What follows belongs to an exercise in optimizing a design on an open flow for small area, a short achievable clock period and few clock cycles per item; a production flow would make more cautious choices. Where RTL was checked, it was by simulation tests only, not by an equivalence proof against the original. Not every run is shown, and edits may drop behaviour that the tests do not exercise. No functional check of the RTL was part of runs 2 to 9.

## design/flow/config.mk

```make
export PLATFORM = sky130hd
export DESIGN_NAME = ysyx_mulunit
export DESIGN_NICKNAME = ysyx_mulunit
export VERILOG_FILES = /design/flow/design.v
export SDC_FILE = /design/flow/constraint.sdc
export NUM_CORES = 8
export LEC_CHECK = 0
export CAP_MARGIN = 20
export CORE_MARGIN = 2
export CORE_UTILIZATION = 40
export SLEW_MARGIN = 20
```

## design/flow/constraint.sdc

```tcl
create_clock -name core_clock -period 8.0 [get_ports {clk}]
set_input_delay 1.6000 -clock core_clock [delete_from_list [all_inputs] [get_ports {clk}]]
set_output_delay 1.6000 -clock core_clock [all_outputs]
set_load 0.01 [all_outputs]
```

## design/flow/design.v

```verilog
module mul(
	input clk,
	input rst_n,
	input [63:0] alu_src1,
	input [63:0] alu_src2,    
	input mul_valid,
	input [1:0] mul_signed,    
	input [3:0] mul_expand_signed,
	output [129:0] mul_res,
	output reg sh_fnsh_flag
    );
reg [129:0] alu_x;
reg [65:0] alu_y;
reg [129:0] no_latch_x;
reg [65:0] no_latch_y;
always@(posedge clk or negedge rst_n)begin
	if(!rst_n)begin
		no_latch_x <= 130'd0;
		no_latch_y <= 66'd0;
	end
	else begin
		no_latch_x <= alu_x;
		no_latch_y <= alu_y;
	end
end
always@(*)begin
	if(mul_valid & ((!delay_mul_valid) | (delay2_sh_fg)))begin
		if(mul_signed == 2'b00)begin
			alu_x = {{66{alu_src1[63]}},alu_src1[63:0]};
			alu_y = {{2{alu_src2[63]}},alu_src2[63:0]};
		end
		else if(mul_signed == 2'b01)begin
			alu_x = {{66{alu_src1[63]}},alu_src1[63:0]};
			alu_y = {{2{1'b0}},alu_src2[63:0]};
		end
		else if(mul_signed == 2'b10)begin
			alu_x = {{66{1'b0}},alu_src1[63:0]};
			alu_y = {{2{alu_src2[63]}},alu_src2[63:0]};
		end
		else begin
			alu_x = {{66{1'b0}},alu_src1[63:0]};
			alu_y = {{2{1'b0}},alu_src2[63:0]};
		end
		end
	else begin
		alu_x = no_latch_x;
		alu_y = no_latch_y;
	end
end
reg delay_mul_valid;
reg delay1_sh_fg;
reg delay2_sh_fg;
always@(posedge clk or negedge rst_n)begin
	if(!rst_n)begin
		delay_mul_valid <= 1'b0;
		delay1_sh_fg <= 1'b0;
		delay2_sh_fg <= 1'b0;
	end
	else begin
		delay_mul_valid <= mul_valid;
		delay1_sh_fg <= sh_fnsh_flag;
		delay2_sh_fg <= delay1_sh_fg;
	end
end		
parameter IDLE = 3'd0,NEXT=3'd1,SHIFT=3'd2,LAST=3'd3;
reg [2:0] present_state,next_state;
always@(posedge clk or negedge rst_n)begin
	if(!rst_n)begin
		present_state <= 3'd0;
	end
	else begin
		present_state <= next_state;
	end
end
always@(*)begin
	case(present_state)
	IDLE:begin
		if(mul_valid & ((!delay_mul_valid) | (delay2_sh_fg)))
			next_state = NEXT;
		else
			next_state = IDLE;
	end
	NEXT:begin
		if((delay_alu_y == 66'b111 && (mul_signed[0] == 1'b0)) || (delay_alu_y == 66'b0 && (mul_signed[0]==1'b1 )))
			next_state = LAST;
		else
			next_state = SHIFT;
	end
	SHIFT:begin
		if((delay_alu_y == 66'b111 && (mul_signed[0] == 1'b0)) || (delay_alu_y == 66'b0 && (mul_signed[0]==1'b1 )))
			next_state = LAST;
		else
			next_state = SHIFT;
	end
	LAST:begin
		next_state = IDLE;
	end
	default : next_state = IDLE;
	endcase
end
reg [129:0] x;
reg [2:0] y;
reg [129:0] add_p;
reg [129:0] reg_alu_y;
reg [129:0] delay_alu_y;
reg [129:0] p;
always@(posedge clk or negedge rst_n)begin
	if(!rst_n)begin
		x <= 130'd0;
		y <= 3'd0;
		sh_fnsh_flag <= 1'd0;
		add_p <= 130'd0;
		p <= 130'd0;
	end
	else begin
		case(present_state)
		IDLE:begin
			x <= 130'd0;
			y <= 3'd0;
			sh_fnsh_flag <= 1'd0;
			add_p <= 130'd0;
			p <= 130'd0;
			reg_alu_y <= alu_y;
			delay_alu_y <= alu_y;
		end
		NEXT:begin
			x <= alu_x;
			y <= {alu_y[1],alu_y[0],1'b0};
			reg_alu_y <= alu_y >>>3'd2;
			delay_alu_y <= reg_alu_y >>> 3'd1;
			sh_fnsh_flag <= 1'd0;
			case(y)
			3'b000,3'b111:begin p <= p + 130'd0;add_p <= 130'd0; end
			3'b001,3'b010:begin p <= p +x;add_p <= x; end
			3'b011: begin p <= p + (x << 1'b1); add_p <= x << 1'b1;end
			3'b100: begin  p <= p +( ~(x<<1'b1)) + 1'b1;add_p <= ( ~(x<<1'b1)) + 1'b1;end
			3'b101,3'b110: begin  p <=p + ~x + 1'b1;add_p <=~x + 1'b1; end
			default : begin p <= p + 130'd0;add_p <= 130'd0;end
			endcase
		end
		SHIFT:begin
			x <= x << 3'd2;
			reg_alu_y <= reg_alu_y >>> 3'd2;
			delay_alu_y <= reg_alu_y >>> 3'd1;
			y <= delay_alu_y[2:0];
			sh_fnsh_flag <= 1'd0;
			case(y)
			3'b000,3'b111:begin p <= p + 130'd0;add_p <= 130'd0; end
			3'b001,3'b010:begin p <= p +x; add_p <= x;end
			3'b011: begin p <=p + (x << 1'b1);add_p <= x << 1'b1;end
			3'b100: begin  p <= p +( ~(x<<1'b1)) + 1'b1;add_p <= ( ~(x<<1'b1)) + 1'b1;end
			3'b101,3'b110: begin  p <=p + ~x + 1'b1;add_p <=~x + 1'b1; end
			default : begin p <= p + 130'd0;add_p <= 130'd0;end
			endcase
		end
		LAST:begin
			x <= 130'd0;
			y <= 66'd0;
			case(y)
			3'b000,3'b111:begin p <= p + 130'd0;add_p <= 130'd0; end
			3'b001,3'b010:begin p <= p +x; add_p <= x;end
			3'b011: begin p <= p + (x << 1'b1); add_p <= x << 1'b1;end
			3'b100: begin  p <= p +( ~(x<<1'b1)) + 1'b1;add_p <= ( ~(x<<1'b1)) + 1'b1;end
			3'b101,3'b110: begin  p <= p + ~x + 1'b1;add_p <=~x + 1'b1; end
			default : begin p <= p + 130'd0; add_p <= 130'd0; end
			endcase
			sh_fnsh_flag <= 1'd1;
			reg_alu_y <= reg_alu_y;
		end
		default: begin
			x <= 130'd0;
			y <= 66'd0;
			p <= 130'd0;
			sh_fnsh_flag <= 1'd1;
			add_p <= 130'd0;
			reg_alu_y <= 130'd0;
		end
		endcase
	end
end
reg [129:0]ex_p;
always @(*) begin
	if(sh_fnsh_flag)begin
    case(mul_expand_signed)
        4'd0:begin
             ex_p =p;    
        end
        4'd1:begin
            ex_p = {{32{p[31]}},p[31:0]};    
        end
        4'd2:begin
            ex_p = p[31:0];             
        end
        4'd3:begin
            ex_p = {{48{ p[15]}},p[15:0]};  
        end
        default:begin
            ex_p = 130'd0;
        end
    endcase
	end
	else 
		ex_p = 130'd0;
end
assign mul_res = (sh_fnsh_flag == 1'd1)? ex_p :130'd0;
endmodule
module ysyx_mulunit (
    input          clk,
    input          rst_n,
    input          mul_valid,
    input  [63:0]  alu_src1,
    input  [63:0]  alu_src2,
    input  [3:0]   mul_expand_signed,
    output [129:0] mul_res,
    output         sh_fnsh_flag
);
mul u_mul (
    .clk(clk),
    .rst_n(rst_n),
    .alu_src1(alu_src1),
    .alu_src2(alu_src2),
    .mul_valid(mul_valid),
    .mul_signed(2'b11),
    .mul_expand_signed(mul_expand_signed),
    .mul_res(mul_res),
    .sh_fnsh_flag(sh_fnsh_flag)
);
endmodule
```

## design/flow/run.sh

```bash
#!/bin/bash
# synth_recipe.tcl (not shown) runs the flow's synth.tcl, then flattens the netlist and writes it again
# the make line also repeats each setting of config.mk as NAME=value (left out here)
make -C /OpenROAD-flow-scripts/flow DESIGN_CONFIG=/design/flow/config.mk WORK_HOME=/design/flow/orfs CLKGATE_MAP_FILE= SYNTH_SCRIPT=/design/flow/synth_recipe.tcl finish
```

### Routing congestion map, run 1

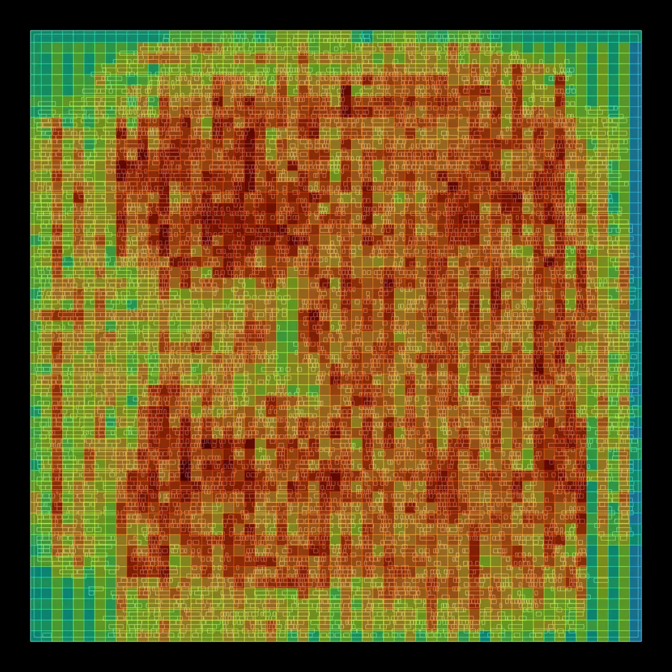
GR peak layer: met2
met3 GRT Util: 8.56%
Final Core Density: 44.6%

### Signal wires by layer, run 1

(1.5 px per um)
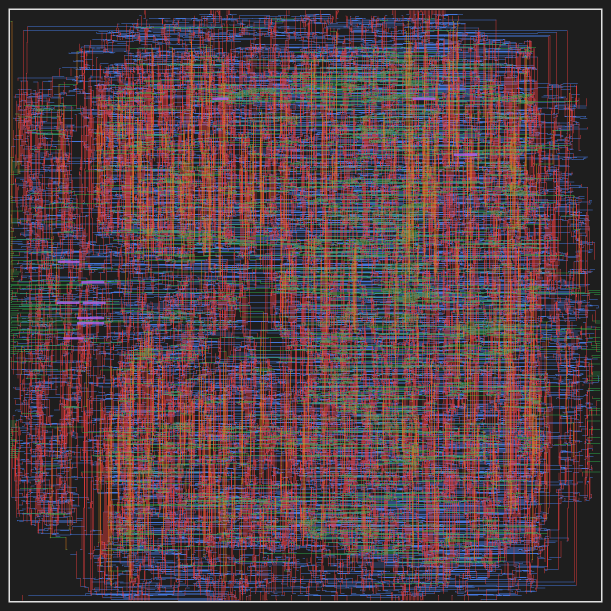
colour	layer	wire length
red	M2	129 mm
orange	M4	16600 um
green	M3	33.0 mm
purple	M5	136 um
blue	M1	127 mm

### Pin map, run 1

(1 px per um) Pins as bars across the die edge, other pins in grey.
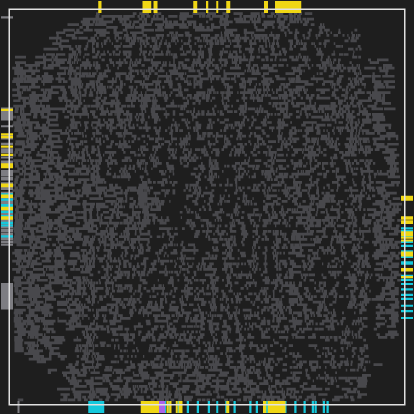
colour	port	pins	direction	edge
yellow	mul_res	130	output	49 top, 47 bottom, 18 right, 16 left
purple	mul_expand_signed	4	input	bottom
cyan	alu_src1	64	input	37 bottom, 18 right, 9 left
all pins by edge	92 left, 89 bottom, 49 top, 36 right

==> impl_metrics.csv, run 1 <==
group,metric,value,unit
grt,grt_pass1_vias,62600,
yosys,ys_ff_latch,596,
place,placed_cell_area,0.0650,mm2
grt,grt-ovfl-total,0,
grt,use_met2,56.3,%
yosys,synthSimpleGateAreaFrac,18.9,%
clock_tree,numCtsBuffers,74,
timing,maxSlewHeadroom,13.9,%
timing,finalWorstSetupSlack,1.67,ns
yosys,synth_top_family_by_area,"compound AO/OA/AOI/OAI gates",
status,status,"complete, no violations",
layout,multi_input_area_share,61.8,%
clock_tree,worstSkewPairLatency,0.77,ns
yosys,synth_mux_area_share,3.80,%
worst_setup_path,arrival,4.73,ns
route,dr_total_vias,66700,
worst_setup_path,crit_start,"mul_expand_signed[0]",
layout,regArea,0.0156,mm2
yosys,synth_cell_types,112,
yosys,synth.largest_area_cell,"dfrtp_1",
layout,seq-cell-share,23.1,%
place,placedCellCount,9643,
timing,skew,0.0609,ns
layout,seq_cell_count,596,
timing,rsz0062_at_grt,"no",
clock_tree,cts-resized-gates,0,
timing,fin_crit_sh,79.1,%
route,wl_met2,129000,um
route,wl_met3,33000,um
Testbench counts for the RTL of run 1, summed over its fixed seeds: cycles 103,611, muls 4,800.
## Run 2: what changed since run 1
==> design/flow/design.v (replaced) <==
module mul #(parameter K = 2) (
    input              clk,
    input              rst_n,
    input              mul_valid,
    input      [63:0]  alu_src1,
    input      [63:0]  alu_src2,
    input      [3:0]   mul_expand_signed,
    output     [129:0] mul_res,
    output reg         sh_fnsh_flag
);
localparam NC = 64 / K;
localparam W  = 64 + K;
wire [3:0] md = mul_expand_signed;
wire e0 = (md == 4'd0);
wire e1 = (md == 4'd1);
wire e2 = (md == 4'd2);
wire e3 = (md == 4'd3);
wire [63:0] mask = {{32{e0}}, {16{e0 | e1 | e2}}, {16{e0 | e1 | e2 | e3}}};
wire [63:0] am = alu_src1 & mask;
wire [63:0] bm = alu_src2 & mask;
wire [NC-1:0] oa, ob, ta, tb;
genvar g;
generate for (g = 0; g < NC; g = g + 1) begin : occ
    assign oa[g] = |am[g*K +: K];
    assign ob[g] = |bm[g*K +: K];
    assign ta[g] = |oa[NC-1:g];
    assign tb[g] = |ob[NC-1:g];
end endgenerate
wire swap = |(tb & ~ta);                
wire [NC-1:0] tn = ta & tb;
wire [NC-1:0] sel_n = tn & ~(tn >> 1);
reg              busy;
reg  [NC-1:0]    cnt;
reg  [NC-1:0]    sel;
reg  [127:0]     P;
reg  [63:0]      M;
reg              f0, f1, f3;
wire start = mul_valid & ~busy & ~sh_fnsh_flag;
reg [K-1:0] c;
reg [63:0]  hi_src;
integer i;
always @(*) begin
    c = {K{1'b0}};
    for (i = 0; i < NC; i = i + 1)
        c = c | (P[64 + i*K +: K] & {K{sel[i]}});
    hi_src = P[127:64];
    for (i = 0; i < NC; i = i + 1)
        if (sel[i]) hi_src[i*K +: K] = {K{1'b0}};
end
wire [W-1:0] rs [0:K-1];
wire [W-1:0] rc [0:K-1];
assign rs[0] = {P[63:0], {K{1'b0}}};
assign rc[0] = {{(W-64){1'b0}}, M & {64{c[0]}}};
generate for (g = 1; g < K; g = g + 1) begin : csa
    wire [W-1:0] pp = {{(W-64-g){1'b0}}, M & {64{c[g]}}, {g{1'b0}}};
    assign rs[g] = rs[g-1] ^ rc[g-1] ^ pp;
    assign rc[g] = {(rs[g-1] & rc[g-1] | rs[g-1] & pp | rc[g-1] & pp), 1'b0};
end endgenerate
wire [W:0]      lo = rs[K-1] + rc[K-1];
wire [63-K:0]   hi = hi_src[63-K:0] + lo[W];
always @(posedge clk or negedge rst_n) begin
    if (!rst_n) begin
        busy         <= 1'b0;
        sh_fnsh_flag <= 1'b0;
        cnt          <= {NC{1'b0}};
    end else begin
        if (start) begin
            busy         <= |tn;
            sh_fnsh_flag <= ~|tn;
            cnt          <= sel_n;
        end else if (busy) begin
            busy         <= ~cnt[0];
            sh_fnsh_flag <= cnt[0];
            cnt          <= cnt >> 1;
        end else begin
            sh_fnsh_flag <= 1'b0;
        end
    end
end
always @(posedge clk) begin
    M   <= swap ? bm : am;
    sel <= sel_n;
    f0  <= e0;
    f1  <= e1;
    f3  <= e3;
    if (start)
        P <= {swap ? am : bm, 64'd0};
    else
        P <= {hi, lo[W-1:0]};
end
assign mul_res[15:0]    = P[15:0];
assign mul_res[31:16]   = f3 ? {16{P[15]}} : P[31:16];
assign mul_res[63:32]   = f0 ? P[63:32] : {32{(P[31] & f1) | (P[15] & f3)}};
assign mul_res[127:64]  = P[127:64];
assign mul_res[129:128] = 2'b00;
endmodule
module ysyx_mulunit (
    input          clk,
    input          rst_n,
    input          mul_valid,
    input  [63:0]  alu_src1,
    input  [63:0]  alu_src2,
    input  [3:0]   mul_expand_signed,
    output [129:0] mul_res,
    output         sh_fnsh_flag
);
mul u_mul (
    .clk(clk),
    .rst_n(rst_n),
    .mul_valid(mul_valid),
    .alu_src1(alu_src1),
    .alu_src2(alu_src2),
    .mul_expand_signed(mul_expand_signed),
    .mul_res(mul_res),
    .sh_fnsh_flag(sh_fnsh_flag)
);
endmodule
--- a/design/flow/config.mk
+++ b/design/flow/config.mk
@@ -7,5 +7,6 @@
 export LEC_CHECK = 0
 export CAP_MARGIN = 20
 export CORE_MARGIN = 2
-export CORE_UTILIZATION = 40
+export CORE_UTILIZATION = 50
+export SETUP_SLACK_MARGIN = 5
 export SLEW_MARGIN = 20
### Pin map, run 2

(2 px per um) Pins as bars across the die edge, other pins in grey.
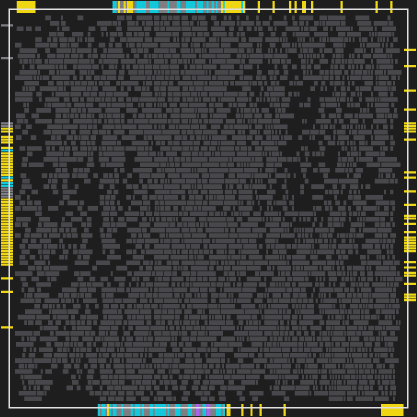
colour	port	pins	direction	edge
cyan	alu_src1	64	input	32 bottom, 28 top, 4 left
purple	mul_expand_signed	4	input	bottom
yellow	mul_res	130	output	44 left, 36 top, 31 right, 19 bottom
all pins by edge	92 top, 87 bottom, 56 left, 31 right

### Signal wires by layer, run 2

(3 px per um)
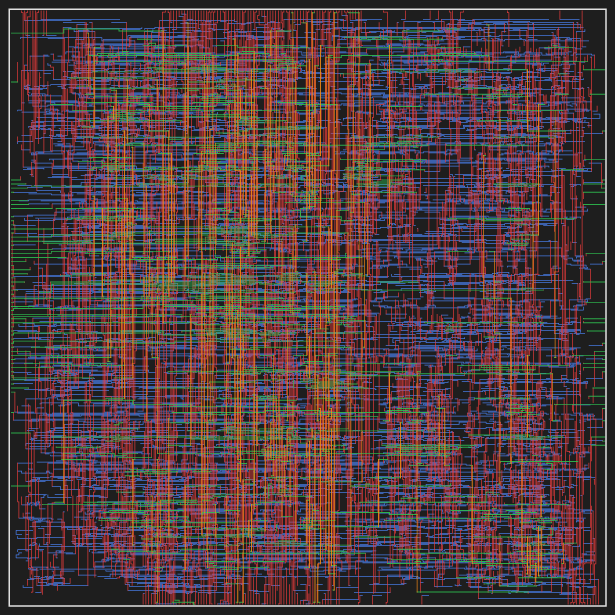
colour	layer	wire length
blue	M1	32.8 mm
green	M3	9020 um
red	M2	38.0 mm
orange	M4	6380 um

### Routing congestion map, run 2

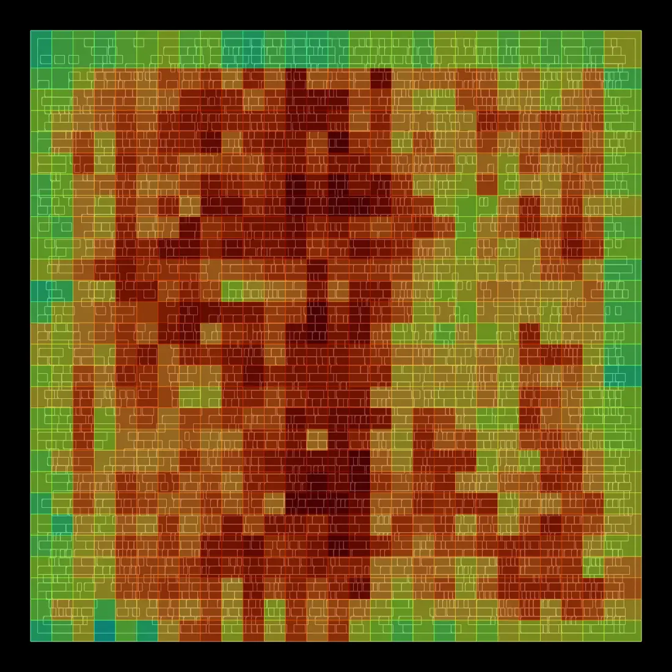
drt wl/cell: 25.9 um
Final Core Density: 75.5%
met1 Usage GRT: 51.3%
met3 GRT Util: 9.31%

==> run 2 against run 1 <==
Effect of this change: still clean on timing, DRC and antenna; first-iteration DRC count fell by 77%; design area shrank 58%; count of clock-buffer cells in the layout decreased by 56; global-route usage increased by 2.9 points; die area down 75%; via count down 69%; critical path type is now reg2reg; critical endpoint is now u_mul.P[120]; largest cell class unchanged; highest routed layer is now met4.
==> impl_metrics.csv, run 2 <==
group,metric,value,unit
yosys,synth_top_cell_area_share,24.0,%
yosys,synth_cell_types,80,
yosys,synth_top_family_by_area,"simple AND/OR/NAND/NOR gates",
yosys,synth_mux_area_share,8.37,%
layout,multi_input_area_share,51.4,%
route,dr_total_vias,20900,
route,wl_met3,9020,um
layout,layout_commonest_cell,"nand2_1",
grt,top_usage_layer,"met2",
yosys,ys_ff_latch,261,
route,wl_met2,38000,um
yosys,yosysWarnings,1,
worst_setup_path,arrival,7.15,ns
worst_setup_path,crit_start,"u_mul.sel[18]",
layout,regArea,0.00548,mm2
clock_tree,cts-resized-gates,924,
timing,skew,0.0165,ns
timing,rsz0062_at_grt,"yes",
grt,grt_pass1_vias,19800,
grt,use_met2,64.4,%
yosys,synthSimpleGateAreaFrac,20.2,%
timing,fin_crit_sh,83.6,%
layout,seq_cell_count,261,
clock_tree,worstSkewPairLatency,0.61,ns
clock_tree,cts.sinks,261,
layout,seq-cell-share,19.4,%
yosys,synth.largest_area_cell,"dfxtp_1",
timing,maxSlewHeadroom,39.6,%
layout,largest_reg_flops,128,
place,placedCellCount,2932,
status,status,"complete, no violations",
==> run 3: a larger rewrite; changed files in full <==
==> design/flow/design.v <==
module mul (
    input              clk,
    input              rst_n,
    input              mul_valid,
    input      [63:0]  alu_src1,
    input      [63:0]  alu_src2,
    input      [3:0]   mul_expand_signed,
    output     [129:0] mul_res,
    output reg         sh_fnsh_flag
);
localparam K  = 4;
localparam NC = 16;
localparam W  = 72;
wire [3:0] md = mul_expand_signed;
wire e0 = (md == 4'd0);
wire e1 = (md == 4'd1);
wire e2 = (md == 4'd2);
wire e3 = (md == 4'd3);
wire [63:0] mask = {{32{e0}}, {16{e0 | e1 | e2}}, {16{e0 | e1 | e2 | e3}}};
wire [63:0] am = alu_src1 & mask;
wire [63:0] bm = alu_src2 & mask;
wire [NC-1:0] oa, ob, ta, tb;
genvar g;
generate for (g = 0; g < NC; g = g + 1) begin : occ
    assign oa[g] = |am[g*K +: K];
    assign ob[g] = |bm[g*K +: K];
    assign ta[g] = |oa[NC-1:g];
    assign tb[g] = |ob[NC-1:g];
end endgenerate
wire [NC-1:0] ha = ta & ~(ta >> 1);
wire [NC-1:0] hb = tb & ~(tb >> 1);
wire swap = |(tb & ~ta);                
wire [NC-1:0] tn = ta & tb;
wire [NC-1:0] sel_n = swap ? ha : hb;   
reg [K-1:0] qa, qb;
integer i;
always @(*) begin
    qa = {K{1'b0}};
    qb = {K{1'b0}};
    for (i = 0; i < NC; i = i + 1) begin
        qa = qa | (am[i*K +: K] & {K{ha[i]}});
        qb = qb | (bm[i*K +: K] & {K{hb[i]}});
    end
end
reg              busy;      
reg              res;       
reg  [NC-1:0]    cnt;       
reg  [NC-1:0]    sel;       
reg  [127:0]     P;         
reg  [W-1:0]     C;         
reg  [63:0]      M;
reg  [K-1:0]     q;
reg              f0, f1, f3;
wire start = mul_valid & ~busy & ~res & ~sh_fnsh_flag;
reg [127:0] Pm;             
reg [K-1:0] qn;             
always @(*) begin
    Pm = P;
    qn = {K{1'b0}};
    for (i = 0; i < NC; i = i + 1) begin
        if (sel[i]) Pm[64 + i*K +: K] = {K{1'b0}};
        if (i + 1 < NC)
            qn = qn | (P[64 + i*K +: K] & {K{sel[i+1]}});
    end
end
wire [W-K-1:0] A = Pm[W-K-1:0];
wire [W-K-1:0] B = C[W-K-1:0];
wire [63:0] pp0 = M & {64{q[0]}};
wire [63:0] pp1 = M & {64{q[1]}};
wire [63:0] pp2 = M & {64{q[2]}};
wire [63:0] pp3 = M & {64{q[3]}};
wire t1 = A[0] ^ B[0] ^ pp0[4];
wire t2 = (A[0] & B[0]) | (A[0] & pp0[4]) | (B[0] & pp0[4]);
wire t3 = A[1] ^ B[1] ^ pp0[5];
wire t4 = (A[1] & B[1]) | (A[1] & pp0[5]) | (B[1] & pp0[5]);
wire t5 = pp1[4] ^ pp2[3];
wire t6 = pp1[4] & pp2[3];
wire t7 = A[2] ^ B[2] ^ pp0[6];
wire t8 = (A[2] & B[2]) | (A[2] & pp0[6]) | (B[2] & pp0[6]);
wire t9 = pp1[5] ^ pp2[4] ^ pp3[3];
wire t10 = (pp1[5] & pp2[4]) | (pp1[5] & pp3[3]) | (pp2[4] & pp3[3]);
wire t11 = A[3] ^ B[3] ^ pp0[7];
wire t12 = (A[3] & B[3]) | (A[3] & pp0[7]) | (B[3] & pp0[7]);
wire t13 = pp1[6] ^ pp2[5] ^ pp3[4];
wire t14 = (pp1[6] & pp2[5]) | (pp1[6] & pp3[4]) | (pp2[5] & pp3[4]);
wire t15 = A[4] ^ B[4] ^ pp0[8];
wire t16 = (A[4] & B[4]) | (A[4] & pp0[8]) | (B[4] & pp0[8]);
wire t17 = pp1[7] ^ pp2[6] ^ pp3[5];
wire t18 = (pp1[7] & pp2[6]) | (pp1[7] & pp3[5]) | (pp2[6] & pp3[5]);
wire t19 = A[5] ^ B[5] ^ pp0[9];
wire t20 = (A[5] & B[5]) | (A[5] & pp0[9]) | (B[5] & pp0[9]);
wire t21 = pp1[8] ^ pp2[7] ^ pp3[6];
wire t22 = (pp1[8] & pp2[7]) | (pp1[8] & pp3[6]) | (pp2[7] & pp3[6]);
wire t23 = A[6] ^ B[6] ^ pp0[10];
wire t24 = (A[6] & B[6]) | (A[6] & pp0[10]) | (B[6] & pp0[10]);
wire t25 = pp1[9] ^ pp2[8] ^ pp3[7];
wire t26 = (pp1[9] & pp2[8]) | (pp1[9] & pp3[7]) | (pp2[8] & pp3[7]);
wire t27 = A[7] ^ B[7] ^ pp0[11];
wire t28 = (A[7] & B[7]) | (A[7] & pp0[11]) | (B[7] & pp0[11]);
wire t29 = pp1[10] ^ pp2[9] ^ pp3[8];
wire t30 = (pp1[10] & pp2[9]) | (pp1[10] & pp3[8]) | (pp2[9] & pp3[8]);
wire t31 = A[8] ^ B[8] ^ pp0[12];
wire t32 = (A[8] & B[8]) | (A[8] & pp0[12]) | (B[8] & pp0[12]);
wire t33 = pp1[11] ^ pp2[10] ^ pp3[9];
wire t34 = (pp1[11] & pp2[10]) | (pp1[11] & pp3[9]) | (pp2[10] & pp3[9]);
wire t35 = A[9] ^ B[9] ^ pp0[13];
wire t36 = (A[9] & B[9]) | (A[9] & pp0[13]) | (B[9] & pp0[13]);
wire t37 = pp1[12] ^ pp2[11] ^ pp3[10];
wire t38 = (pp1[12] & pp2[11]) | (pp1[12] & pp3[10]) | (pp2[11] & pp3[10]);
wire t39 = A[10] ^ B[10] ^ pp0[14];
wire t40 = (A[10] & B[10]) | (A[10] & pp0[14]) | (B[10] & pp0[14]);
wire t41 = pp1[13] ^ pp2[12] ^ pp3[11];
wire t42 = (pp1[13] & pp2[12]) | (pp1[13] & pp3[11]) | (pp2[12] & pp3[11]);
wire t43 = A[11] ^ B[11] ^ pp0[15];
wire t44 = (A[11] & B[11]) | (A[11] & pp0[15]) | (B[11] & pp0[15]);
wire t45 = pp1[14] ^ pp2[13] ^ pp3[12];
wire t46 = (pp1[14] & pp2[13]) | (pp1[14] & pp3[12]) | (pp2[13] & pp3[12]);
wire t47 = A[12] ^ B[12] ^ pp0[16];
wire t48 = (A[12] & B[12]) | (A[12] & pp0[16]) | (B[12] & pp0[16]);
wire t49 = pp1[15] ^ pp2[14] ^ pp3[13];
wire t50 = (pp1[15] & pp2[14]) | (pp1[15] & pp3[13]) | (pp2[14] & pp3[13]);
wire t51 = A[13] ^ B[13] ^ pp0[17];
wire t52 = (A[13] & B[13]) | (A[13] & pp0[17]) | (B[13] & pp0[17]);
wire t53 = pp1[16] ^ pp2[15] ^ pp3[14];
wire t54 = (pp1[16] & pp2[15]) | (pp1[16] & pp3[14]) | (pp2[15] & pp3[14]);
wire t55 = A[14] ^ B[14] ^ pp0[18];
wire t56 = (A[14] & B[14]) | (A[14] & pp0[18]) | (B[14] & pp0[18]);
wire t57 = pp1[17] ^ pp2[16] ^ pp3[15];
wire t58 = (pp1[17] & pp2[16]) | (pp1[17] & pp3[15]) | (pp2[16] & pp3[15]);
wire t59 = A[15] ^ B[15] ^ pp0[19];
wire t60 = (A[15] & B[15]) | (A[15] & pp0[19]) | (B[15] & pp0[19]);
wire t61 = pp1[18] ^ pp2[17] ^ pp3[16];
wire t62 = (pp1[18] & pp2[17]) | (pp1[18] & pp3[16]) | (pp2[17] & pp3[16]);
wire t63 = A[16] ^ B[16] ^ pp0[20];
wire t64 = (A[16] & B[16]) | (A[16] & pp0[20]) | (B[16] & pp0[20]);
wire t65 = pp1[19] ^ pp2[18] ^ pp3[17];
wire t66 = (pp1[19] & pp2[18]) | (pp1[19] & pp3[17]) | (pp2[18] & pp3[17]);
wire t67 = A[17] ^ B[17] ^ pp0[21];
wire t68 = (A[17] & B[17]) | (A[17] & pp0[21]) | (B[17] & pp0[21]);
wire t69 = pp1[20] ^ pp2[19] ^ pp3[18];
wire t70 = (pp1[20] & pp2[19]) | (pp1[20] & pp3[18]) | (pp2[19] & pp3[18]);
wire t71 = A[18] ^ B[18] ^ pp0[22];
wire t72 = (A[18] & B[18]) | (A[18] & pp0[22]) | (B[18] & pp0[22]);
wire t73 = pp1[21] ^ pp2[20] ^ pp3[19];
wire t74 = (pp1[21] & pp2[20]) | (pp1[21] & pp3[19]) | (pp2[20] & pp3[19]);
wire t75 = A[19] ^ B[19] ^ pp0[23];
wire t76 = (A[19] & B[19]) | (A[19] & pp0[23]) | (B[19] & pp0[23]);
wire t77 = pp1[22] ^ pp2[21] ^ pp3[20];
wire t78 = (pp1[22] & pp2[21]) | (pp1[22] & pp3[20]) | (pp2[21] & pp3[20]);
wire t79 = A[20] ^ B[20] ^ pp0[24];
wire t80 = (A[20] & B[20]) | (A[20] & pp0[24]) | (B[20] & pp0[24]);
wire t81 = pp1[23] ^ pp2[22] ^ pp3[21];
wire t82 = (pp1[23] & pp2[22]) | (pp1[23] & pp3[21]) | (pp2[22] & pp3[21]);
wire t83 = A[21] ^ B[21] ^ pp0[25];
wire t84 = (A[21] & B[21]) | (A[21] & pp0[25]) | (B[21] & pp0[25]);
wire t85 = pp1[24] ^ pp2[23] ^ pp3[22];
wire t86 = (pp1[24] & pp2[23]) | (pp1[24] & pp3[22]) | (pp2[23] & pp3[22]);
wire t87 = A[22] ^ B[22] ^ pp0[26];
wire t88 = (A[22] & B[22]) | (A[22] & pp0[26]) | (B[22] & pp0[26]);
wire t89 = pp1[25] ^ pp2[24] ^ pp3[23];
wire t90 = (pp1[25] & pp2[24]) | (pp1[25] & pp3[23]) | (pp2[24] & pp3[23]);
wire t91 = A[23] ^ B[23] ^ pp0[27];
wire t92 = (A[23] & B[23]) | (A[23] & pp0[27]) | (B[23] & pp0[27]);
wire t93 = pp1[26] ^ pp2[25] ^ pp3[24];
wire t94 = (pp1[26] & pp2[25]) | (pp1[26] & pp3[24]) | (pp2[25] & pp3[24]);
wire t95 = A[24] ^ B[24] ^ pp0[28];
wire t96 = (A[24] & B[24]) | (A[24] & pp0[28]) | (B[24] & pp0[28]);
wire t97 = pp1[27] ^ pp2[26] ^ pp3[25];
wire t98 = (pp1[27] & pp2[26]) | (pp1[27] & pp3[25]) | (pp2[26] & pp3[25]);
wire t99 = A[25] ^ B[25] ^ pp0[29];
wire t100 = (A[25] & B[25]) | (A[25] & pp0[29]) | (B[25] & pp0[29]);
wire t101 = pp1[28] ^ pp2[27] ^ pp3[26];
wire t102 = (pp1[28] & pp2[27]) | (pp1[28] & pp3[26]) | (pp2[27] & pp3[26]);
wire t103 = A[26] ^ B[26] ^ pp0[30];
wire t104 = (A[26] & B[26]) | (A[26] & pp0[30]) | (B[26] & pp0[30]);
wire t105 = pp1[29] ^ pp2[28] ^ pp3[27];
wire t106 = (pp1[29] & pp2[28]) | (pp1[29] & pp3[27]) | (pp2[28] & pp3[27]);
wire t107 = A[27] ^ B[27] ^ pp0[31];
wire t108 = (A[27] & B[27]) | (A[27] & pp0[31]) | (B[27] & pp0[31]);
wire t109 = pp1[30] ^ pp2[29] ^ pp3[28];
wire t110 = (pp1[30] & pp2[29]) | (pp1[30] & pp3[28]) | (pp2[29] & pp3[28]);
wire t111 = A[28] ^ B[28] ^ pp0[32];
wire t112 = (A[28] & B[28]) | (A[28] & pp0[32]) | (B[28] & pp0[32]);
wire t113 = pp1[31] ^ pp2[30] ^ pp3[29];
wire t114 = (pp1[31] & pp2[30]) | (pp1[31] & pp3[29]) | (pp2[30] & pp3[29]);
wire t115 = A[29] ^ B[29] ^ pp0[33];
wire t116 = (A[29] & B[29]) | (A[29] & pp0[33]) | (B[29] & pp0[33]);
wire t117 = pp1[32] ^ pp2[31] ^ pp3[30];
wire t118 = (pp1[32] & pp2[31]) | (pp1[32] & pp3[30]) | (pp2[31] & pp3[30]);
wire t119 = A[30] ^ B[30] ^ pp0[34];
wire t120 = (A[30] & B[30]) | (A[30] & pp0[34]) | (B[30] & pp0[34]);
wire t121 = pp1[33] ^ pp2[32] ^ pp3[31];
wire t122 = (pp1[33] & pp2[32]) | (pp1[33] & pp3[31]) | (pp2[32] & pp3[31]);
wire t123 = A[31] ^ B[31] ^ pp0[35];
wire t124 = (A[31] & B[31]) | (A[31] & pp0[35]) | (B[31] & pp0[35]);
wire t125 = pp1[34] ^ pp2[33] ^ pp3[32];
wire t126 = (pp1[34] & pp2[33]) | (pp1[34] & pp3[32]) | (pp2[33] & pp3[32]);
wire t127 = A[32] ^ B[32] ^ pp0[36];
wire t128 = (A[32] & B[32]) | (A[32] & pp0[36]) | (B[32] & pp0[36]);
wire t129 = pp1[35] ^ pp2[34] ^ pp3[33];
wire t130 = (pp1[35] & pp2[34]) | (pp1[35] & pp3[33]) | (pp2[34] & pp3[33]);
wire t131 = A[33] ^ B[33] ^ pp0[37];
wire t132 = (A[33] & B[33]) | (A[33] & pp0[37]) | (B[33] & pp0[37]);
wire t133 = pp1[36] ^ pp2[35] ^ pp3[34];
wire t134 = (pp1[36] & pp2[35]) | (pp1[36] & pp3[34]) | (pp2[35] & pp3[34]);
wire t135 = A[34] ^ B[34] ^ pp0[38];
wire t136 = (A[34] & B[34]) | (A[34] & pp0[38]) | (B[34] & pp0[38]);
wire t137 = pp1[37] ^ pp2[36] ^ pp3[35];
wire t138 = (pp1[37] & pp2[36]) | (pp1[37] & pp3[35]) | (pp2[36] & pp3[35]);
wire t139 = A[35] ^ B[35] ^ pp0[39];
wire t140 = (A[35] & B[35]) | (A[35] & pp0[39]) | (B[35] & pp0[39]);
wire t141 = pp1[38] ^ pp2[37] ^ pp3[36];
wire t142 = (pp1[38] & pp2[37]) | (pp1[38] & pp3[36]) | (pp2[37] & pp3[36]);
wire t143 = A[36] ^ B[36] ^ pp0[40];
wire t144 = (A[36] & B[36]) | (A[36] & pp0[40]) | (B[36] & pp0[40]);
wire t145 = pp1[39] ^ pp2[38] ^ pp3[37];
wire t146 = (pp1[39] & pp2[38]) | (pp1[39] & pp3[37]) | (pp2[38] & pp3[37]);
wire t147 = A[37] ^ B[37] ^ pp0[41];
wire t148 = (A[37] & B[37]) | (A[37] & pp0[41]) | (B[37] & pp0[41]);
wire t149 = pp1[40] ^ pp2[39] ^ pp3[38];
wire t150 = (pp1[40] & pp2[39]) | (pp1[40] & pp3[38]) | (pp2[39] & pp3[38]);
wire t151 = A[38] ^ B[38] ^ pp0[42];
wire t152 = (A[38] & B[38]) | (A[38] & pp0[42]) | (B[38] & pp0[42]);
wire t153 = pp1[41] ^ pp2[40] ^ pp3[39];
wire t154 = (pp1[41] & pp2[40]) | (pp1[41] & pp3[39]) | (pp2[40] & pp3[39]);
wire t155 = A[39] ^ B[39] ^ pp0[43];
wire t156 = (A[39] & B[39]) | (A[39] & pp0[43]) | (B[39] & pp0[43]);
wire t157 = pp1[42] ^ pp2[41] ^ pp3[40];
wire t158 = (pp1[42] & pp2[41]) | (pp1[42] & pp3[40]) | (pp2[41] & pp3[40]);
wire t159 = A[40] ^ B[40] ^ pp0[44];
wire t160 = (A[40] & B[40]) | (A[40] & pp0[44]) | (B[40] & pp0[44]);
wire t161 = pp1[43] ^ pp2[42] ^ pp3[41];
wire t162 = (pp1[43] & pp2[42]) | (pp1[43] & pp3[41]) | (pp2[42] & pp3[41]);
wire t163 = A[41] ^ B[41] ^ pp0[45];
wire t164 = (A[41] & B[41]) | (A[41] & pp0[45]) | (B[41] & pp0[45]);
wire t165 = pp1[44] ^ pp2[43] ^ pp3[42];
wire t166 = (pp1[44] & pp2[43]) | (pp1[44] & pp3[42]) | (pp2[43] & pp3[42]);
wire t167 = A[42] ^ B[42] ^ pp0[46];
wire t168 = (A[42] & B[42]) | (A[42] & pp0[46]) | (B[42] & pp0[46]);
wire t169 = pp1[45] ^ pp2[44] ^ pp3[43];
wire t170 = (pp1[45] & pp2[44]) | (pp1[45] & pp3[43]) | (pp2[44] & pp3[43]);
wire t171 = A[43] ^ B[43] ^ pp0[47];
wire t172 = (A[43] & B[43]) | (A[43] & pp0[47]) | (B[43] & pp0[47]);
wire t173 = pp1[46] ^ pp2[45] ^ pp3[44];
wire t174 = (pp1[46] & pp2[45]) | (pp1[46] & pp3[44]) | (pp2[45] & pp3[44]);
wire t175 = A[44] ^ B[44] ^ pp0[48];
wire t176 = (A[44] & B[44]) | (A[44] & pp0[48]) | (B[44] & pp0[48]);
wire t177 = pp1[47] ^ pp2[46] ^ pp3[45];
wire t178 = (pp1[47] & pp2[46]) | (pp1[47] & pp3[45]) | (pp2[46] & pp3[45]);
wire t179 = A[45] ^ B[45] ^ pp0[49];
wire t180 = (A[45] & B[45]) | (A[45] & pp0[49]) | (B[45] & pp0[49]);
wire t181 = pp1[48] ^ pp2[47] ^ pp3[46];
wire t182 = (pp1[48] & pp2[47]) | (pp1[48] & pp3[46]) | (pp2[47] & pp3[46]);
wire t183 = A[46] ^ B[46] ^ pp0[50];
wire t184 = (A[46] & B[46]) | (A[46] & pp0[50]) | (B[46] & pp0[50]);
wire t185 = pp1[49] ^ pp2[48] ^ pp3[47];
wire t186 = (pp1[49] & pp2[48]) | (pp1[49] & pp3[47]) | (pp2[48] & pp3[47]);
wire t187 = A[47] ^ B[47] ^ pp0[51];
wire t188 = (A[47] & B[47]) | (A[47] & pp0[51]) | (B[47] & pp0[51]);
wire t189 = pp1[50] ^ pp2[49] ^ pp3[48];
wire t190 = (pp1[50] & pp2[49]) | (pp1[50] & pp3[48]) | (pp2[49] & pp3[48]);
wire t191 = A[48] ^ B[48] ^ pp0[52];
wire t192 = (A[48] & B[48]) | (A[48] & pp0[52]) | (B[48] & pp0[52]);
wire t193 = pp1[51] ^ pp2[50] ^ pp3[49];
wire t194 = (pp1[51] & pp2[50]) | (pp1[51] & pp3[49]) | (pp2[50] & pp3[49]);
wire t195 = A[49] ^ B[49] ^ pp0[53];
wire t196 = (A[49] & B[49]) | (A[49] & pp0[53]) | (B[49] & pp0[53]);
wire t197 = pp1[52] ^ pp2[51] ^ pp3[50];
wire t198 = (pp1[52] & pp2[51]) | (pp1[52] & pp3[50]) | (pp2[51] & pp3[50]);
wire t199 = A[50] ^ B[50] ^ pp0[54];
wire t200 = (A[50] & B[50]) | (A[50] & pp0[54]) | (B[50] & pp0[54]);
wire t201 = pp1[53] ^ pp2[52] ^ pp3[51];
wire t202 = (pp1[53] & pp2[52]) | (pp1[53] & pp3[51]) | (pp2[52] & pp3[51]);
wire t203 = A[51] ^ B[51] ^ pp0[55];
wire t204 = (A[51] & B[51]) | (A[51] & pp0[55]) | (B[51] & pp0[55]);
wire t205 = pp1[54] ^ pp2[53] ^ pp3[52];
wire t206 = (pp1[54] & pp2[53]) | (pp1[54] & pp3[52]) | (pp2[53] & pp3[52]);
wire t207 = A[52] ^ B[52] ^ pp0[56];
wire t208 = (A[52] & B[52]) | (A[52] & pp0[56]) | (B[52] & pp0[56]);
wire t209 = pp1[55] ^ pp2[54] ^ pp3[53];
wire t210 = (pp1[55] & pp2[54]) | (pp1[55] & pp3[53]) | (pp2[54] & pp3[53]);
wire t211 = A[53] ^ B[53] ^ pp0[57];
wire t212 = (A[53] & B[53]) | (A[53] & pp0[57]) | (B[53] & pp0[57]);
wire t213 = pp1[56] ^ pp2[55] ^ pp3[54];
wire t214 = (pp1[56] & pp2[55]) | (pp1[56] & pp3[54]) | (pp2[55] & pp3[54]);
wire t215 = A[54] ^ B[54] ^ pp0[58];
wire t216 = (A[54] & B[54]) | (A[54] & pp0[58]) | (B[54] & pp0[58]);
wire t217 = pp1[57] ^ pp2[56] ^ pp3[55];
wire t218 = (pp1[57] & pp2[56]) | (pp1[57] & pp3[55]) | (pp2[56] & pp3[55]);
wire t219 = A[55] ^ B[55] ^ pp0[59];
wire t220 = (A[55] & B[55]) | (A[55] & pp0[59]) | (B[55] & pp0[59]);
wire t221 = pp1[58] ^ pp2[57] ^ pp3[56];
wire t222 = (pp1[58] & pp2[57]) | (pp1[58] & pp3[56]) | (pp2[57] & pp3[56]);
wire t223 = A[56] ^ B[56] ^ pp0[60];
wire t224 = (A[56] & B[56]) | (A[56] & pp0[60]) | (B[56] & pp0[60]);
wire t225 = pp1[59] ^ pp2[58] ^ pp3[57];
wire t226 = (pp1[59] & pp2[58]) | (pp1[59] & pp3[57]) | (pp2[58] & pp3[57]);
wire t227 = A[57] ^ B[57] ^ pp0[61];
wire t228 = (A[57] & B[57]) | (A[57] & pp0[61]) | (B[57] & pp0[61]);
wire t229 = pp1[60] ^ pp2[59] ^ pp3[58];
wire t230 = (pp1[60] & pp2[59]) | (pp1[60] & pp3[58]) | (pp2[59] & pp3[58]);
wire t231 = A[58] ^ B[58] ^ pp0[62];
wire t232 = (A[58] & B[58]) | (A[58] & pp0[62]) | (B[58] & pp0[62]);
wire t233 = pp1[61] ^ pp2[60] ^ pp3[59];
wire t234 = (pp1[61] & pp2[60]) | (pp1[61] & pp3[59]) | (pp2[60] & pp3[59]);
wire t235 = A[59] ^ B[59] ^ pp0[63];
wire t236 = (A[59] & B[59]) | (A[59] & pp0[63]) | (B[59] & pp0[63]);
wire t237 = pp1[62] ^ pp2[61] ^ pp3[60];
wire t238 = (pp1[62] & pp2[61]) | (pp1[62] & pp3[60]) | (pp2[61] & pp3[60]);
wire t239 = A[60] ^ B[60] ^ pp1[63];
wire t240 = (A[60] & B[60]) | (A[60] & pp1[63]) | (B[60] & pp1[63]);
wire t241 = pp2[62] ^ pp3[61];
wire t242 = pp2[62] & pp3[61];
wire t243 = A[61] ^ B[61] ^ pp2[63];
wire t244 = (A[61] & B[61]) | (A[61] & pp2[63]) | (B[61] & pp2[63]);
wire t245 = pp0[3] ^ pp1[2];
wire t246 = pp0[3] & pp1[2];
wire t247 = pp1[3] ^ pp2[2] ^ pp3[1];
wire t248 = (pp1[3] & pp2[2]) | (pp1[3] & pp3[1]) | (pp2[2] & pp3[1]);
wire t249 = pp3[2] ^ t3 ^ t5;
wire t250 = (pp3[2] & t3) | (pp3[2] & t5) | (t3 & t5);
wire t251 = t7 ^ t9 ^ t4;
wire t252 = (t7 & t9) | (t7 & t4) | (t9 & t4);
wire t253 = t11 ^ t13 ^ t8;
wire t254 = (t11 & t13) | (t11 & t8) | (t13 & t8);
wire t255 = t15 ^ t17 ^ t12;
wire t256 = (t15 & t17) | (t15 & t12) | (t17 & t12);
wire t257 = t19 ^ t21 ^ t16;
wire t258 = (t19 & t21) | (t19 & t16) | (t21 & t16);
wire t259 = t23 ^ t25 ^ t20;
wire t260 = (t23 & t25) | (t23 & t20) | (t25 & t20);
wire t261 = t27 ^ t29 ^ t24;
wire t262 = (t27 & t29) | (t27 & t24) | (t29 & t24);
wire t263 = t31 ^ t33 ^ t28;
wire t264 = (t31 & t33) | (t31 & t28) | (t33 & t28);
wire t265 = t35 ^ t37 ^ t32;
wire t266 = (t35 & t37) | (t35 & t32) | (t37 & t32);
wire t267 = t39 ^ t41 ^ t36;
wire t268 = (t39 & t41) | (t39 & t36) | (t41 & t36);
wire t269 = t43 ^ t45 ^ t40;
wire t270 = (t43 & t45) | (t43 & t40) | (t45 & t40);
wire t271 = t47 ^ t49 ^ t44;
wire t272 = (t47 & t49) | (t47 & t44) | (t49 & t44);
wire t273 = t51 ^ t53 ^ t48;
wire t274 = (t51 & t53) | (t51 & t48) | (t53 & t48);
wire t275 = t55 ^ t57 ^ t52;
wire t276 = (t55 & t57) | (t55 & t52) | (t57 & t52);
wire t277 = t59 ^ t61 ^ t56;
wire t278 = (t59 & t61) | (t59 & t56) | (t61 & t56);
wire t279 = t63 ^ t65 ^ t60;
wire t280 = (t63 & t65) | (t63 & t60) | (t65 & t60);
wire t281 = t67 ^ t69 ^ t64;
wire t282 = (t67 & t69) | (t67 & t64) | (t69 & t64);
wire t283 = t71 ^ t73 ^ t68;
wire t284 = (t71 & t73) | (t71 & t68) | (t73 & t68);
wire t285 = t75 ^ t77 ^ t72;
wire t286 = (t75 & t77) | (t75 & t72) | (t77 & t72);
wire t287 = t79 ^ t81 ^ t76;
wire t288 = (t79 & t81) | (t79 & t76) | (t81 & t76);
wire t289 = t83 ^ t85 ^ t80;
wire t290 = (t83 & t85) | (t83 & t80) | (t85 & t80);
wire t291 = t87 ^ t89 ^ t84;
wire t292 = (t87 & t89) | (t87 & t84) | (t89 & t84);
wire t293 = t91 ^ t93 ^ t88;
wire t294 = (t91 & t93) | (t91 & t88) | (t93 & t88);
wire t295 = t95 ^ t97 ^ t92;
wire t296 = (t95 & t97) | (t95 & t92) | (t97 & t92);
wire t297 = t99 ^ t101 ^ t96;
wire t298 = (t99 & t101) | (t99 & t96) | (t101 & t96);
wire t299 = t103 ^ t105 ^ t100;
wire t300 = (t103 & t105) | (t103 & t100) | (t105 & t100);
wire t301 = t107 ^ t109 ^ t104;
wire t302 = (t107 & t109) | (t107 & t104) | (t109 & t104);
wire t303 = t111 ^ t113 ^ t108;
wire t304 = (t111 & t113) | (t111 & t108) | (t113 & t108);
wire t305 = t115 ^ t117 ^ t112;
wire t306 = (t115 & t117) | (t115 & t112) | (t117 & t112);
wire t307 = t119 ^ t121 ^ t116;
wire t308 = (t119 & t121) | (t119 & t116) | (t121 & t116);
wire t309 = t123 ^ t125 ^ t120;
wire t310 = (t123 & t125) | (t123 & t120) | (t125 & t120);
wire t311 = t127 ^ t129 ^ t124;
wire t312 = (t127 & t129) | (t127 & t124) | (t129 & t124);
wire t313 = t131 ^ t133 ^ t128;
wire t314 = (t131 & t133) | (t131 & t128) | (t133 & t128);
wire t315 = t135 ^ t137 ^ t132;
wire t316 = (t135 & t137) | (t135 & t132) | (t137 & t132);
wire t317 = t139 ^ t141 ^ t136;
wire t318 = (t139 & t141) | (t139 & t136) | (t141 & t136);
wire t319 = t143 ^ t145 ^ t140;
wire t320 = (t143 & t145) | (t143 & t140) | (t145 & t140);
wire t321 = t147 ^ t149 ^ t144;
wire t322 = (t147 & t149) | (t147 & t144) | (t149 & t144);
wire t323 = t151 ^ t153 ^ t148;
wire t324 = (t151 & t153) | (t151 & t148) | (t153 & t148);
wire t325 = t155 ^ t157 ^ t152;
wire t326 = (t155 & t157) | (t155 & t152) | (t157 & t152);
wire t327 = t159 ^ t161 ^ t156;
wire t328 = (t159 & t161) | (t159 & t156) | (t161 & t156);
wire t329 = t163 ^ t165 ^ t160;
wire t330 = (t163 & t165) | (t163 & t160) | (t165 & t160);
wire t331 = t167 ^ t169 ^ t164;
wire t332 = (t167 & t169) | (t167 & t164) | (t169 & t164);
wire t333 = t171 ^ t173 ^ t168;
wire t334 = (t171 & t173) | (t171 & t168) | (t173 & t168);
wire t335 = t175 ^ t177 ^ t172;
wire t336 = (t175 & t177) | (t175 & t172) | (t177 & t172);
wire t337 = t179 ^ t181 ^ t176;
wire t338 = (t179 & t181) | (t179 & t176) | (t181 & t176);
wire t339 = t183 ^ t185 ^ t180;
wire t340 = (t183 & t185) | (t183 & t180) | (t185 & t180);
wire t341 = t187 ^ t189 ^ t184;
wire t342 = (t187 & t189) | (t187 & t184) | (t189 & t184);
wire t343 = t191 ^ t193 ^ t188;
wire t344 = (t191 & t193) | (t191 & t188) | (t193 & t188);
wire t345 = t195 ^ t197 ^ t192;
wire t346 = (t195 & t197) | (t195 & t192) | (t197 & t192);
wire t347 = t199 ^ t201 ^ t196;
wire t348 = (t199 & t201) | (t199 & t196) | (t201 & t196);
wire t349 = t203 ^ t205 ^ t200;
wire t350 = (t203 & t205) | (t203 & t200) | (t205 & t200);
wire t351 = t207 ^ t209 ^ t204;
wire t352 = (t207 & t209) | (t207 & t204) | (t209 & t204);
wire t353 = t211 ^ t213 ^ t208;
wire t354 = (t211 & t213) | (t211 & t208) | (t213 & t208);
wire t355 = t215 ^ t217 ^ t212;
wire t356 = (t215 & t217) | (t215 & t212) | (t217 & t212);
wire t357 = t219 ^ t221 ^ t216;
wire t358 = (t219 & t221) | (t219 & t216) | (t221 & t216);
wire t359 = t223 ^ t225 ^ t220;
wire t360 = (t223 & t225) | (t223 & t220) | (t225 & t220);
wire t361 = t227 ^ t229 ^ t224;
wire t362 = (t227 & t229) | (t227 & t224) | (t229 & t224);
wire t363 = t231 ^ t233 ^ t228;
wire t364 = (t231 & t233) | (t231 & t228) | (t233 & t228);
wire t365 = t235 ^ t237 ^ t232;
wire t366 = (t235 & t237) | (t235 & t232) | (t237 & t232);
wire t367 = t239 ^ t241 ^ t236;
wire t368 = (t239 & t241) | (t239 & t236) | (t241 & t236);
wire t369 = pp3[62] ^ t243 ^ t240;
wire t370 = (pp3[62] & t243) | (pp3[62] & t240) | (t243 & t240);
wire t371 = A[62] ^ B[62] ^ pp3[63];
wire t372 = (A[62] & B[62]) | (A[62] & pp3[63]) | (B[62] & pp3[63]);
wire t373 = pp0[2] ^ pp1[1];
wire t374 = pp0[2] & pp1[1];
wire t375 = pp2[1] ^ pp3[0] ^ t245;
wire t376 = (pp2[1] & pp3[0]) | (pp2[1] & t245) | (pp3[0] & t245);
wire t377 = t1 ^ t247 ^ t246;
wire t378 = (t1 & t247) | (t1 & t246) | (t247 & t246);
wire t379 = t2 ^ t249 ^ t248;
wire t380 = (t2 & t249) | (t2 & t248) | (t249 & t248);
wire t381 = t6 ^ t251 ^ t250;
wire t382 = (t6 & t251) | (t6 & t250) | (t251 & t250);
wire t383 = t10 ^ t253 ^ t252;
wire t384 = (t10 & t253) | (t10 & t252) | (t253 & t252);
wire t385 = t14 ^ t255 ^ t254;
wire t386 = (t14 & t255) | (t14 & t254) | (t255 & t254);
wire t387 = t18 ^ t257 ^ t256;
wire t388 = (t18 & t257) | (t18 & t256) | (t257 & t256);
wire t389 = t22 ^ t259 ^ t258;
wire t390 = (t22 & t259) | (t22 & t258) | (t259 & t258);
wire t391 = t26 ^ t261 ^ t260;
wire t392 = (t26 & t261) | (t26 & t260) | (t261 & t260);
wire t393 = t30 ^ t263 ^ t262;
wire t394 = (t30 & t263) | (t30 & t262) | (t263 & t262);
wire t395 = t34 ^ t265 ^ t264;
wire t396 = (t34 & t265) | (t34 & t264) | (t265 & t264);
wire t397 = t38 ^ t267 ^ t266;
wire t398 = (t38 & t267) | (t38 & t266) | (t267 & t266);
wire t399 = t42 ^ t269 ^ t268;
wire t400 = (t42 & t269) | (t42 & t268) | (t269 & t268);
wire t401 = t46 ^ t271 ^ t270;
wire t402 = (t46 & t271) | (t46 & t270) | (t271 & t270);
wire t403 = t50 ^ t273 ^ t272;
wire t404 = (t50 & t273) | (t50 & t272) | (t273 & t272);
wire t405 = t54 ^ t275 ^ t274;
wire t406 = (t54 & t275) | (t54 & t274) | (t275 & t274);
wire t407 = t58 ^ t277 ^ t276;
wire t408 = (t58 & t277) | (t58 & t276) | (t277 & t276);
wire t409 = t62 ^ t279 ^ t278;
wire t410 = (t62 & t279) | (t62 & t278) | (t279 & t278);
wire t411 = t66 ^ t281 ^ t280;
wire t412 = (t66 & t281) | (t66 & t280) | (t281 & t280);
wire t413 = t70 ^ t283 ^ t282;
wire t414 = (t70 & t283) | (t70 & t282) | (t283 & t282);
wire t415 = t74 ^ t285 ^ t284;
wire t416 = (t74 & t285) | (t74 & t284) | (t285 & t284);
wire t417 = t78 ^ t287 ^ t286;
wire t418 = (t78 & t287) | (t78 & t286) | (t287 & t286);
wire t419 = t82 ^ t289 ^ t288;
wire t420 = (t82 & t289) | (t82 & t288) | (t289 & t288);
wire t421 = t86 ^ t291 ^ t290;
wire t422 = (t86 & t291) | (t86 & t290) | (t291 & t290);
wire t423 = t90 ^ t293 ^ t292;
wire t424 = (t90 & t293) | (t90 & t292) | (t293 & t292);
wire t425 = t94 ^ t295 ^ t294;
wire t426 = (t94 & t295) | (t94 & t294) | (t295 & t294);
wire t427 = t98 ^ t297 ^ t296;
wire t428 = (t98 & t297) | (t98 & t296) | (t297 & t296);
wire t429 = t102 ^ t299 ^ t298;
wire t430 = (t102 & t299) | (t102 & t298) | (t299 & t298);
wire t431 = t106 ^ t301 ^ t300;
wire t432 = (t106 & t301) | (t106 & t300) | (t301 & t300);
wire t433 = t110 ^ t303 ^ t302;
wire t434 = (t110 & t303) | (t110 & t302) | (t303 & t302);
wire t435 = t114 ^ t305 ^ t304;
wire t436 = (t114 & t305) | (t114 & t304) | (t305 & t304);
wire t437 = t118 ^ t307 ^ t306;
wire t438 = (t118 & t307) | (t118 & t306) | (t307 & t306);
wire t439 = t122 ^ t309 ^ t308;
wire t440 = (t122 & t309) | (t122 & t308) | (t309 & t308);
wire t441 = t126 ^ t311 ^ t310;
wire t442 = (t126 & t311) | (t126 & t310) | (t311 & t310);
wire t443 = t130 ^ t313 ^ t312;
wire t444 = (t130 & t313) | (t130 & t312) | (t313 & t312);
wire t445 = t134 ^ t315 ^ t314;
wire t446 = (t134 & t315) | (t134 & t314) | (t315 & t314);
wire t447 = t138 ^ t317 ^ t316;
wire t448 = (t138 & t317) | (t138 & t316) | (t317 & t316);
wire t449 = t142 ^ t319 ^ t318;
wire t450 = (t142 & t319) | (t142 & t318) | (t319 & t318);
wire t451 = t146 ^ t321 ^ t320;
wire t452 = (t146 & t321) | (t146 & t320) | (t321 & t320);
wire t453 = t150 ^ t323 ^ t322;
wire t454 = (t150 & t323) | (t150 & t322) | (t323 & t322);
wire t455 = t154 ^ t325 ^ t324;
wire t456 = (t154 & t325) | (t154 & t324) | (t325 & t324);
wire t457 = t158 ^ t327 ^ t326;
wire t458 = (t158 & t327) | (t158 & t326) | (t327 & t326);
wire t459 = t162 ^ t329 ^ t328;
wire t460 = (t162 & t329) | (t162 & t328) | (t329 & t328);
wire t461 = t166 ^ t331 ^ t330;
wire t462 = (t166 & t331) | (t166 & t330) | (t331 & t330);
wire t463 = t170 ^ t333 ^ t332;
wire t464 = (t170 & t333) | (t170 & t332) | (t333 & t332);
wire t465 = t174 ^ t335 ^ t334;
wire t466 = (t174 & t335) | (t174 & t334) | (t335 & t334);
wire t467 = t178 ^ t337 ^ t336;
wire t468 = (t178 & t337) | (t178 & t336) | (t337 & t336);
wire t469 = t182 ^ t339 ^ t338;
wire t470 = (t182 & t339) | (t182 & t338) | (t339 & t338);
wire t471 = t186 ^ t341 ^ t340;
wire t472 = (t186 & t341) | (t186 & t340) | (t341 & t340);
wire t473 = t190 ^ t343 ^ t342;
wire t474 = (t190 & t343) | (t190 & t342) | (t343 & t342);
wire t475 = t194 ^ t345 ^ t344;
wire t476 = (t194 & t345) | (t194 & t344) | (t345 & t344);
wire t477 = t198 ^ t347 ^ t346;
wire t478 = (t198 & t347) | (t198 & t346) | (t347 & t346);
wire t479 = t202 ^ t349 ^ t348;
wire t480 = (t202 & t349) | (t202 & t348) | (t349 & t348);
wire t481 = t206 ^ t351 ^ t350;
wire t482 = (t206 & t351) | (t206 & t350) | (t351 & t350);
wire t483 = t210 ^ t353 ^ t352;
wire t484 = (t210 & t353) | (t210 & t352) | (t353 & t352);
wire t485 = t214 ^ t355 ^ t354;
wire t486 = (t214 & t355) | (t214 & t354) | (t355 & t354);
wire t487 = t218 ^ t357 ^ t356;
wire t488 = (t218 & t357) | (t218 & t356) | (t357 & t356);
wire t489 = t222 ^ t359 ^ t358;
wire t490 = (t222 & t359) | (t222 & t358) | (t359 & t358);
wire t491 = t226 ^ t361 ^ t360;
wire t492 = (t226 & t361) | (t226 & t360) | (t361 & t360);
wire t493 = t230 ^ t363 ^ t362;
wire t494 = (t230 & t363) | (t230 & t362) | (t363 & t362);
wire t495 = t234 ^ t365 ^ t364;
wire t496 = (t234 & t365) | (t234 & t364) | (t365 & t364);
wire t497 = t238 ^ t367 ^ t366;
wire t498 = (t238 & t367) | (t238 & t366) | (t367 & t366);
wire t499 = t242 ^ t369 ^ t368;
wire t500 = (t242 & t369) | (t242 & t368) | (t369 & t368);
wire t501 = t244 ^ t371 ^ t370;
wire t502 = (t244 & t371) | (t244 & t370) | (t371 & t370);
wire t503 = A[63] ^ B[63] ^ t372;
wire t504 = (A[63] & B[63]) | (A[63] & t372) | (B[63] & t372);
wire t505 = A[64] ^ B[64];
wire t506 = A[64] & B[64];
wire t507 = A[65] ^ B[65];
wire t508 = A[65] & B[65];
wire t509 = A[66] ^ B[66];
wire t510 = A[66] & B[66];
wire t511 = A[67] ^ B[67];
wire t512 = A[67] & B[67];
wire [W-1:0] ns = {t511, t509, t507, t505, t503, t501, t499, t497, t495, t493, t491, t489, t487, t485, t483, t481, t479, t477, t475, t473, t471, t469, t467, t465, t463, t461, t459, t457, t455, t453, t451, t449, t447, t445, t443, t441, t439, t437, t435, t433, t431, t429, t427, t425, t423, t421, t419, t417, t415, t413, t411, t409, t407, t405, t403, t401, t399, t397, t395, t393, t391, t389, t387, t385, t383, t381, t379, t377, t375, pp2[0], pp0[1], pp0[0]};
wire [W-1:0] nc = {t510, t508, t506, t504, t502, t500, t498, t496, t494, t492, t490, t488, t486, t484, t482, t480, t478, t476, t474, t472, t470, t468, t466, t464, t462, t460, t458, t456, t454, t452, t450, t448, t446, t444, t442, t440, t438, t436, t434, t432, t430, t428, t426, t424, t422, t420, t418, t416, t414, t412, t410, t408, t406, t404, t402, t400, t398, t396, t394, t392, t390, t388, t386, t384, t382, t380, t378, t376, t374, t373, pp1[0], 1'b0};
wire ncout = t512;
wire [K:0] lowu = Pm[W-1:W-K] + C[W-1:W-K] + ncout;
wire [127-W-K:0] uhi = Pm[127-K:W];
wire [127-W-K:0] all1s;
assign all1s[0] = 1'b1;
generate for (g = 1; g <= 127 - W - K; g = g + 1) begin : pa
    assign all1s[g] = all1s[g-1] & uhi[g-1];
end endgenerate
wire [127-W:0] ustep = {uhi ^ (all1s & {(128-W-K){lowu[K]}}), lowu[K-1:0]};
wire [W:0] rsum = P[W-1:0] + C;
wire [127-W:0] ur = P[127:W];
wire [127-W:0] all1r;
assign all1r[0] = 1'b1;
generate for (g = 1; g <= 127 - W; g = g + 1) begin : pr
    assign all1r[g] = all1r[g-1] & ur[g-1];
end endgenerate
wire [127-W:0] ures = ur ^ (all1r & {(128-W){rsum[W]}});
always @(posedge clk or negedge rst_n) begin
    if (!rst_n) begin
        busy         <= 1'b0;
        res          <= 1'b0;
        sh_fnsh_flag <= 1'b0;
        cnt          <= {NC{1'b0}};
    end else begin
        if (start) begin
            busy         <= |tn;
            sh_fnsh_flag <= ~|tn;
            cnt          <= sel_n;
        end else if (busy) begin
            busy         <= ~cnt[0];
            res          <= cnt[0];
            cnt          <= cnt >> 1;
        end else if (res) begin
            res          <= 1'b0;
            sh_fnsh_flag <= 1'b1;
        end else begin
            sh_fnsh_flag <= 1'b0;
        end
    end
end
always @(posedge clk) begin
    M   <= swap ? bm : am;
    sel <= sel_n;
    f0  <= e0;
    f1  <= e1;
    f3  <= e3;
    if (start) begin
        P <= {swap ? am : bm, 64'd0};
        C <= {W{1'b0}};
        q <= swap ? qa : qb;
    end else if (res) begin
        P <= {ures, rsum[W-1:0]};
    end else begin
        P <= {ustep, ns};
        C <= nc;
        q <= qn;
    end
end
assign mul_res[15:0]    = P[15:0];
assign mul_res[31:16]   = f3 ? {16{P[15]}} : P[31:16];
assign mul_res[63:32]   = f0 ? P[63:32] : {32{(P[31] & f1) | (P[15] & f3)}};
assign mul_res[127:64]  = P[127:64];
assign mul_res[129:128] = 2'b00;
endmodule
module ysyx_mulunit (
    input          clk,
    input          rst_n,
    input          mul_valid,
    input  [63:0]  alu_src1,
    input  [63:0]  alu_src2,
    input  [3:0]   mul_expand_signed,
    output [129:0] mul_res,
    output         sh_fnsh_flag
);
mul u_mul (
    .clk(clk),
    .rst_n(rst_n),
    .mul_valid(mul_valid),
    .alu_src1(alu_src1),
    .alu_src2(alu_src2),
    .mul_expand_signed(mul_expand_signed),
    .mul_res(mul_res),
    .sh_fnsh_flag(sh_fnsh_flag)
);
endmodule
### Register map, names as in the netlist, run 3

(2 px per um)
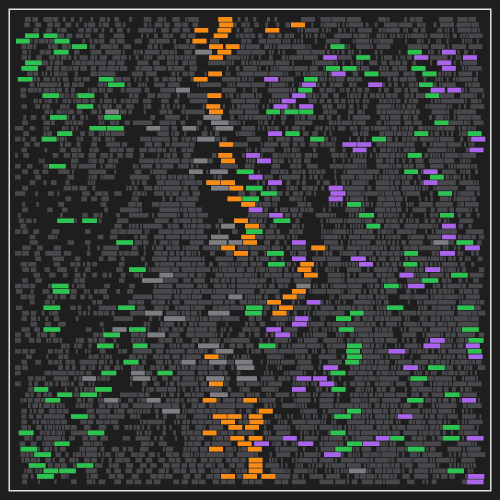
colour	signal	sequential cells
purple	u_mul.C	71
green	u_mul.P	127
orange	u_mul.M	64

### Routing congestion map, run 3

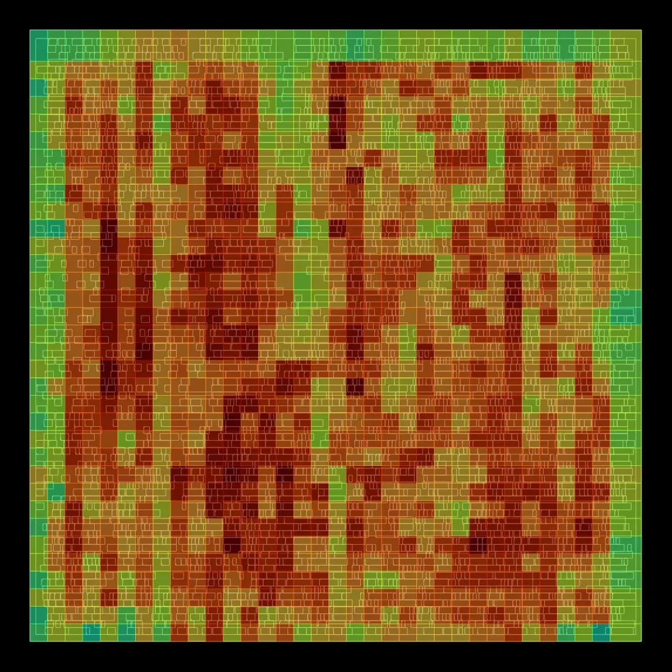
met2 Track Usage GR: 63.9%
GRT Util Overall: 41.2%
drt wl/cell: 26.4 um

### Pin map, run 3

(2 px per um) Pins as bars across the die edge, other pins in grey.
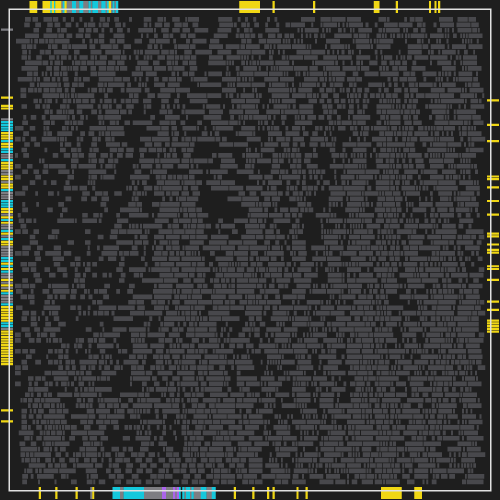
colour	port	pins	direction	edge
purple	mul_expand_signed	4	input	bottom
yellow	mul_res	130	output	48 left, 34 top, 25 bottom, 23 right
cyan	alu_src1	64	input	25 bottom, 23 left, 16 top

==> run 3 against run 2 <==
Effect of this change: critical endpoint is now u_mul.P[67]; still clean; non-clock buffer count fell by 83; global-route usage rose by 0.68 points; synthesized cell count rose by 56%.
==> impl_metrics.csv, run 3 <==
group,metric,value,unit
layout,multi_input_area_share,58.5,%
place,placed_cell_area,0.0308,mm2
yosys,async_flop_share,6.23,%
clock_tree,worstSkewPairLatency,0.60,ns
die,dieWidth,240,um
place,placedCellCount,4421,
timing,maxSlewHeadroom,29.7,%
timing,rsz0062_at_grt,"yes",
yosys,ys_ff_latch,305,
grt,grt_use_met1,53.2,%
clock_tree,cts-resized-gates,1002,
layout,post-route-util,69.8,%
yosys,synth_mux_area_share,0.831,%
hold_path,min_from,"u_mul.C[63]",
yosys,yosysWarnings,1,
route,remaining_drc_errors,0,
yosys,synth.most_common_cell,"nand2_1",
grt,grt-ovfl-total,0,
yosys,synth_cell_types,93,
yosys,synthSimpleGateAreaFrac,21.8,%
clock_tree,numCtsBuffers,40,
clock_tree,clockRootBuffer,"clkbuf_16",
grt,top_usage_layer,"met2",
grt,met3_usage,9.55,%
layout,largest_reg_flops,127,
timing,fin_crit_sh,57.4,%
worst_setup_path,crit_start,"alu_src2[53]",
timing,finalWorstSetupSlack,3.41,ns
layout,final_cell_mix,"nand2_1, inv_1, fa_1",
yosys,synth_top_cell_area_share,20.3,%
worst_setup_path,critical_path_depth,14,
route,ant_nets,0,
yosys,synth_top_family_by_area,"simple AND/OR/NAND/NOR gates",
yosys,synth.largest_area_cell,"dfxtp_1",
yosys,netlist_area,0.0278,mm2
layout,layout_commonest_cell,"nand2_1",
route,wl_met3,12700,um
grt,grt_pass1_vias,29400,
route,wl_met2,55600,um
layout,seq-cell-share,17.0,%
layout,clk_share,3.84,%
worst_setup_path,rr_worst_depth,15,
layout,seq_cell_count,305,
status,status,"complete, no violations",
worst_setup_path,cp_common_cell,"buf_6",
die,dieArea,0.0576,mm2
timing,skew,0.0408,ns
yosys,synth-xor-area-share,4.72,%
clock_tree,cts.sinks,305,
## Run 4: what changed since run 3
--- a/design/flow/config.mk
+++ b/design/flow/config.mk
@@ -8,5 +8,5 @@
 export CAP_MARGIN = 20
 export CORE_MARGIN = 2
 export CORE_UTILIZATION = 50
-export SETUP_SLACK_MARGIN = 5
+export SETUP_SLACK_MARGIN = 4.5
 export SLEW_MARGIN = 20
### Selected gate families, run 4

(1.5 px per um)
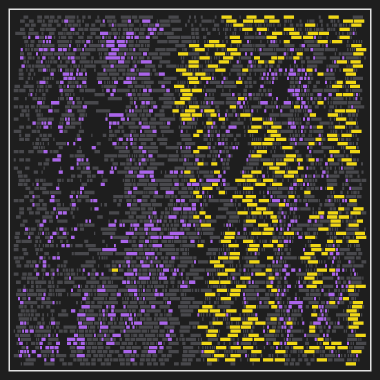
colour	family	cells	most used
yellow	fa/ha/maj cells	335	fa_1
purple	aoi and oai cells	732	o21ai_0

### Register map, names as in the netlist, run 4

(2 px per um)
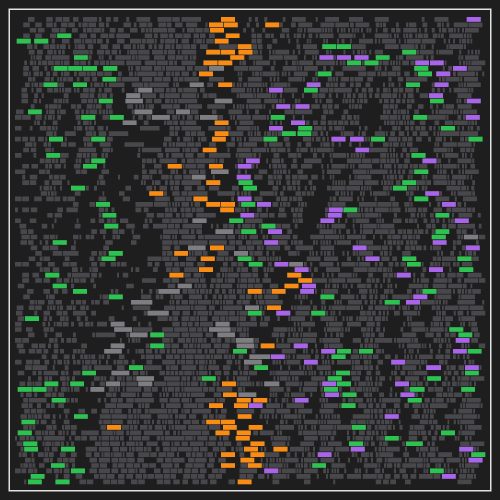
colour	signal	sequential cells
orange	u_mul.M	64
purple	u_mul.C	71
green	u_mul.P	127
not coloured	43

### Routing congestion map, run 4

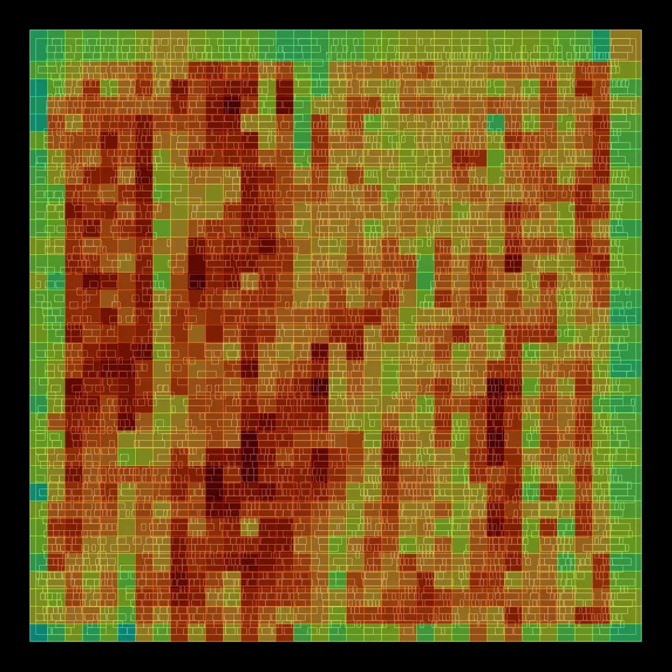
Final Core Density: 66.7%
drt wl/cell: 25.5 um
met3 GRT Util: 8.84%
met2 Track Usage GR: 63.1%

==> run 4 against run 3 <==
Effect of this change: still clean; register-to-register slack barely moved; design area fell by 4.5%; count of clock-buffer cells in the layout rose by 8; non-clock buffer count fell by 75; sequential share of layout area barely moved; global-route usage fell by 1.1 points; area after synthesis did not move; synthesized cell count did not move; wire length fell by 5.1%; via count fell by 2.0%.
==> impl_metrics.csv, run 4 <==
group,metric,value,unit
status,status,"complete, no violations",
die,dieArea,0.0576,mm2
layout,final_cell_mix,"nand2_1, inv_1, dfxtp_1",
yosys,synth_mux_area_share,0.831,%
worst_setup_path,crit_start,"mul_expand_signed[1]",
worst_setup_path,critical_path_depth,13,
worst_setup_path,arrival,4.95,ns
layout,multi_input_area_share,59.8,%
timing,skew,0.0243,ns
timing,maxSlewHeadroom,27.4,%
yosys,async_flop_share,6.23,%
grt,grt_use_met1,52.4,%
clock_tree,cts-resized-gates,711,
yosys,ys_ff_latch,305,
timing,rsz0062_at_grt,"yes",
grt,grt_pass1_vias,28800,
layout,seq-cell-share,17.0,%
yosys,synth_top_family_by_area,"simple AND/OR/NAND/NOR gates",
yosys,synthSimpleGateAreaFrac,21.8,%
place,placed_cell_area,0.0308,mm2
clock_tree,worstSkewPairLatency,0.58,ns
yosys,synth-xor-area-share,4.72,%
worst_setup_path,cp_common_cell,"buf_12",
grt,grt-ovfl-total,0,
route,wl_met2,52800,um
route,wl_met3,12100,um
yosys,netlist_area,0.0278,mm2
route,remaining_drc_errors,0,
yosys,synth.most_common_cell,"nand2_1",
clock_tree,numCtsBuffers,40,
die,dieWidth,240,um
layout,n_all_buffers,449,
layout,largest_reg_flops,127,
hold_path,min_from,"u_mul.C[1]",
layout,regArea,0.00626,mm2
yosys,synth_cell_types,93,
yosys,synth_top_cell_area_share,20.3,%
yosys,synth.largest_area_cell,"dfxtp_1",
grt,top_usage_layer,"met2",
## Run 5: what changed since run 4
--- a/design/flow/design.v
+++ b/design/flow/design.v
@@ -16,54 +16,49 @@
 wire e1 = (md == 4'd1);
 wire e2 = (md == 4'd2);
 wire e3 = (md == 4'd3);
-wire [63:0] mask = {{32{e0}}, {16{e0 | e1 | e2}}, {16{e0 | e1 | e2 | e3}}};
-wire [63:0] am = alu_src1 & mask;
-wire [63:0] bm = alu_src2 & mask;
-wire [NC-1:0] oa, ob, ta, tb;
+wire [3:0] mq = {e0, e0, e0 | e1 | e2, e0 | e1 | e2 | e3};    
+wire [NC-1:0] ua, ub, oa, ob, ta, tb;
 genvar g;
 generate for (g = 0; g < NC; g = g + 1) begin : occ
-    assign oa[g] = |am[g*K +: K];
-    assign ob[g] = |bm[g*K +: K];
+    assign ua[g] = |alu_src1[g*K +: K];
+    assign ub[g] = |alu_src2[g*K +: K];
+    assign oa[g] = ua[g] & mq[g*K/16];
+    assign ob[g] = ub[g] & mq[g*K/16];
     assign ta[g] = |oa[NC-1:g];
     assign tb[g] = |ob[NC-1:g];
 end endgenerate
-wire [NC-1:0] ha = ta & ~(ta >> 1);
+wire [NC-1:0] ha = ta & ~(ta >> 1);     
 wire [NC-1:0] hb = tb & ~(tb >> 1);
-wire swap = |(tb & ~ta);                
-wire [NC-1:0] tn = ta & tb;
-wire [NC-1:0] sel_n = swap ? ha : hb;   
+wire swap = ua < ub;
 reg [K-1:0] qa, qb;
 integer i;
 always @(*) begin
     qa = {K{1'b0}};
     qb = {K{1'b0}};
     for (i = 0; i < NC; i = i + 1) begin
-        qa = qa | (am[i*K +: K] & {K{ha[i]}});
-        qb = qb | (bm[i*K +: K] & {K{hb[i]}});
+        qa = qa | (alu_src1[i*K +: K] & {K{ha[i]}});
+        qb = qb | (alu_src2[i*K +: K] & {K{hb[i]}});
     end
 end
 reg              busy;      
 reg              res;       
 reg  [NC-1:0]    cnt;       
-reg  [NC-1:0]    sel;       
+reg              swp;
 reg  [127:0]     P;         
 reg  [W-1:0]     C;         
-reg  [63:0]      M;
+reg  [63:0]      X, Y;
 reg  [K-1:0]     q;
 reg              f0, f1, f3;
 wire start = mul_valid & ~busy & ~res & ~sh_fnsh_flag;
-reg [127:0] Pm;             
-reg [K-1:0] qn;             
+wire [63:0] M = swp ? Y : X;
+wire [63:0] m = swp ? X : Y;
+reg  [K-1:0] qn;            
 always @(*) begin
-    Pm = P;
     qn = {K{1'b0}};
-    for (i = 0; i < NC; i = i + 1) begin
-        if (sel[i]) Pm[64 + i*K +: K] = {K{1'b0}};
-        if (i + 1 < NC)
-            qn = qn | (P[64 + i*K +: K] & {K{sel[i+1]}});
-    end
+    for (i = 0; i + 1 < NC; i = i + 1)
+        qn = qn | (m[i*K +: K] & {K{cnt[i+1]}});
 end
-wire [W-K-1:0] A = Pm[W-K-1:0];
+wire [W-K-1:0] A = P[W-K-1:0];
 wire [W-K-1:0] B = C[W-K-1:0];
 wire [63:0] pp0 = M & {64{q[0]}};
 wire [63:0] pp1 = M & {64{q[1]}};
@@ -584,8 +579,8 @@
 wire [W-1:0] ns = {t511, t509, t507, t505, t503, t501, t499, t497, t495, t493, t491, t489, t487, t485, t483, t481, t479, t477, t475, t473, t471, t469, t467, t465, t463, t461, t459, t457, t455, t453, t451, t449, t447, t445, t443, t441, t439, t437, t435, t433, t431, t429, t427, t425, t423, t421, t419, t417, t415, t413, t411, t409, t407, t405, t403, t401, t399, t397, t395, t393, t391, t389, t387, t385, t383, t381, t379, t377, t375, pp2[0], pp0[1], pp0[0]};
 wire [W-1:0] nc = {t510, t508, t506, t504, t502, t500, t498, t496, t494, t492, t490, t488, t486, t484, t482, t480, t478, t476, t474, t472, t470, t468, t466, t464, t462, t460, t458, t456, t454, t452, t450, t448, t446, t444, t442, t440, t438, t436, t434, t432, t430, t428, t426, t424, t422, t420, t418, t416, t414, t412, t410, t408, t406, t404, t402, t400, t398, t396, t394, t392, t390, t388, t386, t384, t382, t380, t378, t376, t374, t373, pp1[0], 1'b0};
 wire ncout = t512;
-wire [K:0] lowu = Pm[W-1:W-K] + C[W-1:W-K] + ncout;
-wire [127-W-K:0] uhi = Pm[127-K:W];
+wire [K:0] lowu = P[W-1:W-K] + C[W-1:W-K] + ncout;
+wire [127-W-K:0] uhi = P[127-K:W];
 wire [127-W-K:0] all1s;
 assign all1s[0] = 1'b1;
 generate for (g = 1; g <= 127 - W - K; g = g + 1) begin : pa
@@ -608,9 +603,9 @@
         cnt          <= {NC{1'b0}};
     end else begin
         if (start) begin
-            busy         <= |tn;
-            sh_fnsh_flag <= ~|tn;
-            cnt          <= sel_n;
+            busy         <= |ta & |tb;
+            sh_fnsh_flag <= ~(|ta & |tb);
+            cnt          <= swap ? ha : hb;
         end else if (busy) begin
             busy         <= ~cnt[0];
             res          <= cnt[0];
@@ -624,27 +619,28 @@
     end
 end
 always @(posedge clk) begin
-    M   <= swap ? bm : am;
-    sel <= sel_n;
+    X   <= alu_src1;
+    Y   <= alu_src2;
     f0  <= e0;
     f1  <= e1;
     f3  <= e3;
     if (start) begin
-        P <= {swap ? am : bm, 64'd0};
-        C <= {W{1'b0}};
-        q <= swap ? qa : qb;
+        swp <= swap;
+        q   <= swap ? qa : qb;
+        P   <= 128'd0;
+        C   <= {W{1'b0}};
     end else if (res) begin
-        P <= {ures, rsum[W-1:0]};
+        P   <= {ures, rsum[W-1:0]};
     end else begin
-        P <= {ustep, ns};
-        C <= nc;
-        q <= qn;
+        q   <= qn;
+        P   <= {ustep, ns};
+        C   <= nc;
     end
 end
 assign mul_res[15:0]    = P[15:0];
 assign mul_res[31:16]   = f3 ? {16{P[15]}} : P[31:16];
 assign mul_res[63:32]   = f0 ? P[63:32] : {32{(P[31] & f1) | (P[15] & f3)}};
-assign mul_res[127:64]  = P[127:64];
+assign mul_res[127:64]  = P[127:64] & {64{f0}};
 assign mul_res[129:128] = 2'b00;
 endmodule
 module ysyx_mulunit (
### Routing congestion map, run 5

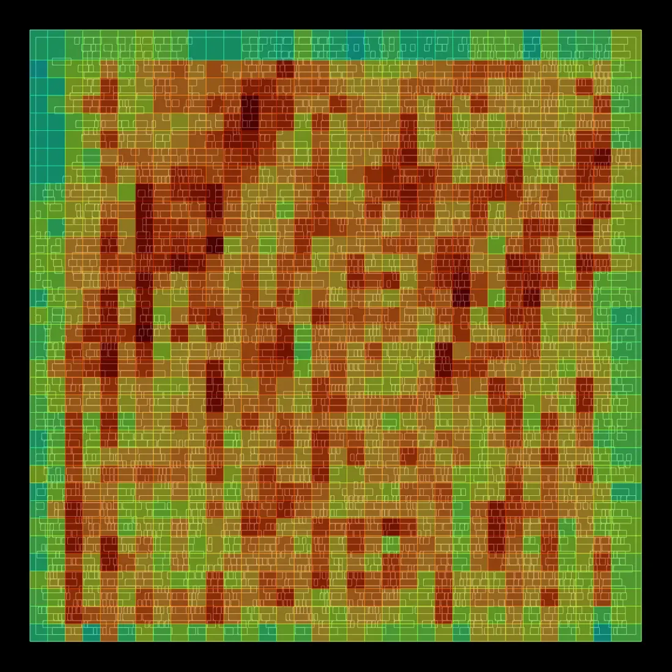
met3 GRT Util: 6.42%
GRT Util Overall: 34.9%

### Signal wires by layer, run 5

(3 px per um)
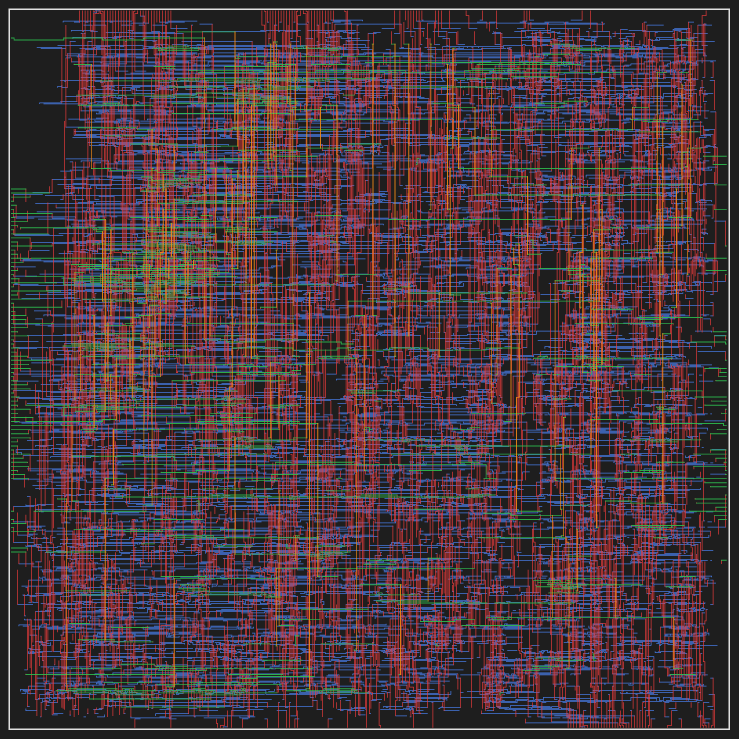
colour	layer	wire length
blue	M1	42.9 mm
green	M3	8270 um
orange	M4	4610 um
red	M2	46.7 mm

### Pin map, run 5

(2 px per um) Pins as bars across the die edge, other pins in grey.
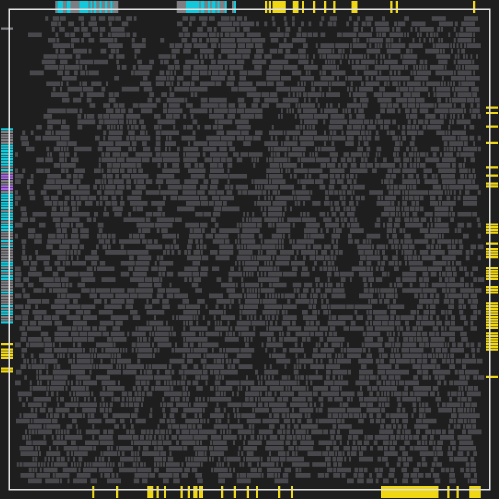
colour	port	pins	direction	edge
cyan	alu_src1	64	input	34 left, 30 top
yellow	mul_res	130	output	58 bottom, 43 right, 22 top, 7 left
purple	mul_expand_signed	4	input	left
all pins by edge	85 top, 80 left, 58 bottom, 43 right

==> run 5 against run 4 <==
Effect of this change: still clean; via count fell by 13%; synthesized cell count is 10% lower; die area decreased by 0.40%; non-clock buffer count fell by 2; wire length fell by 13%; count of clock-buffer cells in the layout fell by 2; global-route usage fell by 5.2 points; first-iteration DRC count shrank 29%; largest cell class unchanged.
==> impl_metrics.csv, run 5 <==
group,metric,value,unit
layout,largest_reg_flops,128,
timing,fin_crit_sh,47.1,%
worst_setup_path,arrival,4.24,ns
timing,skew,0.0290,ns
yosys,async_flop_share,5.37,%
worst_setup_path,cp_common_cell,"a21oi_2",
place,placedCellCount,4074,
status,status,"complete, no violations",
yosys,synth_top_cell_area_share,23.8,%
yosys,synth_cell_types,101,
route,drt-wirelength-per-cell,23.7,um
route,dr_total_vias,25500,
die,dieArea,0.0574,mm2
timing,rsz0062_at_grt,"yes",
route,wl_met2,46700,um
layout,post-route-util,63.7,%
layout,multi_input_area_share,57.1,%
worst_setup_path,critical_path_depth,11,
yosys,yosysWarnings,1,
timing,finalWorstSetupSlack,4.24,ns
route,ant_nets,0,
layout,seq_cell_count,354,
clock_tree,numCtsBuffers,44,
yosys,synth.most_common_cell,"nand2_1",
place,placed_cell_area,0.0308,mm2
worst_setup_path,crit_start,"alu_src1[11]",
route,wl_met3,8270,um
layout,n_all_buffers,447,
grt,grt-ovfl-total,0,
clock_tree,cts.sinks,354,
## Run 6: what changed since run 5
--- a/design/flow/design.v
+++ b/design/flow/design.v
@@ -17,27 +17,26 @@
 wire e2 = (md == 4'd2);
 wire e3 = (md == 4'd3);
 wire [3:0] mq = {e0, e0, e0 | e1 | e2, e0 | e1 | e2 | e3};    
-wire [NC-1:0] ua, ub, oa, ob, ta, tb;
+wire [63:0] am = alu_src1 & {{16{mq[3]}}, {16{mq[2]}}, {16{mq[1]}}, {16{mq[0]}}};
+wire [63:0] bm = alu_src2 & {{16{mq[3]}}, {16{mq[2]}}, {16{mq[1]}}, {16{mq[0]}}};
+wire [NC-1:0] oa, ob, ta, tb;
 genvar g;
 generate for (g = 0; g < NC; g = g + 1) begin : occ
-    assign ua[g] = |alu_src1[g*K +: K];
-    assign ub[g] = |alu_src2[g*K +: K];
-    assign oa[g] = ua[g] & mq[g*K/16];
-    assign ob[g] = ub[g] & mq[g*K/16];
+    assign oa[g] = (|alu_src1[g*K +: K]) & mq[g*K/16];
+    assign ob[g] = (|alu_src2[g*K +: K]) & mq[g*K/16];
     assign ta[g] = |oa[NC-1:g];
     assign tb[g] = |ob[NC-1:g];
 end endgenerate
-wire [NC-1:0] ha = ta & ~(ta >> 1);     
-wire [NC-1:0] hb = tb & ~(tb >> 1);
-wire swap = ua < ub;
+wire swap = |(tb & ~ta);                
+wire [NC-1:0] tn = ta & tb;             
 reg [K-1:0] qa, qb;
 integer i;
 always @(*) begin
     qa = {K{1'b0}};
     qb = {K{1'b0}};
     for (i = 0; i < NC; i = i + 1) begin
-        qa = qa | (alu_src1[i*K +: K] & {K{ha[i]}});
-        qb = qb | (alu_src2[i*K +: K] & {K{hb[i]}});
+        qa = qa | (alu_src1[i*K +: K] & {K{ta[i] & ~(i + 1 < NC ? ta[(i+1) % NC] : 1'b0)}});
+        qb = qb | (alu_src2[i*K +: K] & {K{tb[i] & ~(i + 1 < NC ? tb[(i+1) % NC] : 1'b0)}});
     end
 end
 reg              busy;      
@@ -46,17 +45,20 @@
 reg              swp;
 reg  [127:0]     P;         
 reg  [W-1:0]     C;         
-reg  [63:0]      X, Y;
+reg  [63:0]      M;
 reg  [K-1:0]     q;
 reg              f0, f1, f3;
-wire start = mul_valid & ~busy & ~res & ~sh_fnsh_flag;
-wire [63:0] M = swp ? Y : X;
-wire [63:0] m = swp ? X : Y;
-reg  [K-1:0] qn;            
+wire idle = ~busy & ~res & ~sh_fnsh_flag;
+wire last = ~cnt[1];
+wire [NC-1:0] nxt = (cnt >> 1) & ~(cnt >> 2);
+reg  [K-1:0] qna, qnb;
 always @(*) begin
-    qn = {K{1'b0}};
-    for (i = 0; i + 1 < NC; i = i + 1)
-        qn = qn | (m[i*K +: K] & {K{cnt[i+1]}});
+    qna = {K{1'b0}};
+    qnb = {K{1'b0}};
+    for (i = 0; i < NC; i = i + 1) begin
+        qna = qna | (alu_src1[i*K +: K] & {K{nxt[i]}});
+        qnb = qnb | (alu_src2[i*K +: K] & {K{nxt[i]}});
+    end
 end
 wire [W-K-1:0] A = P[W-K-1:0];
 wire [W-K-1:0] B = C[W-K-1:0];
@@ -580,68 +582,51 @@
 wire [W-1:0] nc = {t510, t508, t506, t504, t502, t500, t498, t496, t494, t492, t490, t488, t486, t484, t482, t480, t478, t476, t474, t472, t470, t468, t466, t464, t462, t460, t458, t456, t454, t452, t450, t448, t446, t444, t442, t440, t438, t436, t434, t432, t430, t428, t426, t424, t422, t420, t418, t416, t414, t412, t410, t408, t406, t404, t402, t400, t398, t396, t394, t392, t390, t388, t386, t384, t382, t380, t378, t376, t374, t373, pp1[0], 1'b0};
 wire ncout = t512;
 wire [K:0] lowu = P[W-1:W-K] + C[W-1:W-K] + ncout;
-wire [127-W-K:0] uhi = P[127-K:W];
-wire [127-W-K:0] all1s;
-assign all1s[0] = 1'b1;
-generate for (g = 1; g <= 127 - W - K; g = g + 1) begin : pa
-    assign all1s[g] = all1s[g-1] & uhi[g-1];
+wire [127-W:0] ub = P[127:W];
+wire [127-W:0] all1;
+assign all1[0] = 1'b1;
+generate for (g = 1; g <= 127 - W; g = g + 1) begin : pa
+    assign all1[g] = all1[g-1] & ub[g-1];
 end endgenerate
-wire [127-W:0] ustep = {uhi ^ (all1s & {(128-W-K){lowu[K]}}), lowu[K-1:0]};
+wire [127-W:0] ustep = {ub[127-W-K:0] ^ (all1[127-W-K:0] & {(128-W-K){lowu[K]}}),
+                        lowu[K-1:0]};
 wire [W:0] rsum = P[W-1:0] + C;
-wire [127-W:0] ur = P[127:W];
-wire [127-W:0] all1r;
-assign all1r[0] = 1'b1;
-generate for (g = 1; g <= 127 - W; g = g + 1) begin : pr
-    assign all1r[g] = all1r[g-1] & ur[g-1];
-end endgenerate
-wire [127-W:0] ures = ur ^ (all1r & {(128-W){rsum[W]}});
+wire [127-W:0] ures = ub ^ (all1 & {(128-W){rsum[W]}});
+wire sx = (f1 & rsum[31]) | (f3 & rsum[15]);
+wire [127:0] rres = {ures, rsum[W-1:64],
+                     f0 ? rsum[63:32] : {32{sx}},
+                     f3 ? {16{rsum[15]}} : rsum[31:16],
+                     rsum[15:0]};
 always @(posedge clk or negedge rst_n) begin
     if (!rst_n) begin
         busy         <= 1'b0;
         res          <= 1'b0;
         sh_fnsh_flag <= 1'b0;
-        cnt          <= {NC{1'b0}};
     end else begin
-        if (start) begin
-            busy         <= |ta & |tb;
-            sh_fnsh_flag <= ~(|ta & |tb);
-            cnt          <= swap ? ha : hb;
-        end else if (busy) begin
-            busy         <= ~cnt[0];
-            res          <= cnt[0];
-            cnt          <= cnt >> 1;
-        end else if (res) begin
-            res          <= 1'b0;
-            sh_fnsh_flag <= 1'b1;
-        end else begin
-            sh_fnsh_flag <= 1'b0;
-        end
+        busy         <= busy ? ~last : (idle & mul_valid & tn[0]);
+        res          <= busy & last;
+        sh_fnsh_flag <= res | (idle & mul_valid & ~tn[0]);
     end
 end
 always @(posedge clk) begin
-    X   <= alu_src1;
-    Y   <= alu_src2;
+    M   <= swap ? bm : am;
+    swp <= swap;
     f0  <= e0;
     f1  <= e1;
     f3  <= e3;
-    if (start) begin
-        swp <= swap;
-        q   <= swap ? qa : qb;
-        P   <= 128'd0;
-        C   <= {W{1'b0}};
-    end else if (res) begin
-        P   <= {ures, rsum[W-1:0]};
-    end else begin
-        q   <= qn;
+    if (busy) begin
+        cnt <= cnt >> 1;
+        q   <= swp ? qna : qnb;
         P   <= {ustep, ns};
         C   <= nc;
+    end else begin
+        cnt <= tn;
+        q   <= swap ? qa : qb;
+        P   <= res ? rres : 128'd0;
+        C   <= {W{1'b0}};
     end
 end
-assign mul_res[15:0]    = P[15:0];
-assign mul_res[31:16]   = f3 ? {16{P[15]}} : P[31:16];
-assign mul_res[63:32]   = f0 ? P[63:32] : {32{(P[31] & f1) | (P[15] & f3)}};
-assign mul_res[127:64]  = P[127:64] & {64{f0}};
-assign mul_res[129:128] = 2'b00;
+assign mul_res = {2'b00, P};
 endmodule
 module ysyx_mulunit (
     input          clk,
### Routing congestion map, run 6

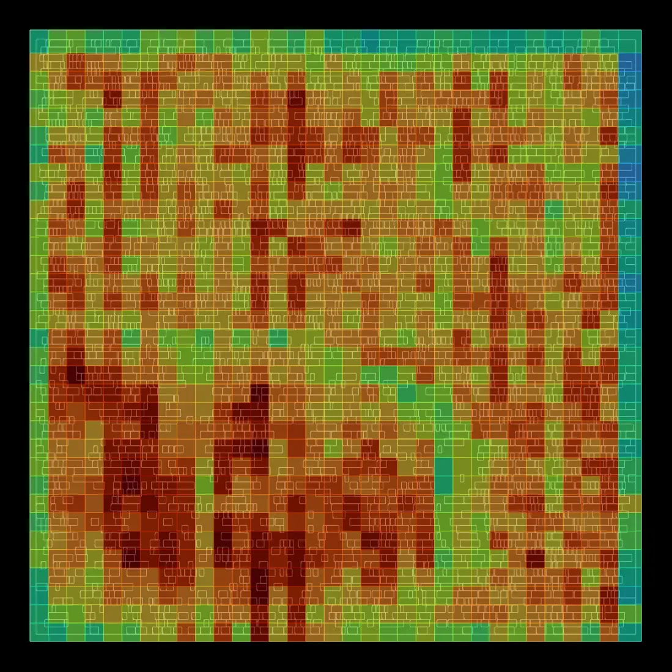
GRT Util Overall: 36.5%
met2 Track Usage GR: 57.6%
Final Core Density: 64.1%

### Pin map, run 6

(2 px per um) Pins as bars across the die edge, other pins in grey.
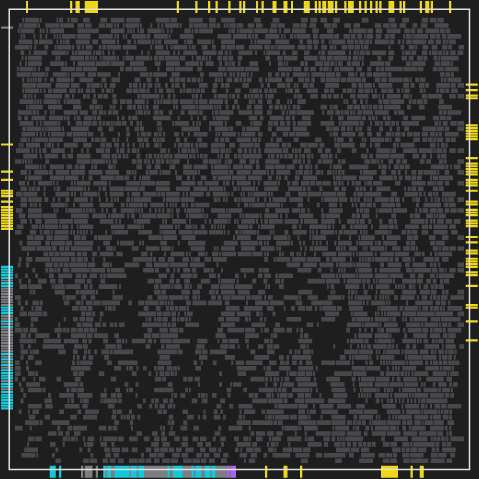
colour	port	pins	direction	edge
purple	mul_expand_signed	4	input	bottom
cyan	alu_src1	64	input	36 bottom, 28 left
yellow	mul_res	130	output	55 top, 43 right, 16 bottom, 16 left
all pins by edge	98 bottom, 70 left, 55 top, 43 right

### Selected gate families, run 6

(1.5 px per um)
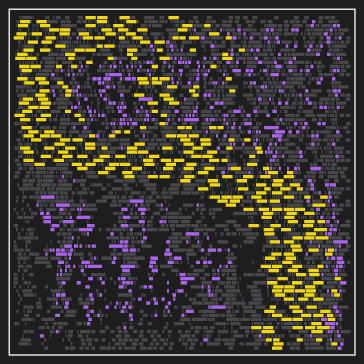
colour	family	cells	most used	where
yellow	fa/ha/maj cells	328	fa_1	widely spread
purple	aoi and oai cells	522	a21oi_1	widely spread

==> run 6 against run 5 <==
Effect of this change: area after synthesis fell by 8.4%; flip-flop and latch count shrank 65; design area decreased by 8.2%; clock skew fell by 0.0056 ns; hold slack worse by 0.039 ns; die area is 8.2% lower; synthesized cell count down 5.9%; non-clock buffer count is 43 lower; sequential share of layout area decreased by 2.7 points; cell count down 6.9%; via count down 2.4%; largest cell class unchanged.
==> impl_metrics.csv, run 6 <==
group,metric,value,unit
status,status,"complete, no violations",
yosys,synth_cell_types,103,
yosys,async_flop_share,1.04,%
layout,seq-cell-share,18.2,%
yosys,synthSimpleGateAreaFrac,21.0,%
yosys,ys_ff_latch,289,
worst_setup_path,arrival,4.27,ns
layout,seq_cell_count,289,
yosys,netlist_area,0.0254,mm2
route,wl_met2,44400,um
route,drt-wirelength-per-cell,24.4,um
grt,top_usage_layer,"met2",
timing,rsz0062_at_grt,"yes",
place,placedCellCount,3835,
clock_tree,clockRootBuffer,"clkbuf_16",
layout,final_cell_mix,"nand2_1, inv_1, dfxtp_1",
layout,multi_input_area_share,58.7,%
timing,maxSlewHeadroom,42.1,%
timing,finalWorstSetupSlack,4.17,ns
layout,regArea,0.00583,mm2
grt,met3_usage,5.75,%
layout,clk_share,4.20,%
route,remaining_drc_errors,0,
layout,n_all_buffers,404,
yosys,synth_top_cell_area_share,22.5,%
yosys,synth_top_family_by_area,"adder cells",
worst_setup_path,crit_start,"mul_expand_signed[3]",
yosys,synth-xor-area-share,3.83,%
yosys,synth_mux_area_share,2.60,%
grt,grt-ovfl-total,0,
grt,grt_pass1_vias,24800,
die,dieArea,0.0526,mm2
worst_setup_path,rr_worst_depth,10,
layout,layout_commonest_cell,"nand2_1",
route,ant_nets,0,
layout,largest_reg_flops,128,
place,placed_cell_area,0.0285,mm2
clock_tree,numCtsBuffers,38,
timing,fin_crit_sh,47.9,%
route,dr_total_vias,24900,
worst_setup_path,critical_path_depth,13,
clock_tree,worstSkewPairLatency,0.58,ns
## Run 7: what changed since run 6
--- a/design/flow/config.mk
+++ b/design/flow/config.mk
@@ -8,5 +8,5 @@
 export CAP_MARGIN = 20
 export CORE_MARGIN = 2
 export CORE_UTILIZATION = 50
-export SETUP_SLACK_MARGIN = 4.5
+export SETUP_SLACK_MARGIN = 5
 export SLEW_MARGIN = 20
### Selected gate families, run 7

(1.5 px per um)
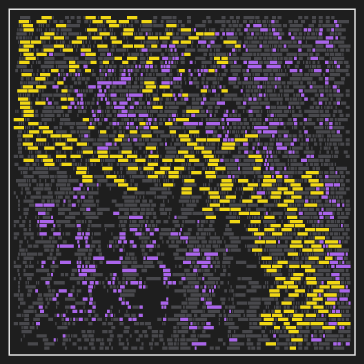
Cell Count, Final, Fillers Out: 4144
most common cell after layout, fill and taps aside: nand2_1
multi-input combinational area share: 58.2%

### Pin map, run 7

(2 px per um) Pins as bars across the die edge, other pins in grey.
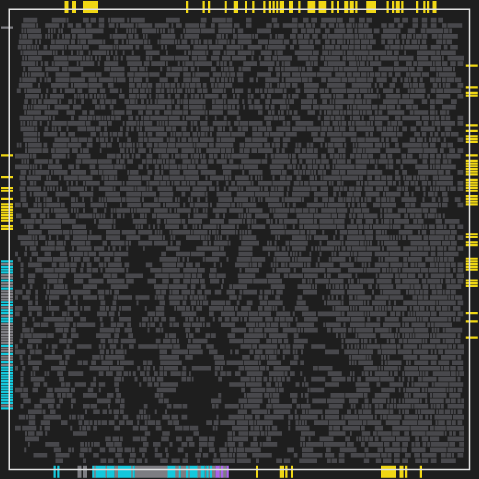
Die H: 229 um
IO buf count: 263

### Routing congestion map, run 7

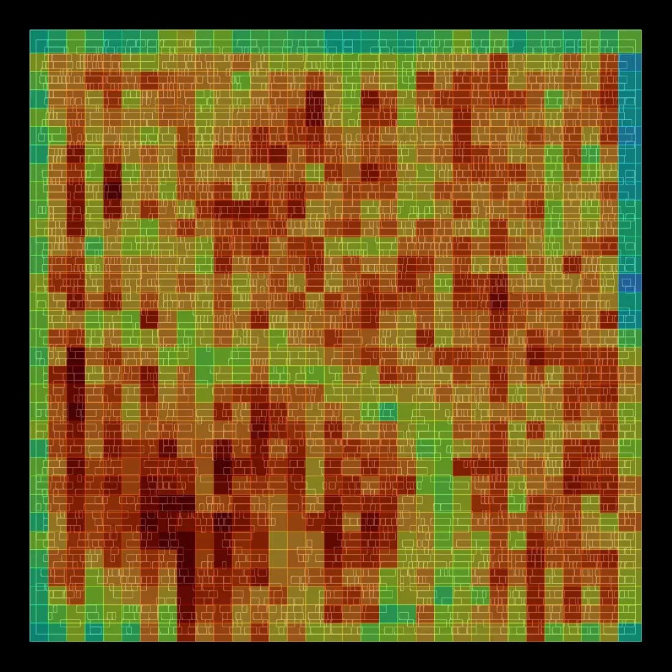
GRT Util Overall: 38.9%
met2 Track Usage GR: 62.0%

==> run 7 against run 6 <==
Effect of this change: sequential share of layout area decreased by 0.98 points; maximum frequency increased by 1.4%; critical path depth increased by 3.
==> impl_metrics.csv, run 7 <==
group,metric,value,unit
yosys,yosysWarnings,1,
yosys,async_flop_share,1.04,%
timing,maxSlewHeadroom,14.5,%
route,remaining_drc_errors,0,
yosys,ys_ff_latch,289,
layout,final_cell_mix,"nand2_1, inv_1, fa_1",
hold_path,min_from,"u_mul.cnt[1]",
route,wl_met3,9990,um
layout,post-route-util,70.0,%
worst_setup_path,arrival,4.23,ns
layout,regArea,0.00603,mm2
timing,finalWorstSetupSlack,4.22,ns
clock_tree,cts.sinks,289,
route,drt-wirelength-per-cell,25.6,um
timing,rsz0062_at_grt,"yes",
layout,clk_share,3.68,%
worst_setup_path,crit_start,"mul_expand_signed[2]",
grt,top_usage_layer,"met2",
worst_setup_path,rr_worst_depth,13,
yosys,synthSimpleGateAreaFrac,21.0,%
timing,skew,0.0249,ns
status,status,"complete, no violations",
yosys,synth-xor-area-share,3.83,%
yosys,netlist_area,0.0254,mm2
die,dieWidth,229,um
worst_setup_path,critical_path_depth,16,
route,dr_total_vias,26100,
layout,largest_reg_flops,128,
clock_tree,numCtsBuffers,37,
timing,fin_crit_sh,47.2,%
yosys,synth_cell_types,103,
yosys,synth_top_cell_area_share,22.5,%
yosys,synth.most_common_cell,"nand2_1",
worst_setup_path,cp_common_cell,"buf_12",
place,placedCellCount,3840,
layout,n_all_buffers,523,
grt,grt_pass1_vias,26200,
yosys,synth_top_family_by_area,"adder cells",
layout,seq_cell_count,289,
yosys,synth.largest_area_cell,"dfxtp_1",
--- run 8: outline of the changes from run 7 ---
design/flow/design.v: 651 -> 1176 lines; modules unchanged: 1
  mul: edited, 630 -> 1155 lines
--- a/design/flow/config.mk
+++ b/design/flow/config.mk
@@ -9,4 +9,4 @@
 export CORE_MARGIN = 2
 export CORE_UTILIZATION = 50
-export SETUP_SLACK_MARGIN = 5
+export SETUP_SLACK_MARGIN = 4.5
 export SLEW_MARGIN = 20
### Signal wires by layer, run 8

(2 px per um)
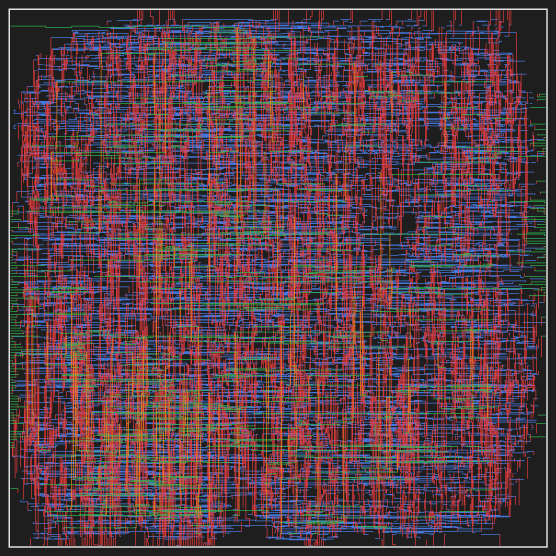
colour	layer	wire length
blue	M1	53.0 mm
green	M3	10300 um
orange	M4	4560 um
red	M2	55.5 mm

### Register map, names as in the netlist, run 8

(2 px per um)
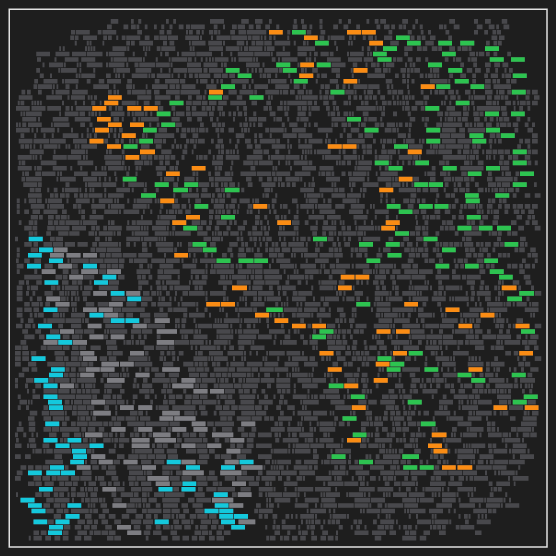
colour	signal	sequential cells
green	u_mul.P	128
orange	u_mul.C	75
cyan	u_mul.Y	64
not coloured	87

### Routing congestion map, run 8

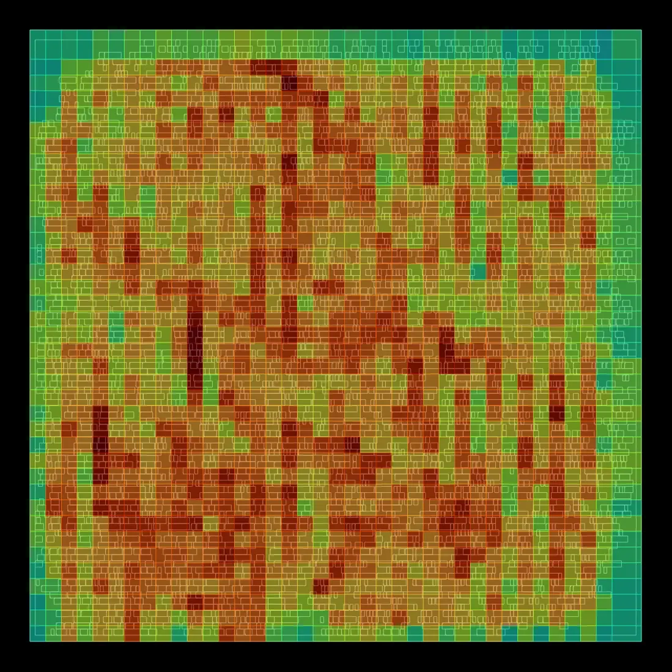
drt wl/cell: 23.7 um
GRT Util Overall: 34.8%
met2 Track Usage GR: 54.9%
met3 GRT Util: 6.74%

==> run 8 against run 7 <==
Effect of this change: still clean on timing, DRC and antenna; cell count is 26% higher; synthesized cell count is 29% higher; count of clock-buffer cells in the layout is 5 higher; clock skew is 0.0024 ns higher; global-route usage is 4.1 points lower; via count is 14% higher; critical path depth is 3 lower; largest cell class unchanged.
==> impl_metrics.csv, run 8 <==
group,metric,value,unit
yosys,async_flop_share,3.11,%
route,dr_total_vias,29700,
timing,skew,0.0273,ns
timing,maxSlewHeadroom,28.5,%
yosys,netlist_area,0.0349,mm2
die,dieArea,0.0719,mm2
hold_path,min_from,"u_mul.C[73]",
yosys,synth.most_common_cell,"nand2_1",
route,wl_met3,10300,um
clock_tree,worstSkewPairLatency,0.61,ns
route,wl_met2,55500,um
layout,seq-cell-share,16.8,%
layout,layout_commonest_cell,"nand2_1",
timing,rsz0062_at_grt,"yes",
yosys,synthSimpleGateAreaFrac,19.2,%
status,status,"complete, no violations",
yosys,ys_ff_latch,354,
layout,finalNonFillerCells,5203,
clock_tree,clockRootBuffer,"clkbuf_16",
layout,num-clock-buffers,63,
yosys,synth_cell_types,95,
worst_setup_path,rr_worst_depth,13,
grt,grt_pass1_vias,30400,
yosys,synth_top_family_by_area,"adder cells",
grt,top_usage_layer,"met2",
route,remaining_drc_errors,0,
worst_setup_path,cp_common_cell,"fa_1",
yosys,synth.largest_area_cell,"fa_1",
layout,final_cell_mix,"nand2_1, inv_1, fa_1",
die,dieWidth,268,um
timing,min_period,4.28,ns
layout,multi_input_area_share,61.2,%
worst_setup_path,critical_path_depth,13,
clock_tree,cts-resized-gates,654,
yosys,yosysWarnings,1,
yosys,synth_top_cell_area_share,28.6,%
grt,grt_use_met1,47.9,%
place,placed_cell_area,0.0387,mm2
timing,fin_crit_sh,53.5,%
grt,grt-ovfl-total,0,
place,placedCellCount,4901,
layout,post-route-util,62.9,%
layout,largest_reg_flops,128,
clock_tree,numCtsBuffers,45,
place,io_buffers,263,
layout,regArea,0.00727,mm2
worst_setup_path,crit_start,"u_mul.swp",
yosys,synth_mux_area_share,3.42,%
layout,seq_cell_count,354,
layout,clk_share,3.49,%
timing,finalWorstSetupSlack,3.72,ns
--- run 9: outline of the changes from run 8 ---
design/flow/design.v: 1176 -> 1409 lines; modules unchanged: 1
  mul: edited, 1155 -> 1388 lines
### Pin map, run 9

(2 px per um) Pins as bars across the die edge, other pins in grey.
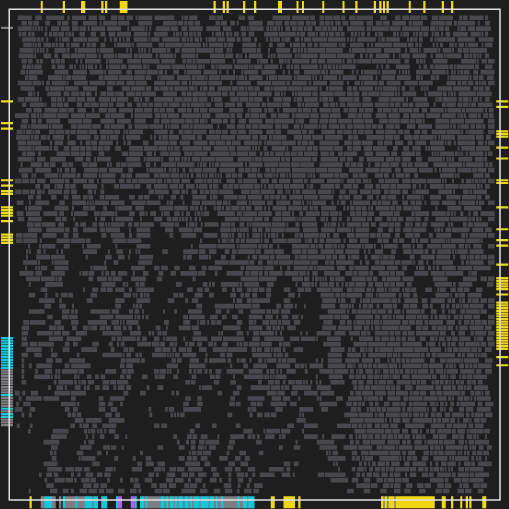
colour	port	pins	direction	edge
purple	mul_expand_signed	4	input	bottom
cyan	alu_src1	64	input	48 bottom, 16 left
yellow	mul_res	130	output	44 bottom, 40 right, 30 top, 16 left
all pins by edge	146 bottom, 50 left, 40 right, 30 top

### Register map, names as in the netlist, run 9

(2 px per um)
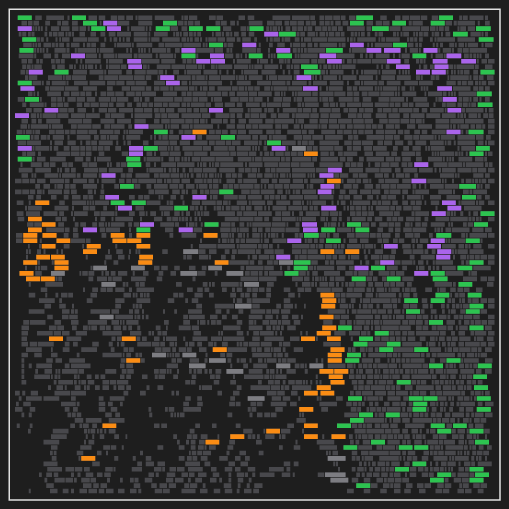
Final Core Density: 69.7%
FF/Latch Area: 0.00594 mm2

### Signal wires by layer, run 9

(3 px per um)
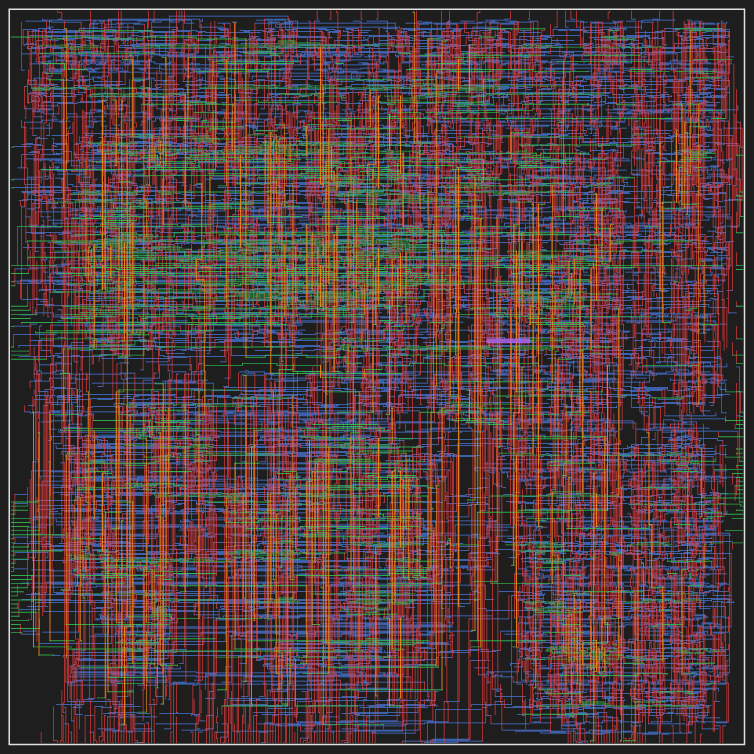
colour	layer	wire length
blue	M1	49.1 mm
red	M2	59.7 mm
orange	M4	10600 um
green	M3	14500 um
purple	M5	12.9 um

==> run 9 against run 8 <==
Effect of this change: register-to-register slack improved by 0.05 ns; flip-flop and latch count decreased by 63; wire length increased by 8.7%; sequential share of layout area decreased by 1.9 points; global-route usage increased by 6.8 points; area after synthesis decreased by 17%; worst setup slack improved by 0.046 ns; clock skew increased by 0.0030 ns; non-clock buffer count increased by 76; die area decreased by 17%; highest routed layer is now met5.
==> impl_metrics.csv, run 9 <==
group,metric,value,unit
timing,skew,0.0303,ns
die,dieArea,0.0598,mm2
clock_tree,cts.sinks,291,
grt,grt_pass1_vias,29400,
layout,clk_share,3.09,%
yosys,async_flop_share,1.03,%
place,placedCellCount,4170,
clock_tree,clockRootBuffer,"clkbuf_16",
layout,largest_reg_flops,128,
route,wl_met2,59700,um
die,die_h,245,um
layout,layout_commonest_cell,"inv_1",
route,drt-wirelength-per-cell,29.6,um
route,wl_met3,14500,um
clock_tree,worstSkewPairLatency,0.59,ns
yosys,synthSimpleGateAreaFrac,12.7,%
route,remaining_drc_errors,0,
layout,num-clock-buffers,61,
die,dieWidth,245,um
worst_setup_path,rr_worst_depth,19,
layout,seq_cell_count,291,
grt,grt-ovfl-total,0,
layout,final_cell_mix,"inv_1, xnor2_1, fa_1",
hold_path,min_from,"u_mul.cnt[1]",
yosys,synth_cell_types,85,
yosys,yosysWarnings,1,
layout,seq-cell-share,14.8,%
timing,fin_crit_sh,53.0,%
layout,finalNonFillerCells,4525,
route,ant_nets,0,
yosys,synth-xor-area-share,12.1,%
yosys,synth_top_family_by_area,"adder cells",
layout,multi_input_area_share,60.7,%
layout,n_all_buffers,577,
timing,finalWorstSetupSlack,3.76,ns
worst_setup_path,critical_path_depth,19,
timing,maxSlewHeadroom,28.5,%
status,status,"complete, no violations",
yosys,ys_ff_latch,291,
grt,grt_use_met1,53.2,%
worst_setup_path,crit_start,"u_mul.C[68]",
clock_tree,numCtsBuffers,37,
yosys,synth.largest_area_cell,"dfxtp_1",
grt,use_met2,65.1,%
yosys,synth.most_common_cell,"inv_1",
clock_tree,cts-resized-gates,750,
grt,met3_usage,8.30,%
timing,rsz0062_at_grt,"yes",
## Run 10: what changed since run 9
--- a/design/flow/design.v
+++ b/design/flow/design.v
@@ -655,10 +655,17 @@
 wire [W-1:0] ns = {t547, t545, t543, t541, t539, t537, t535, t533, t531, t529, t527, t525, t523, t521, t519, t517, t515, t513, t511, t509, t507, t505, t503, t501, t499, t497, t495, t493, t491, t489, t487, t485, t483, t481, t479, t477, t475, t473, t471, t469, t467, t465, t463, t461, t459, t457, t455, t453, t451, t449, t447, t445, t443, t441, t439, t437, t435, t433, t431, t429, t427, t425, t423, t421, t419, t417, t415, t413, t411, t409, t407, t405, t403, neg1, r0[1], r0[0]};
 wire [W-1:0] nc = {t546, t544, t542, t540, t538, t536, t534, t532, t530, t528, t526, t524, t522, t520, t518, t516, t514, t512, t510, t508, t506, t504, t502, t500, t498, t496, t494, t492, t490, t488, t486, t484, t482, t480, t478, t476, t474, t472, t470, t468, t466, t464, t462, t460, t458, t456, t454, t452, t450, t448, t446, t444, t442, t440, t438, t436, t434, t432, t430, t428, t426, t424, t422, t420, t418, t416, t414, t412, t410, t408, t406, t404, t402, t401, 1'b0, neg0};
 wire [1:0] ncout = {t400, t548};
-wire [K+1:0] lowu = P[W-1:W-K] + C[W-1:W-K] + ncout[0] + ncout[1];
-wire [K+1:0] du   = lowu - 1'b1;
-wire uinc = ~du[K+1] & du[K];           
-wire udec = du[K+1];
+wire [K:0]   e    = P[W-1:W-K] + C[W-1:W-K];
+wire [K:0]   em1  = e - 1'b1;
+wire [K:0]   ep1  = e + 1'b1;
+wire [1:0]   nco  = {ncout[1] & ncout[0], ncout[1] ^ ncout[0]};    
+wire [K-1:0] dlow = nco[1] ? ep1[K-1:0] : nco[0] ? e[K-1:0] : em1[K-1:0];
+wire e0z  = (e == 0);
+wire e2k  = (e == (1 << K));
+wire e2km = (e == (1 << K) - 1);
+wire egt  = (e > (1 << K));
+wire udec = e0z & ~nco[0] & ~nco[1];
+wire uinc = egt | (e2k & (nco[0] | nco[1])) | (e2km & nco[1]);
 wire [127-W:0] ub = P[127:W];
 wire [127-W:0] all1, all0;
 assign all1[0] = 1'b1;
@@ -670,7 +677,7 @@
 end endgenerate
 wire [127-W:0] ustep = {ub[127-W-K:0] ^ ((all1[127-W-K:0] & {(128-W-K){uinc}}) |
                                          (all0[127-W-K:0] & {(128-W-K){udec}})),
-                        du[K-1:0]};
+                        dlow};
 wire [W:0] rsum;
 wire ra_g0_0 = P[0] & C[0];
 wire ra_p0_0 = P[0] ^ C[0];
### Selected gate families, run 10

(1.5 px per um)
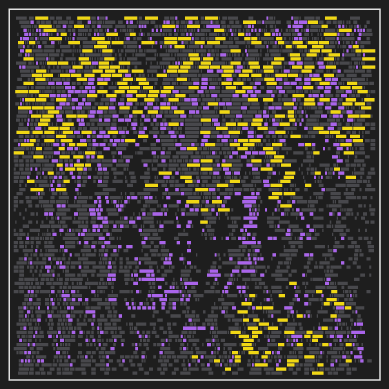
colour	family	cells	most used	where
purple	aoi and oai cells	791	a22oi_2	widely spread
yellow	fa/ha/maj cells	364	fa_1	widely spread

### Pin map, run 10

(2 px per um) Pins as bars across the die edge, other pins in grey.
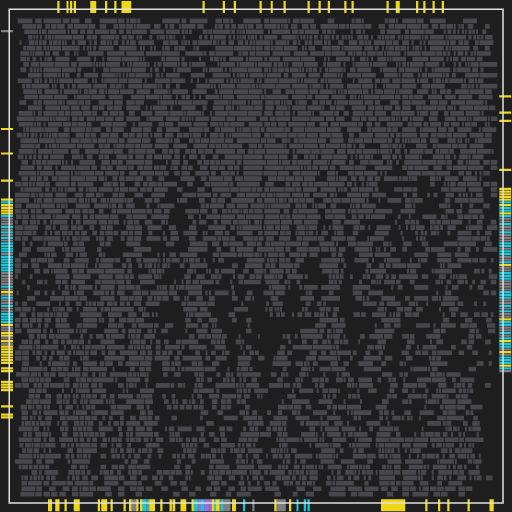
colour	port	pins	direction	edge
cyan	alu_src1	64	input	29 right, 22 left, 13 bottom
yellow	mul_res	130	output	53 bottom, 32 top, 29 left, 16 right
purple	mul_expand_signed	4	input	bottom

### Register map, names as in the netlist, run 10

(2 px per um)
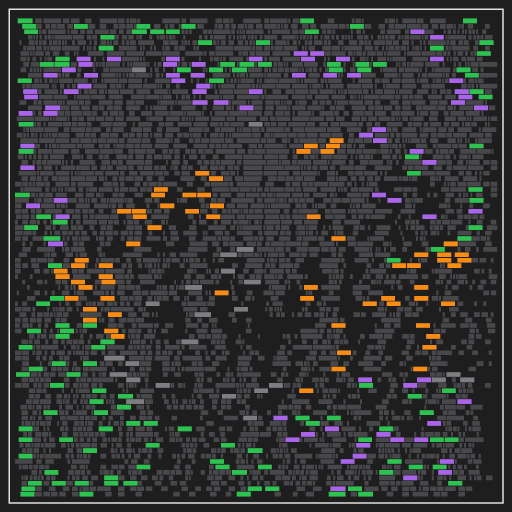
Final Core Density: 68.6%
FF/Latch Area: 0.00590 mm2
Seq/total area: 14.9%

==> run 10 against run 9 <==
Effect of this change: worst setup slack gained 0.38 ns; critical path depth shrank 7; critical path type is now in2reg; largest cell class unchanged.
==> impl_metrics.csv, run 10 <==
group,metric,value,unit
layout,finalNonFillerCells,4540,
timing,max_freq,259,MHz
layout,seq_cell_count,291,
status,status,"complete, no violations",
yosys,post_synth.cell_area_avg,8.39,um2
grt,top_usage_layer,"met2",
timing,finalWorstSetupSlack,4.15,ns
hold_path,min_from,"u_mul.cnt[1]",
grt,grt_use_total,41.0,%
timing,maxSlewHeadroom,22.8,%
clock_tree,numCtsBuffers,40,
route,wl_met2,56600,um
worst_setup_path,critical_path_depth,12,
die,dieWidth,246,um
yosys,yosysWarnings,1,
grt,grt_use_met1,57.8,%
yosys,synth_top_cell_area_share,19.7,%
layout,multi_input_area_share,61.9,%
grt,grt_pass1_vias,28800,
die,die_h,246,um
grt,met3_usage,7.23,%
layout,largest_reg_flops,128,
layout,clk_share,3.36,%
timing,rsz0062_at_grt,"yes",
layout,n_all_buffers,493,
layout,nNonClkInverters,380,
timing,skew,0.0229,ns
route,wl_met3,15400,um
timing,min_period,3.85,ns
yosys,synth_top_family_by_area,"adder cells",
yosys,synth.most_common_cell,"inv_1",
clock_tree,worstSkewPairLatency,0.59,ns
yosys,synth-xor-area-share,12.1,%
die,dieArea,0.0606,mm2
yosys,async_flop_share,1.03,%
place,placedCellCount,4264,
yosys,synth.largest_area_cell,"dfxtp_1",
route,dr_total_vias,30200,
place,io_buffers,263,
layout,fin_area,0.0396,mm2
route,ant_nets,0,
worst_setup_path,rr_worst_depth,15,
yosys,synthSimpleGateAreaFrac,14.2,%
yosys,ys_ff_latch,291,
clock_tree,clockRootBuffer,"clkbuf_16",
yosys,synth_mux_area_share,1.46,%
layout,largestClassByArea,"multi-input gates",
route,drt-wirelength-per-cell,29.3,um
yosys,netlist_area,0.0293,mm2
layout,final_cell_mix,"inv_1, dfxtp_1, nand2_1, xnor2_1, fa_1",
yosys,synth_cell_types,101,
route,remaining_drc_errors,0,
place,placed_cell_area,0.0321,mm2
Testbench counts for the RTL of run 10, summed over its fixed seeds: cycles 30,552, muls 4,800.

## Gallery

Signal wires by layer.
(3 px per um)
(a)
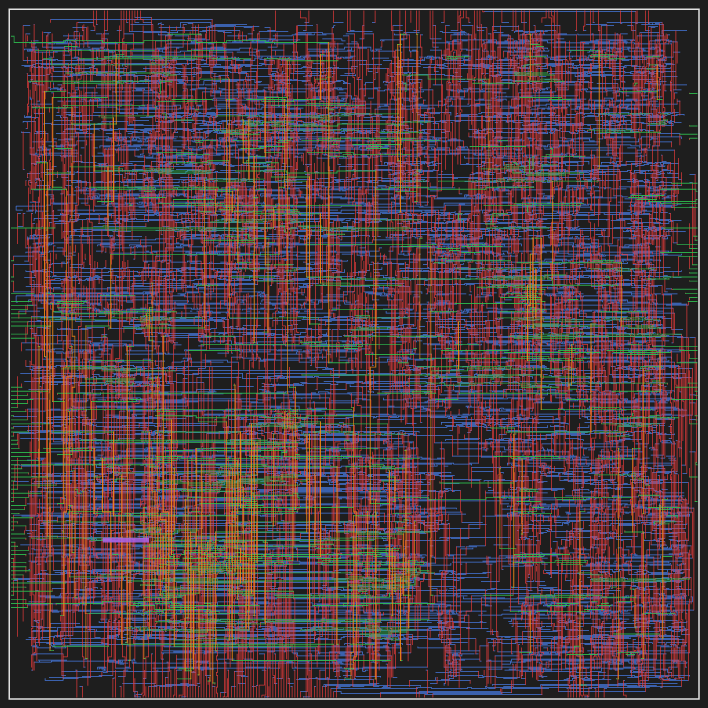
(b)
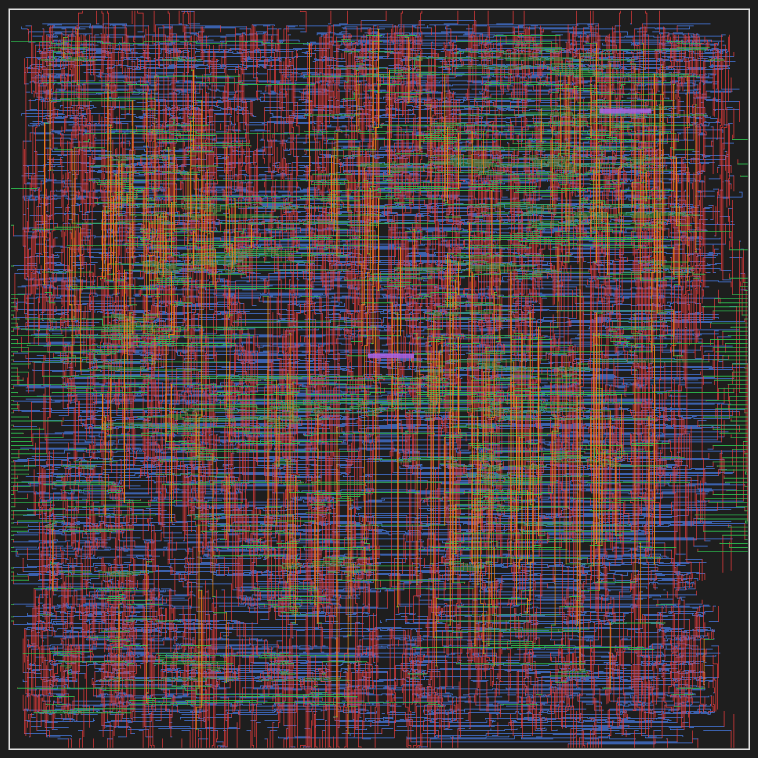
(c)
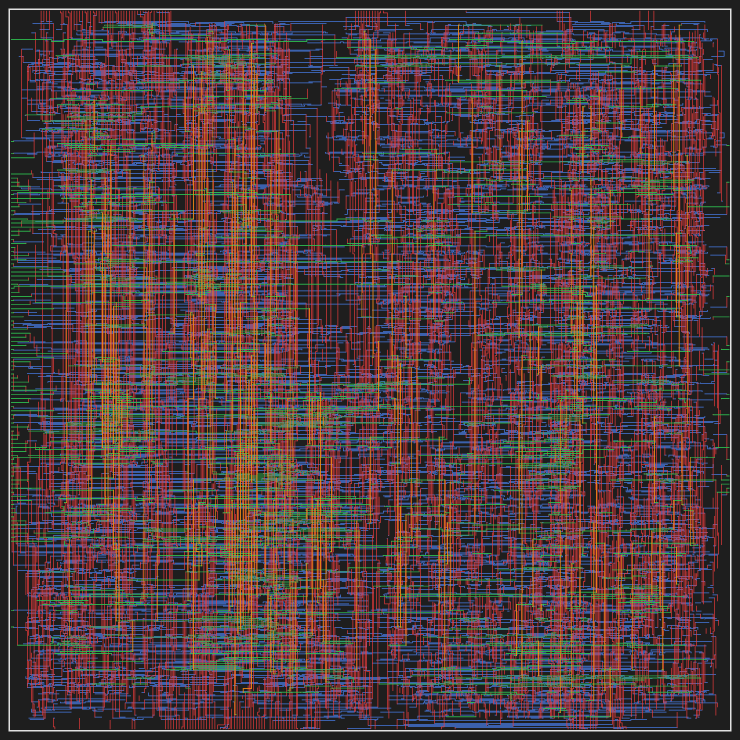
(c) comes from run 3.
(b) comes from run 10.
(a) comes from run 7.

Key to (c):
colour	layer	wire length
green	M3	12700 um
blue	M1	48.2 mm
orange	M4	8310 um
red	M2	55.6 mm


==> gallery <==
Selected gate families.
image #1
(2 px per um)
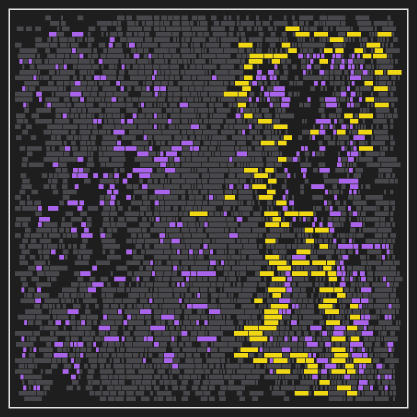
image #2
(1.5 px per um)
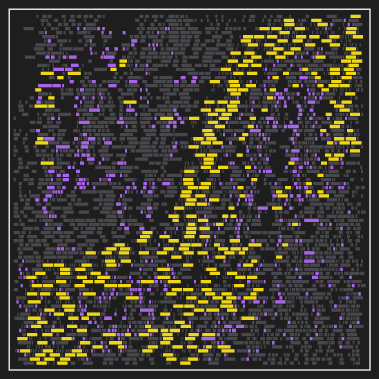
image #3
(1.5 px per um)
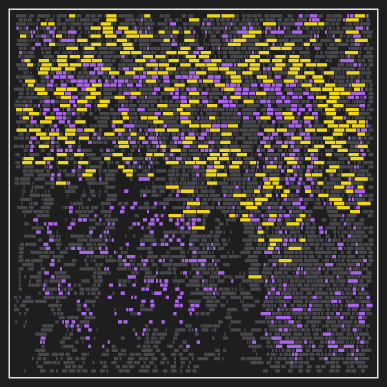
image #4
(1.5 px per um)
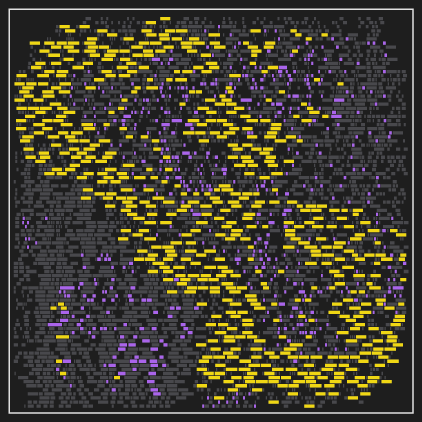
image #5
(1.5 px per um)
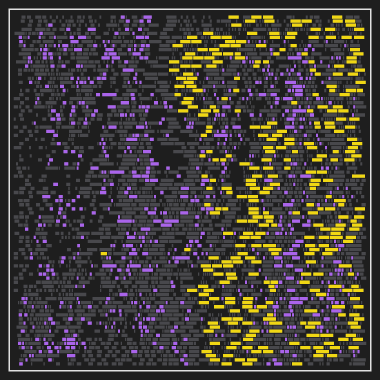
The one with the smallest die is image #1.
The one with the largest die is image #4.
Image #1 is run 2.
Image #2 is run 5.
Image #5 is run 3.
Image #4 is run 8.
Image #3 is run 9.

==> separate check: timing with driven ports <==
The flow's constraints put no driver on any port. The routed layouts listed below were extracted and timed again, unchanged, in two steps.
Step 1: set_driving_cell puts a clkbuf_16 on clk and a buf_2 on each other input, an assumption about the parent block.
Step 2 also shifts input and output timing later by t, the mid clock arrival at the registers, as if the neighbouring blocks saw the same clock.
Slacks: ideal / step 1 / step 2; pairs: ideal / step 1.
| run | t (ns) | setup WS [ns] | slew at the worst register clock pin (ns) | cell pins on the clock port's net |
|---|---|---|---|---|
| run 1 | 0.822 | 1.674 / 1.652 / 1.652 | 0.09 / 0.09 | 1 |
| run 2 | 0.661 | 1.311 / 1.311 / 1.311 | 0.07 / 0.07 | 1 |
| run 3 | 0.645 | 3.407 / 3.441 / 2.796 | 0.07 / 0.07 | 1 |
| run 4 | 0.626 | 3.509 / 3.541 / 2.915 | 0.07 / 0.07 | 1 |
| run 5 | 0.647 | 4.236 / 4.271 / 3.625 | 0.06 / 0.06 | 1 |
| run 6 | 0.631 | 4.171 / 4.184 / 3.553 | 0.06 / 0.06 | 1 |
| run 7 | 0.628 | 4.225 / 4.242 / 3.614 | 0.06 / 0.06 | 1 |
| run 8 | 0.667 | 3.716 / 3.716 / 3.716 | 0.06 / 0.06 | 1 |
| run 9 | 0.642 | 3.762 / 3.762 / 3.395 | 0.07 / 0.07 | 1 |
| run 10 | 0.653 | 4.146 / 4.169 / 3.516 | 0.07 / 0.07 | 1 |
After both steps setup and hold are still met in every run listed. The setup slack of run 10, which loses most, moves by +0.023 ns with the drivers and by -0.630 ns with both steps.
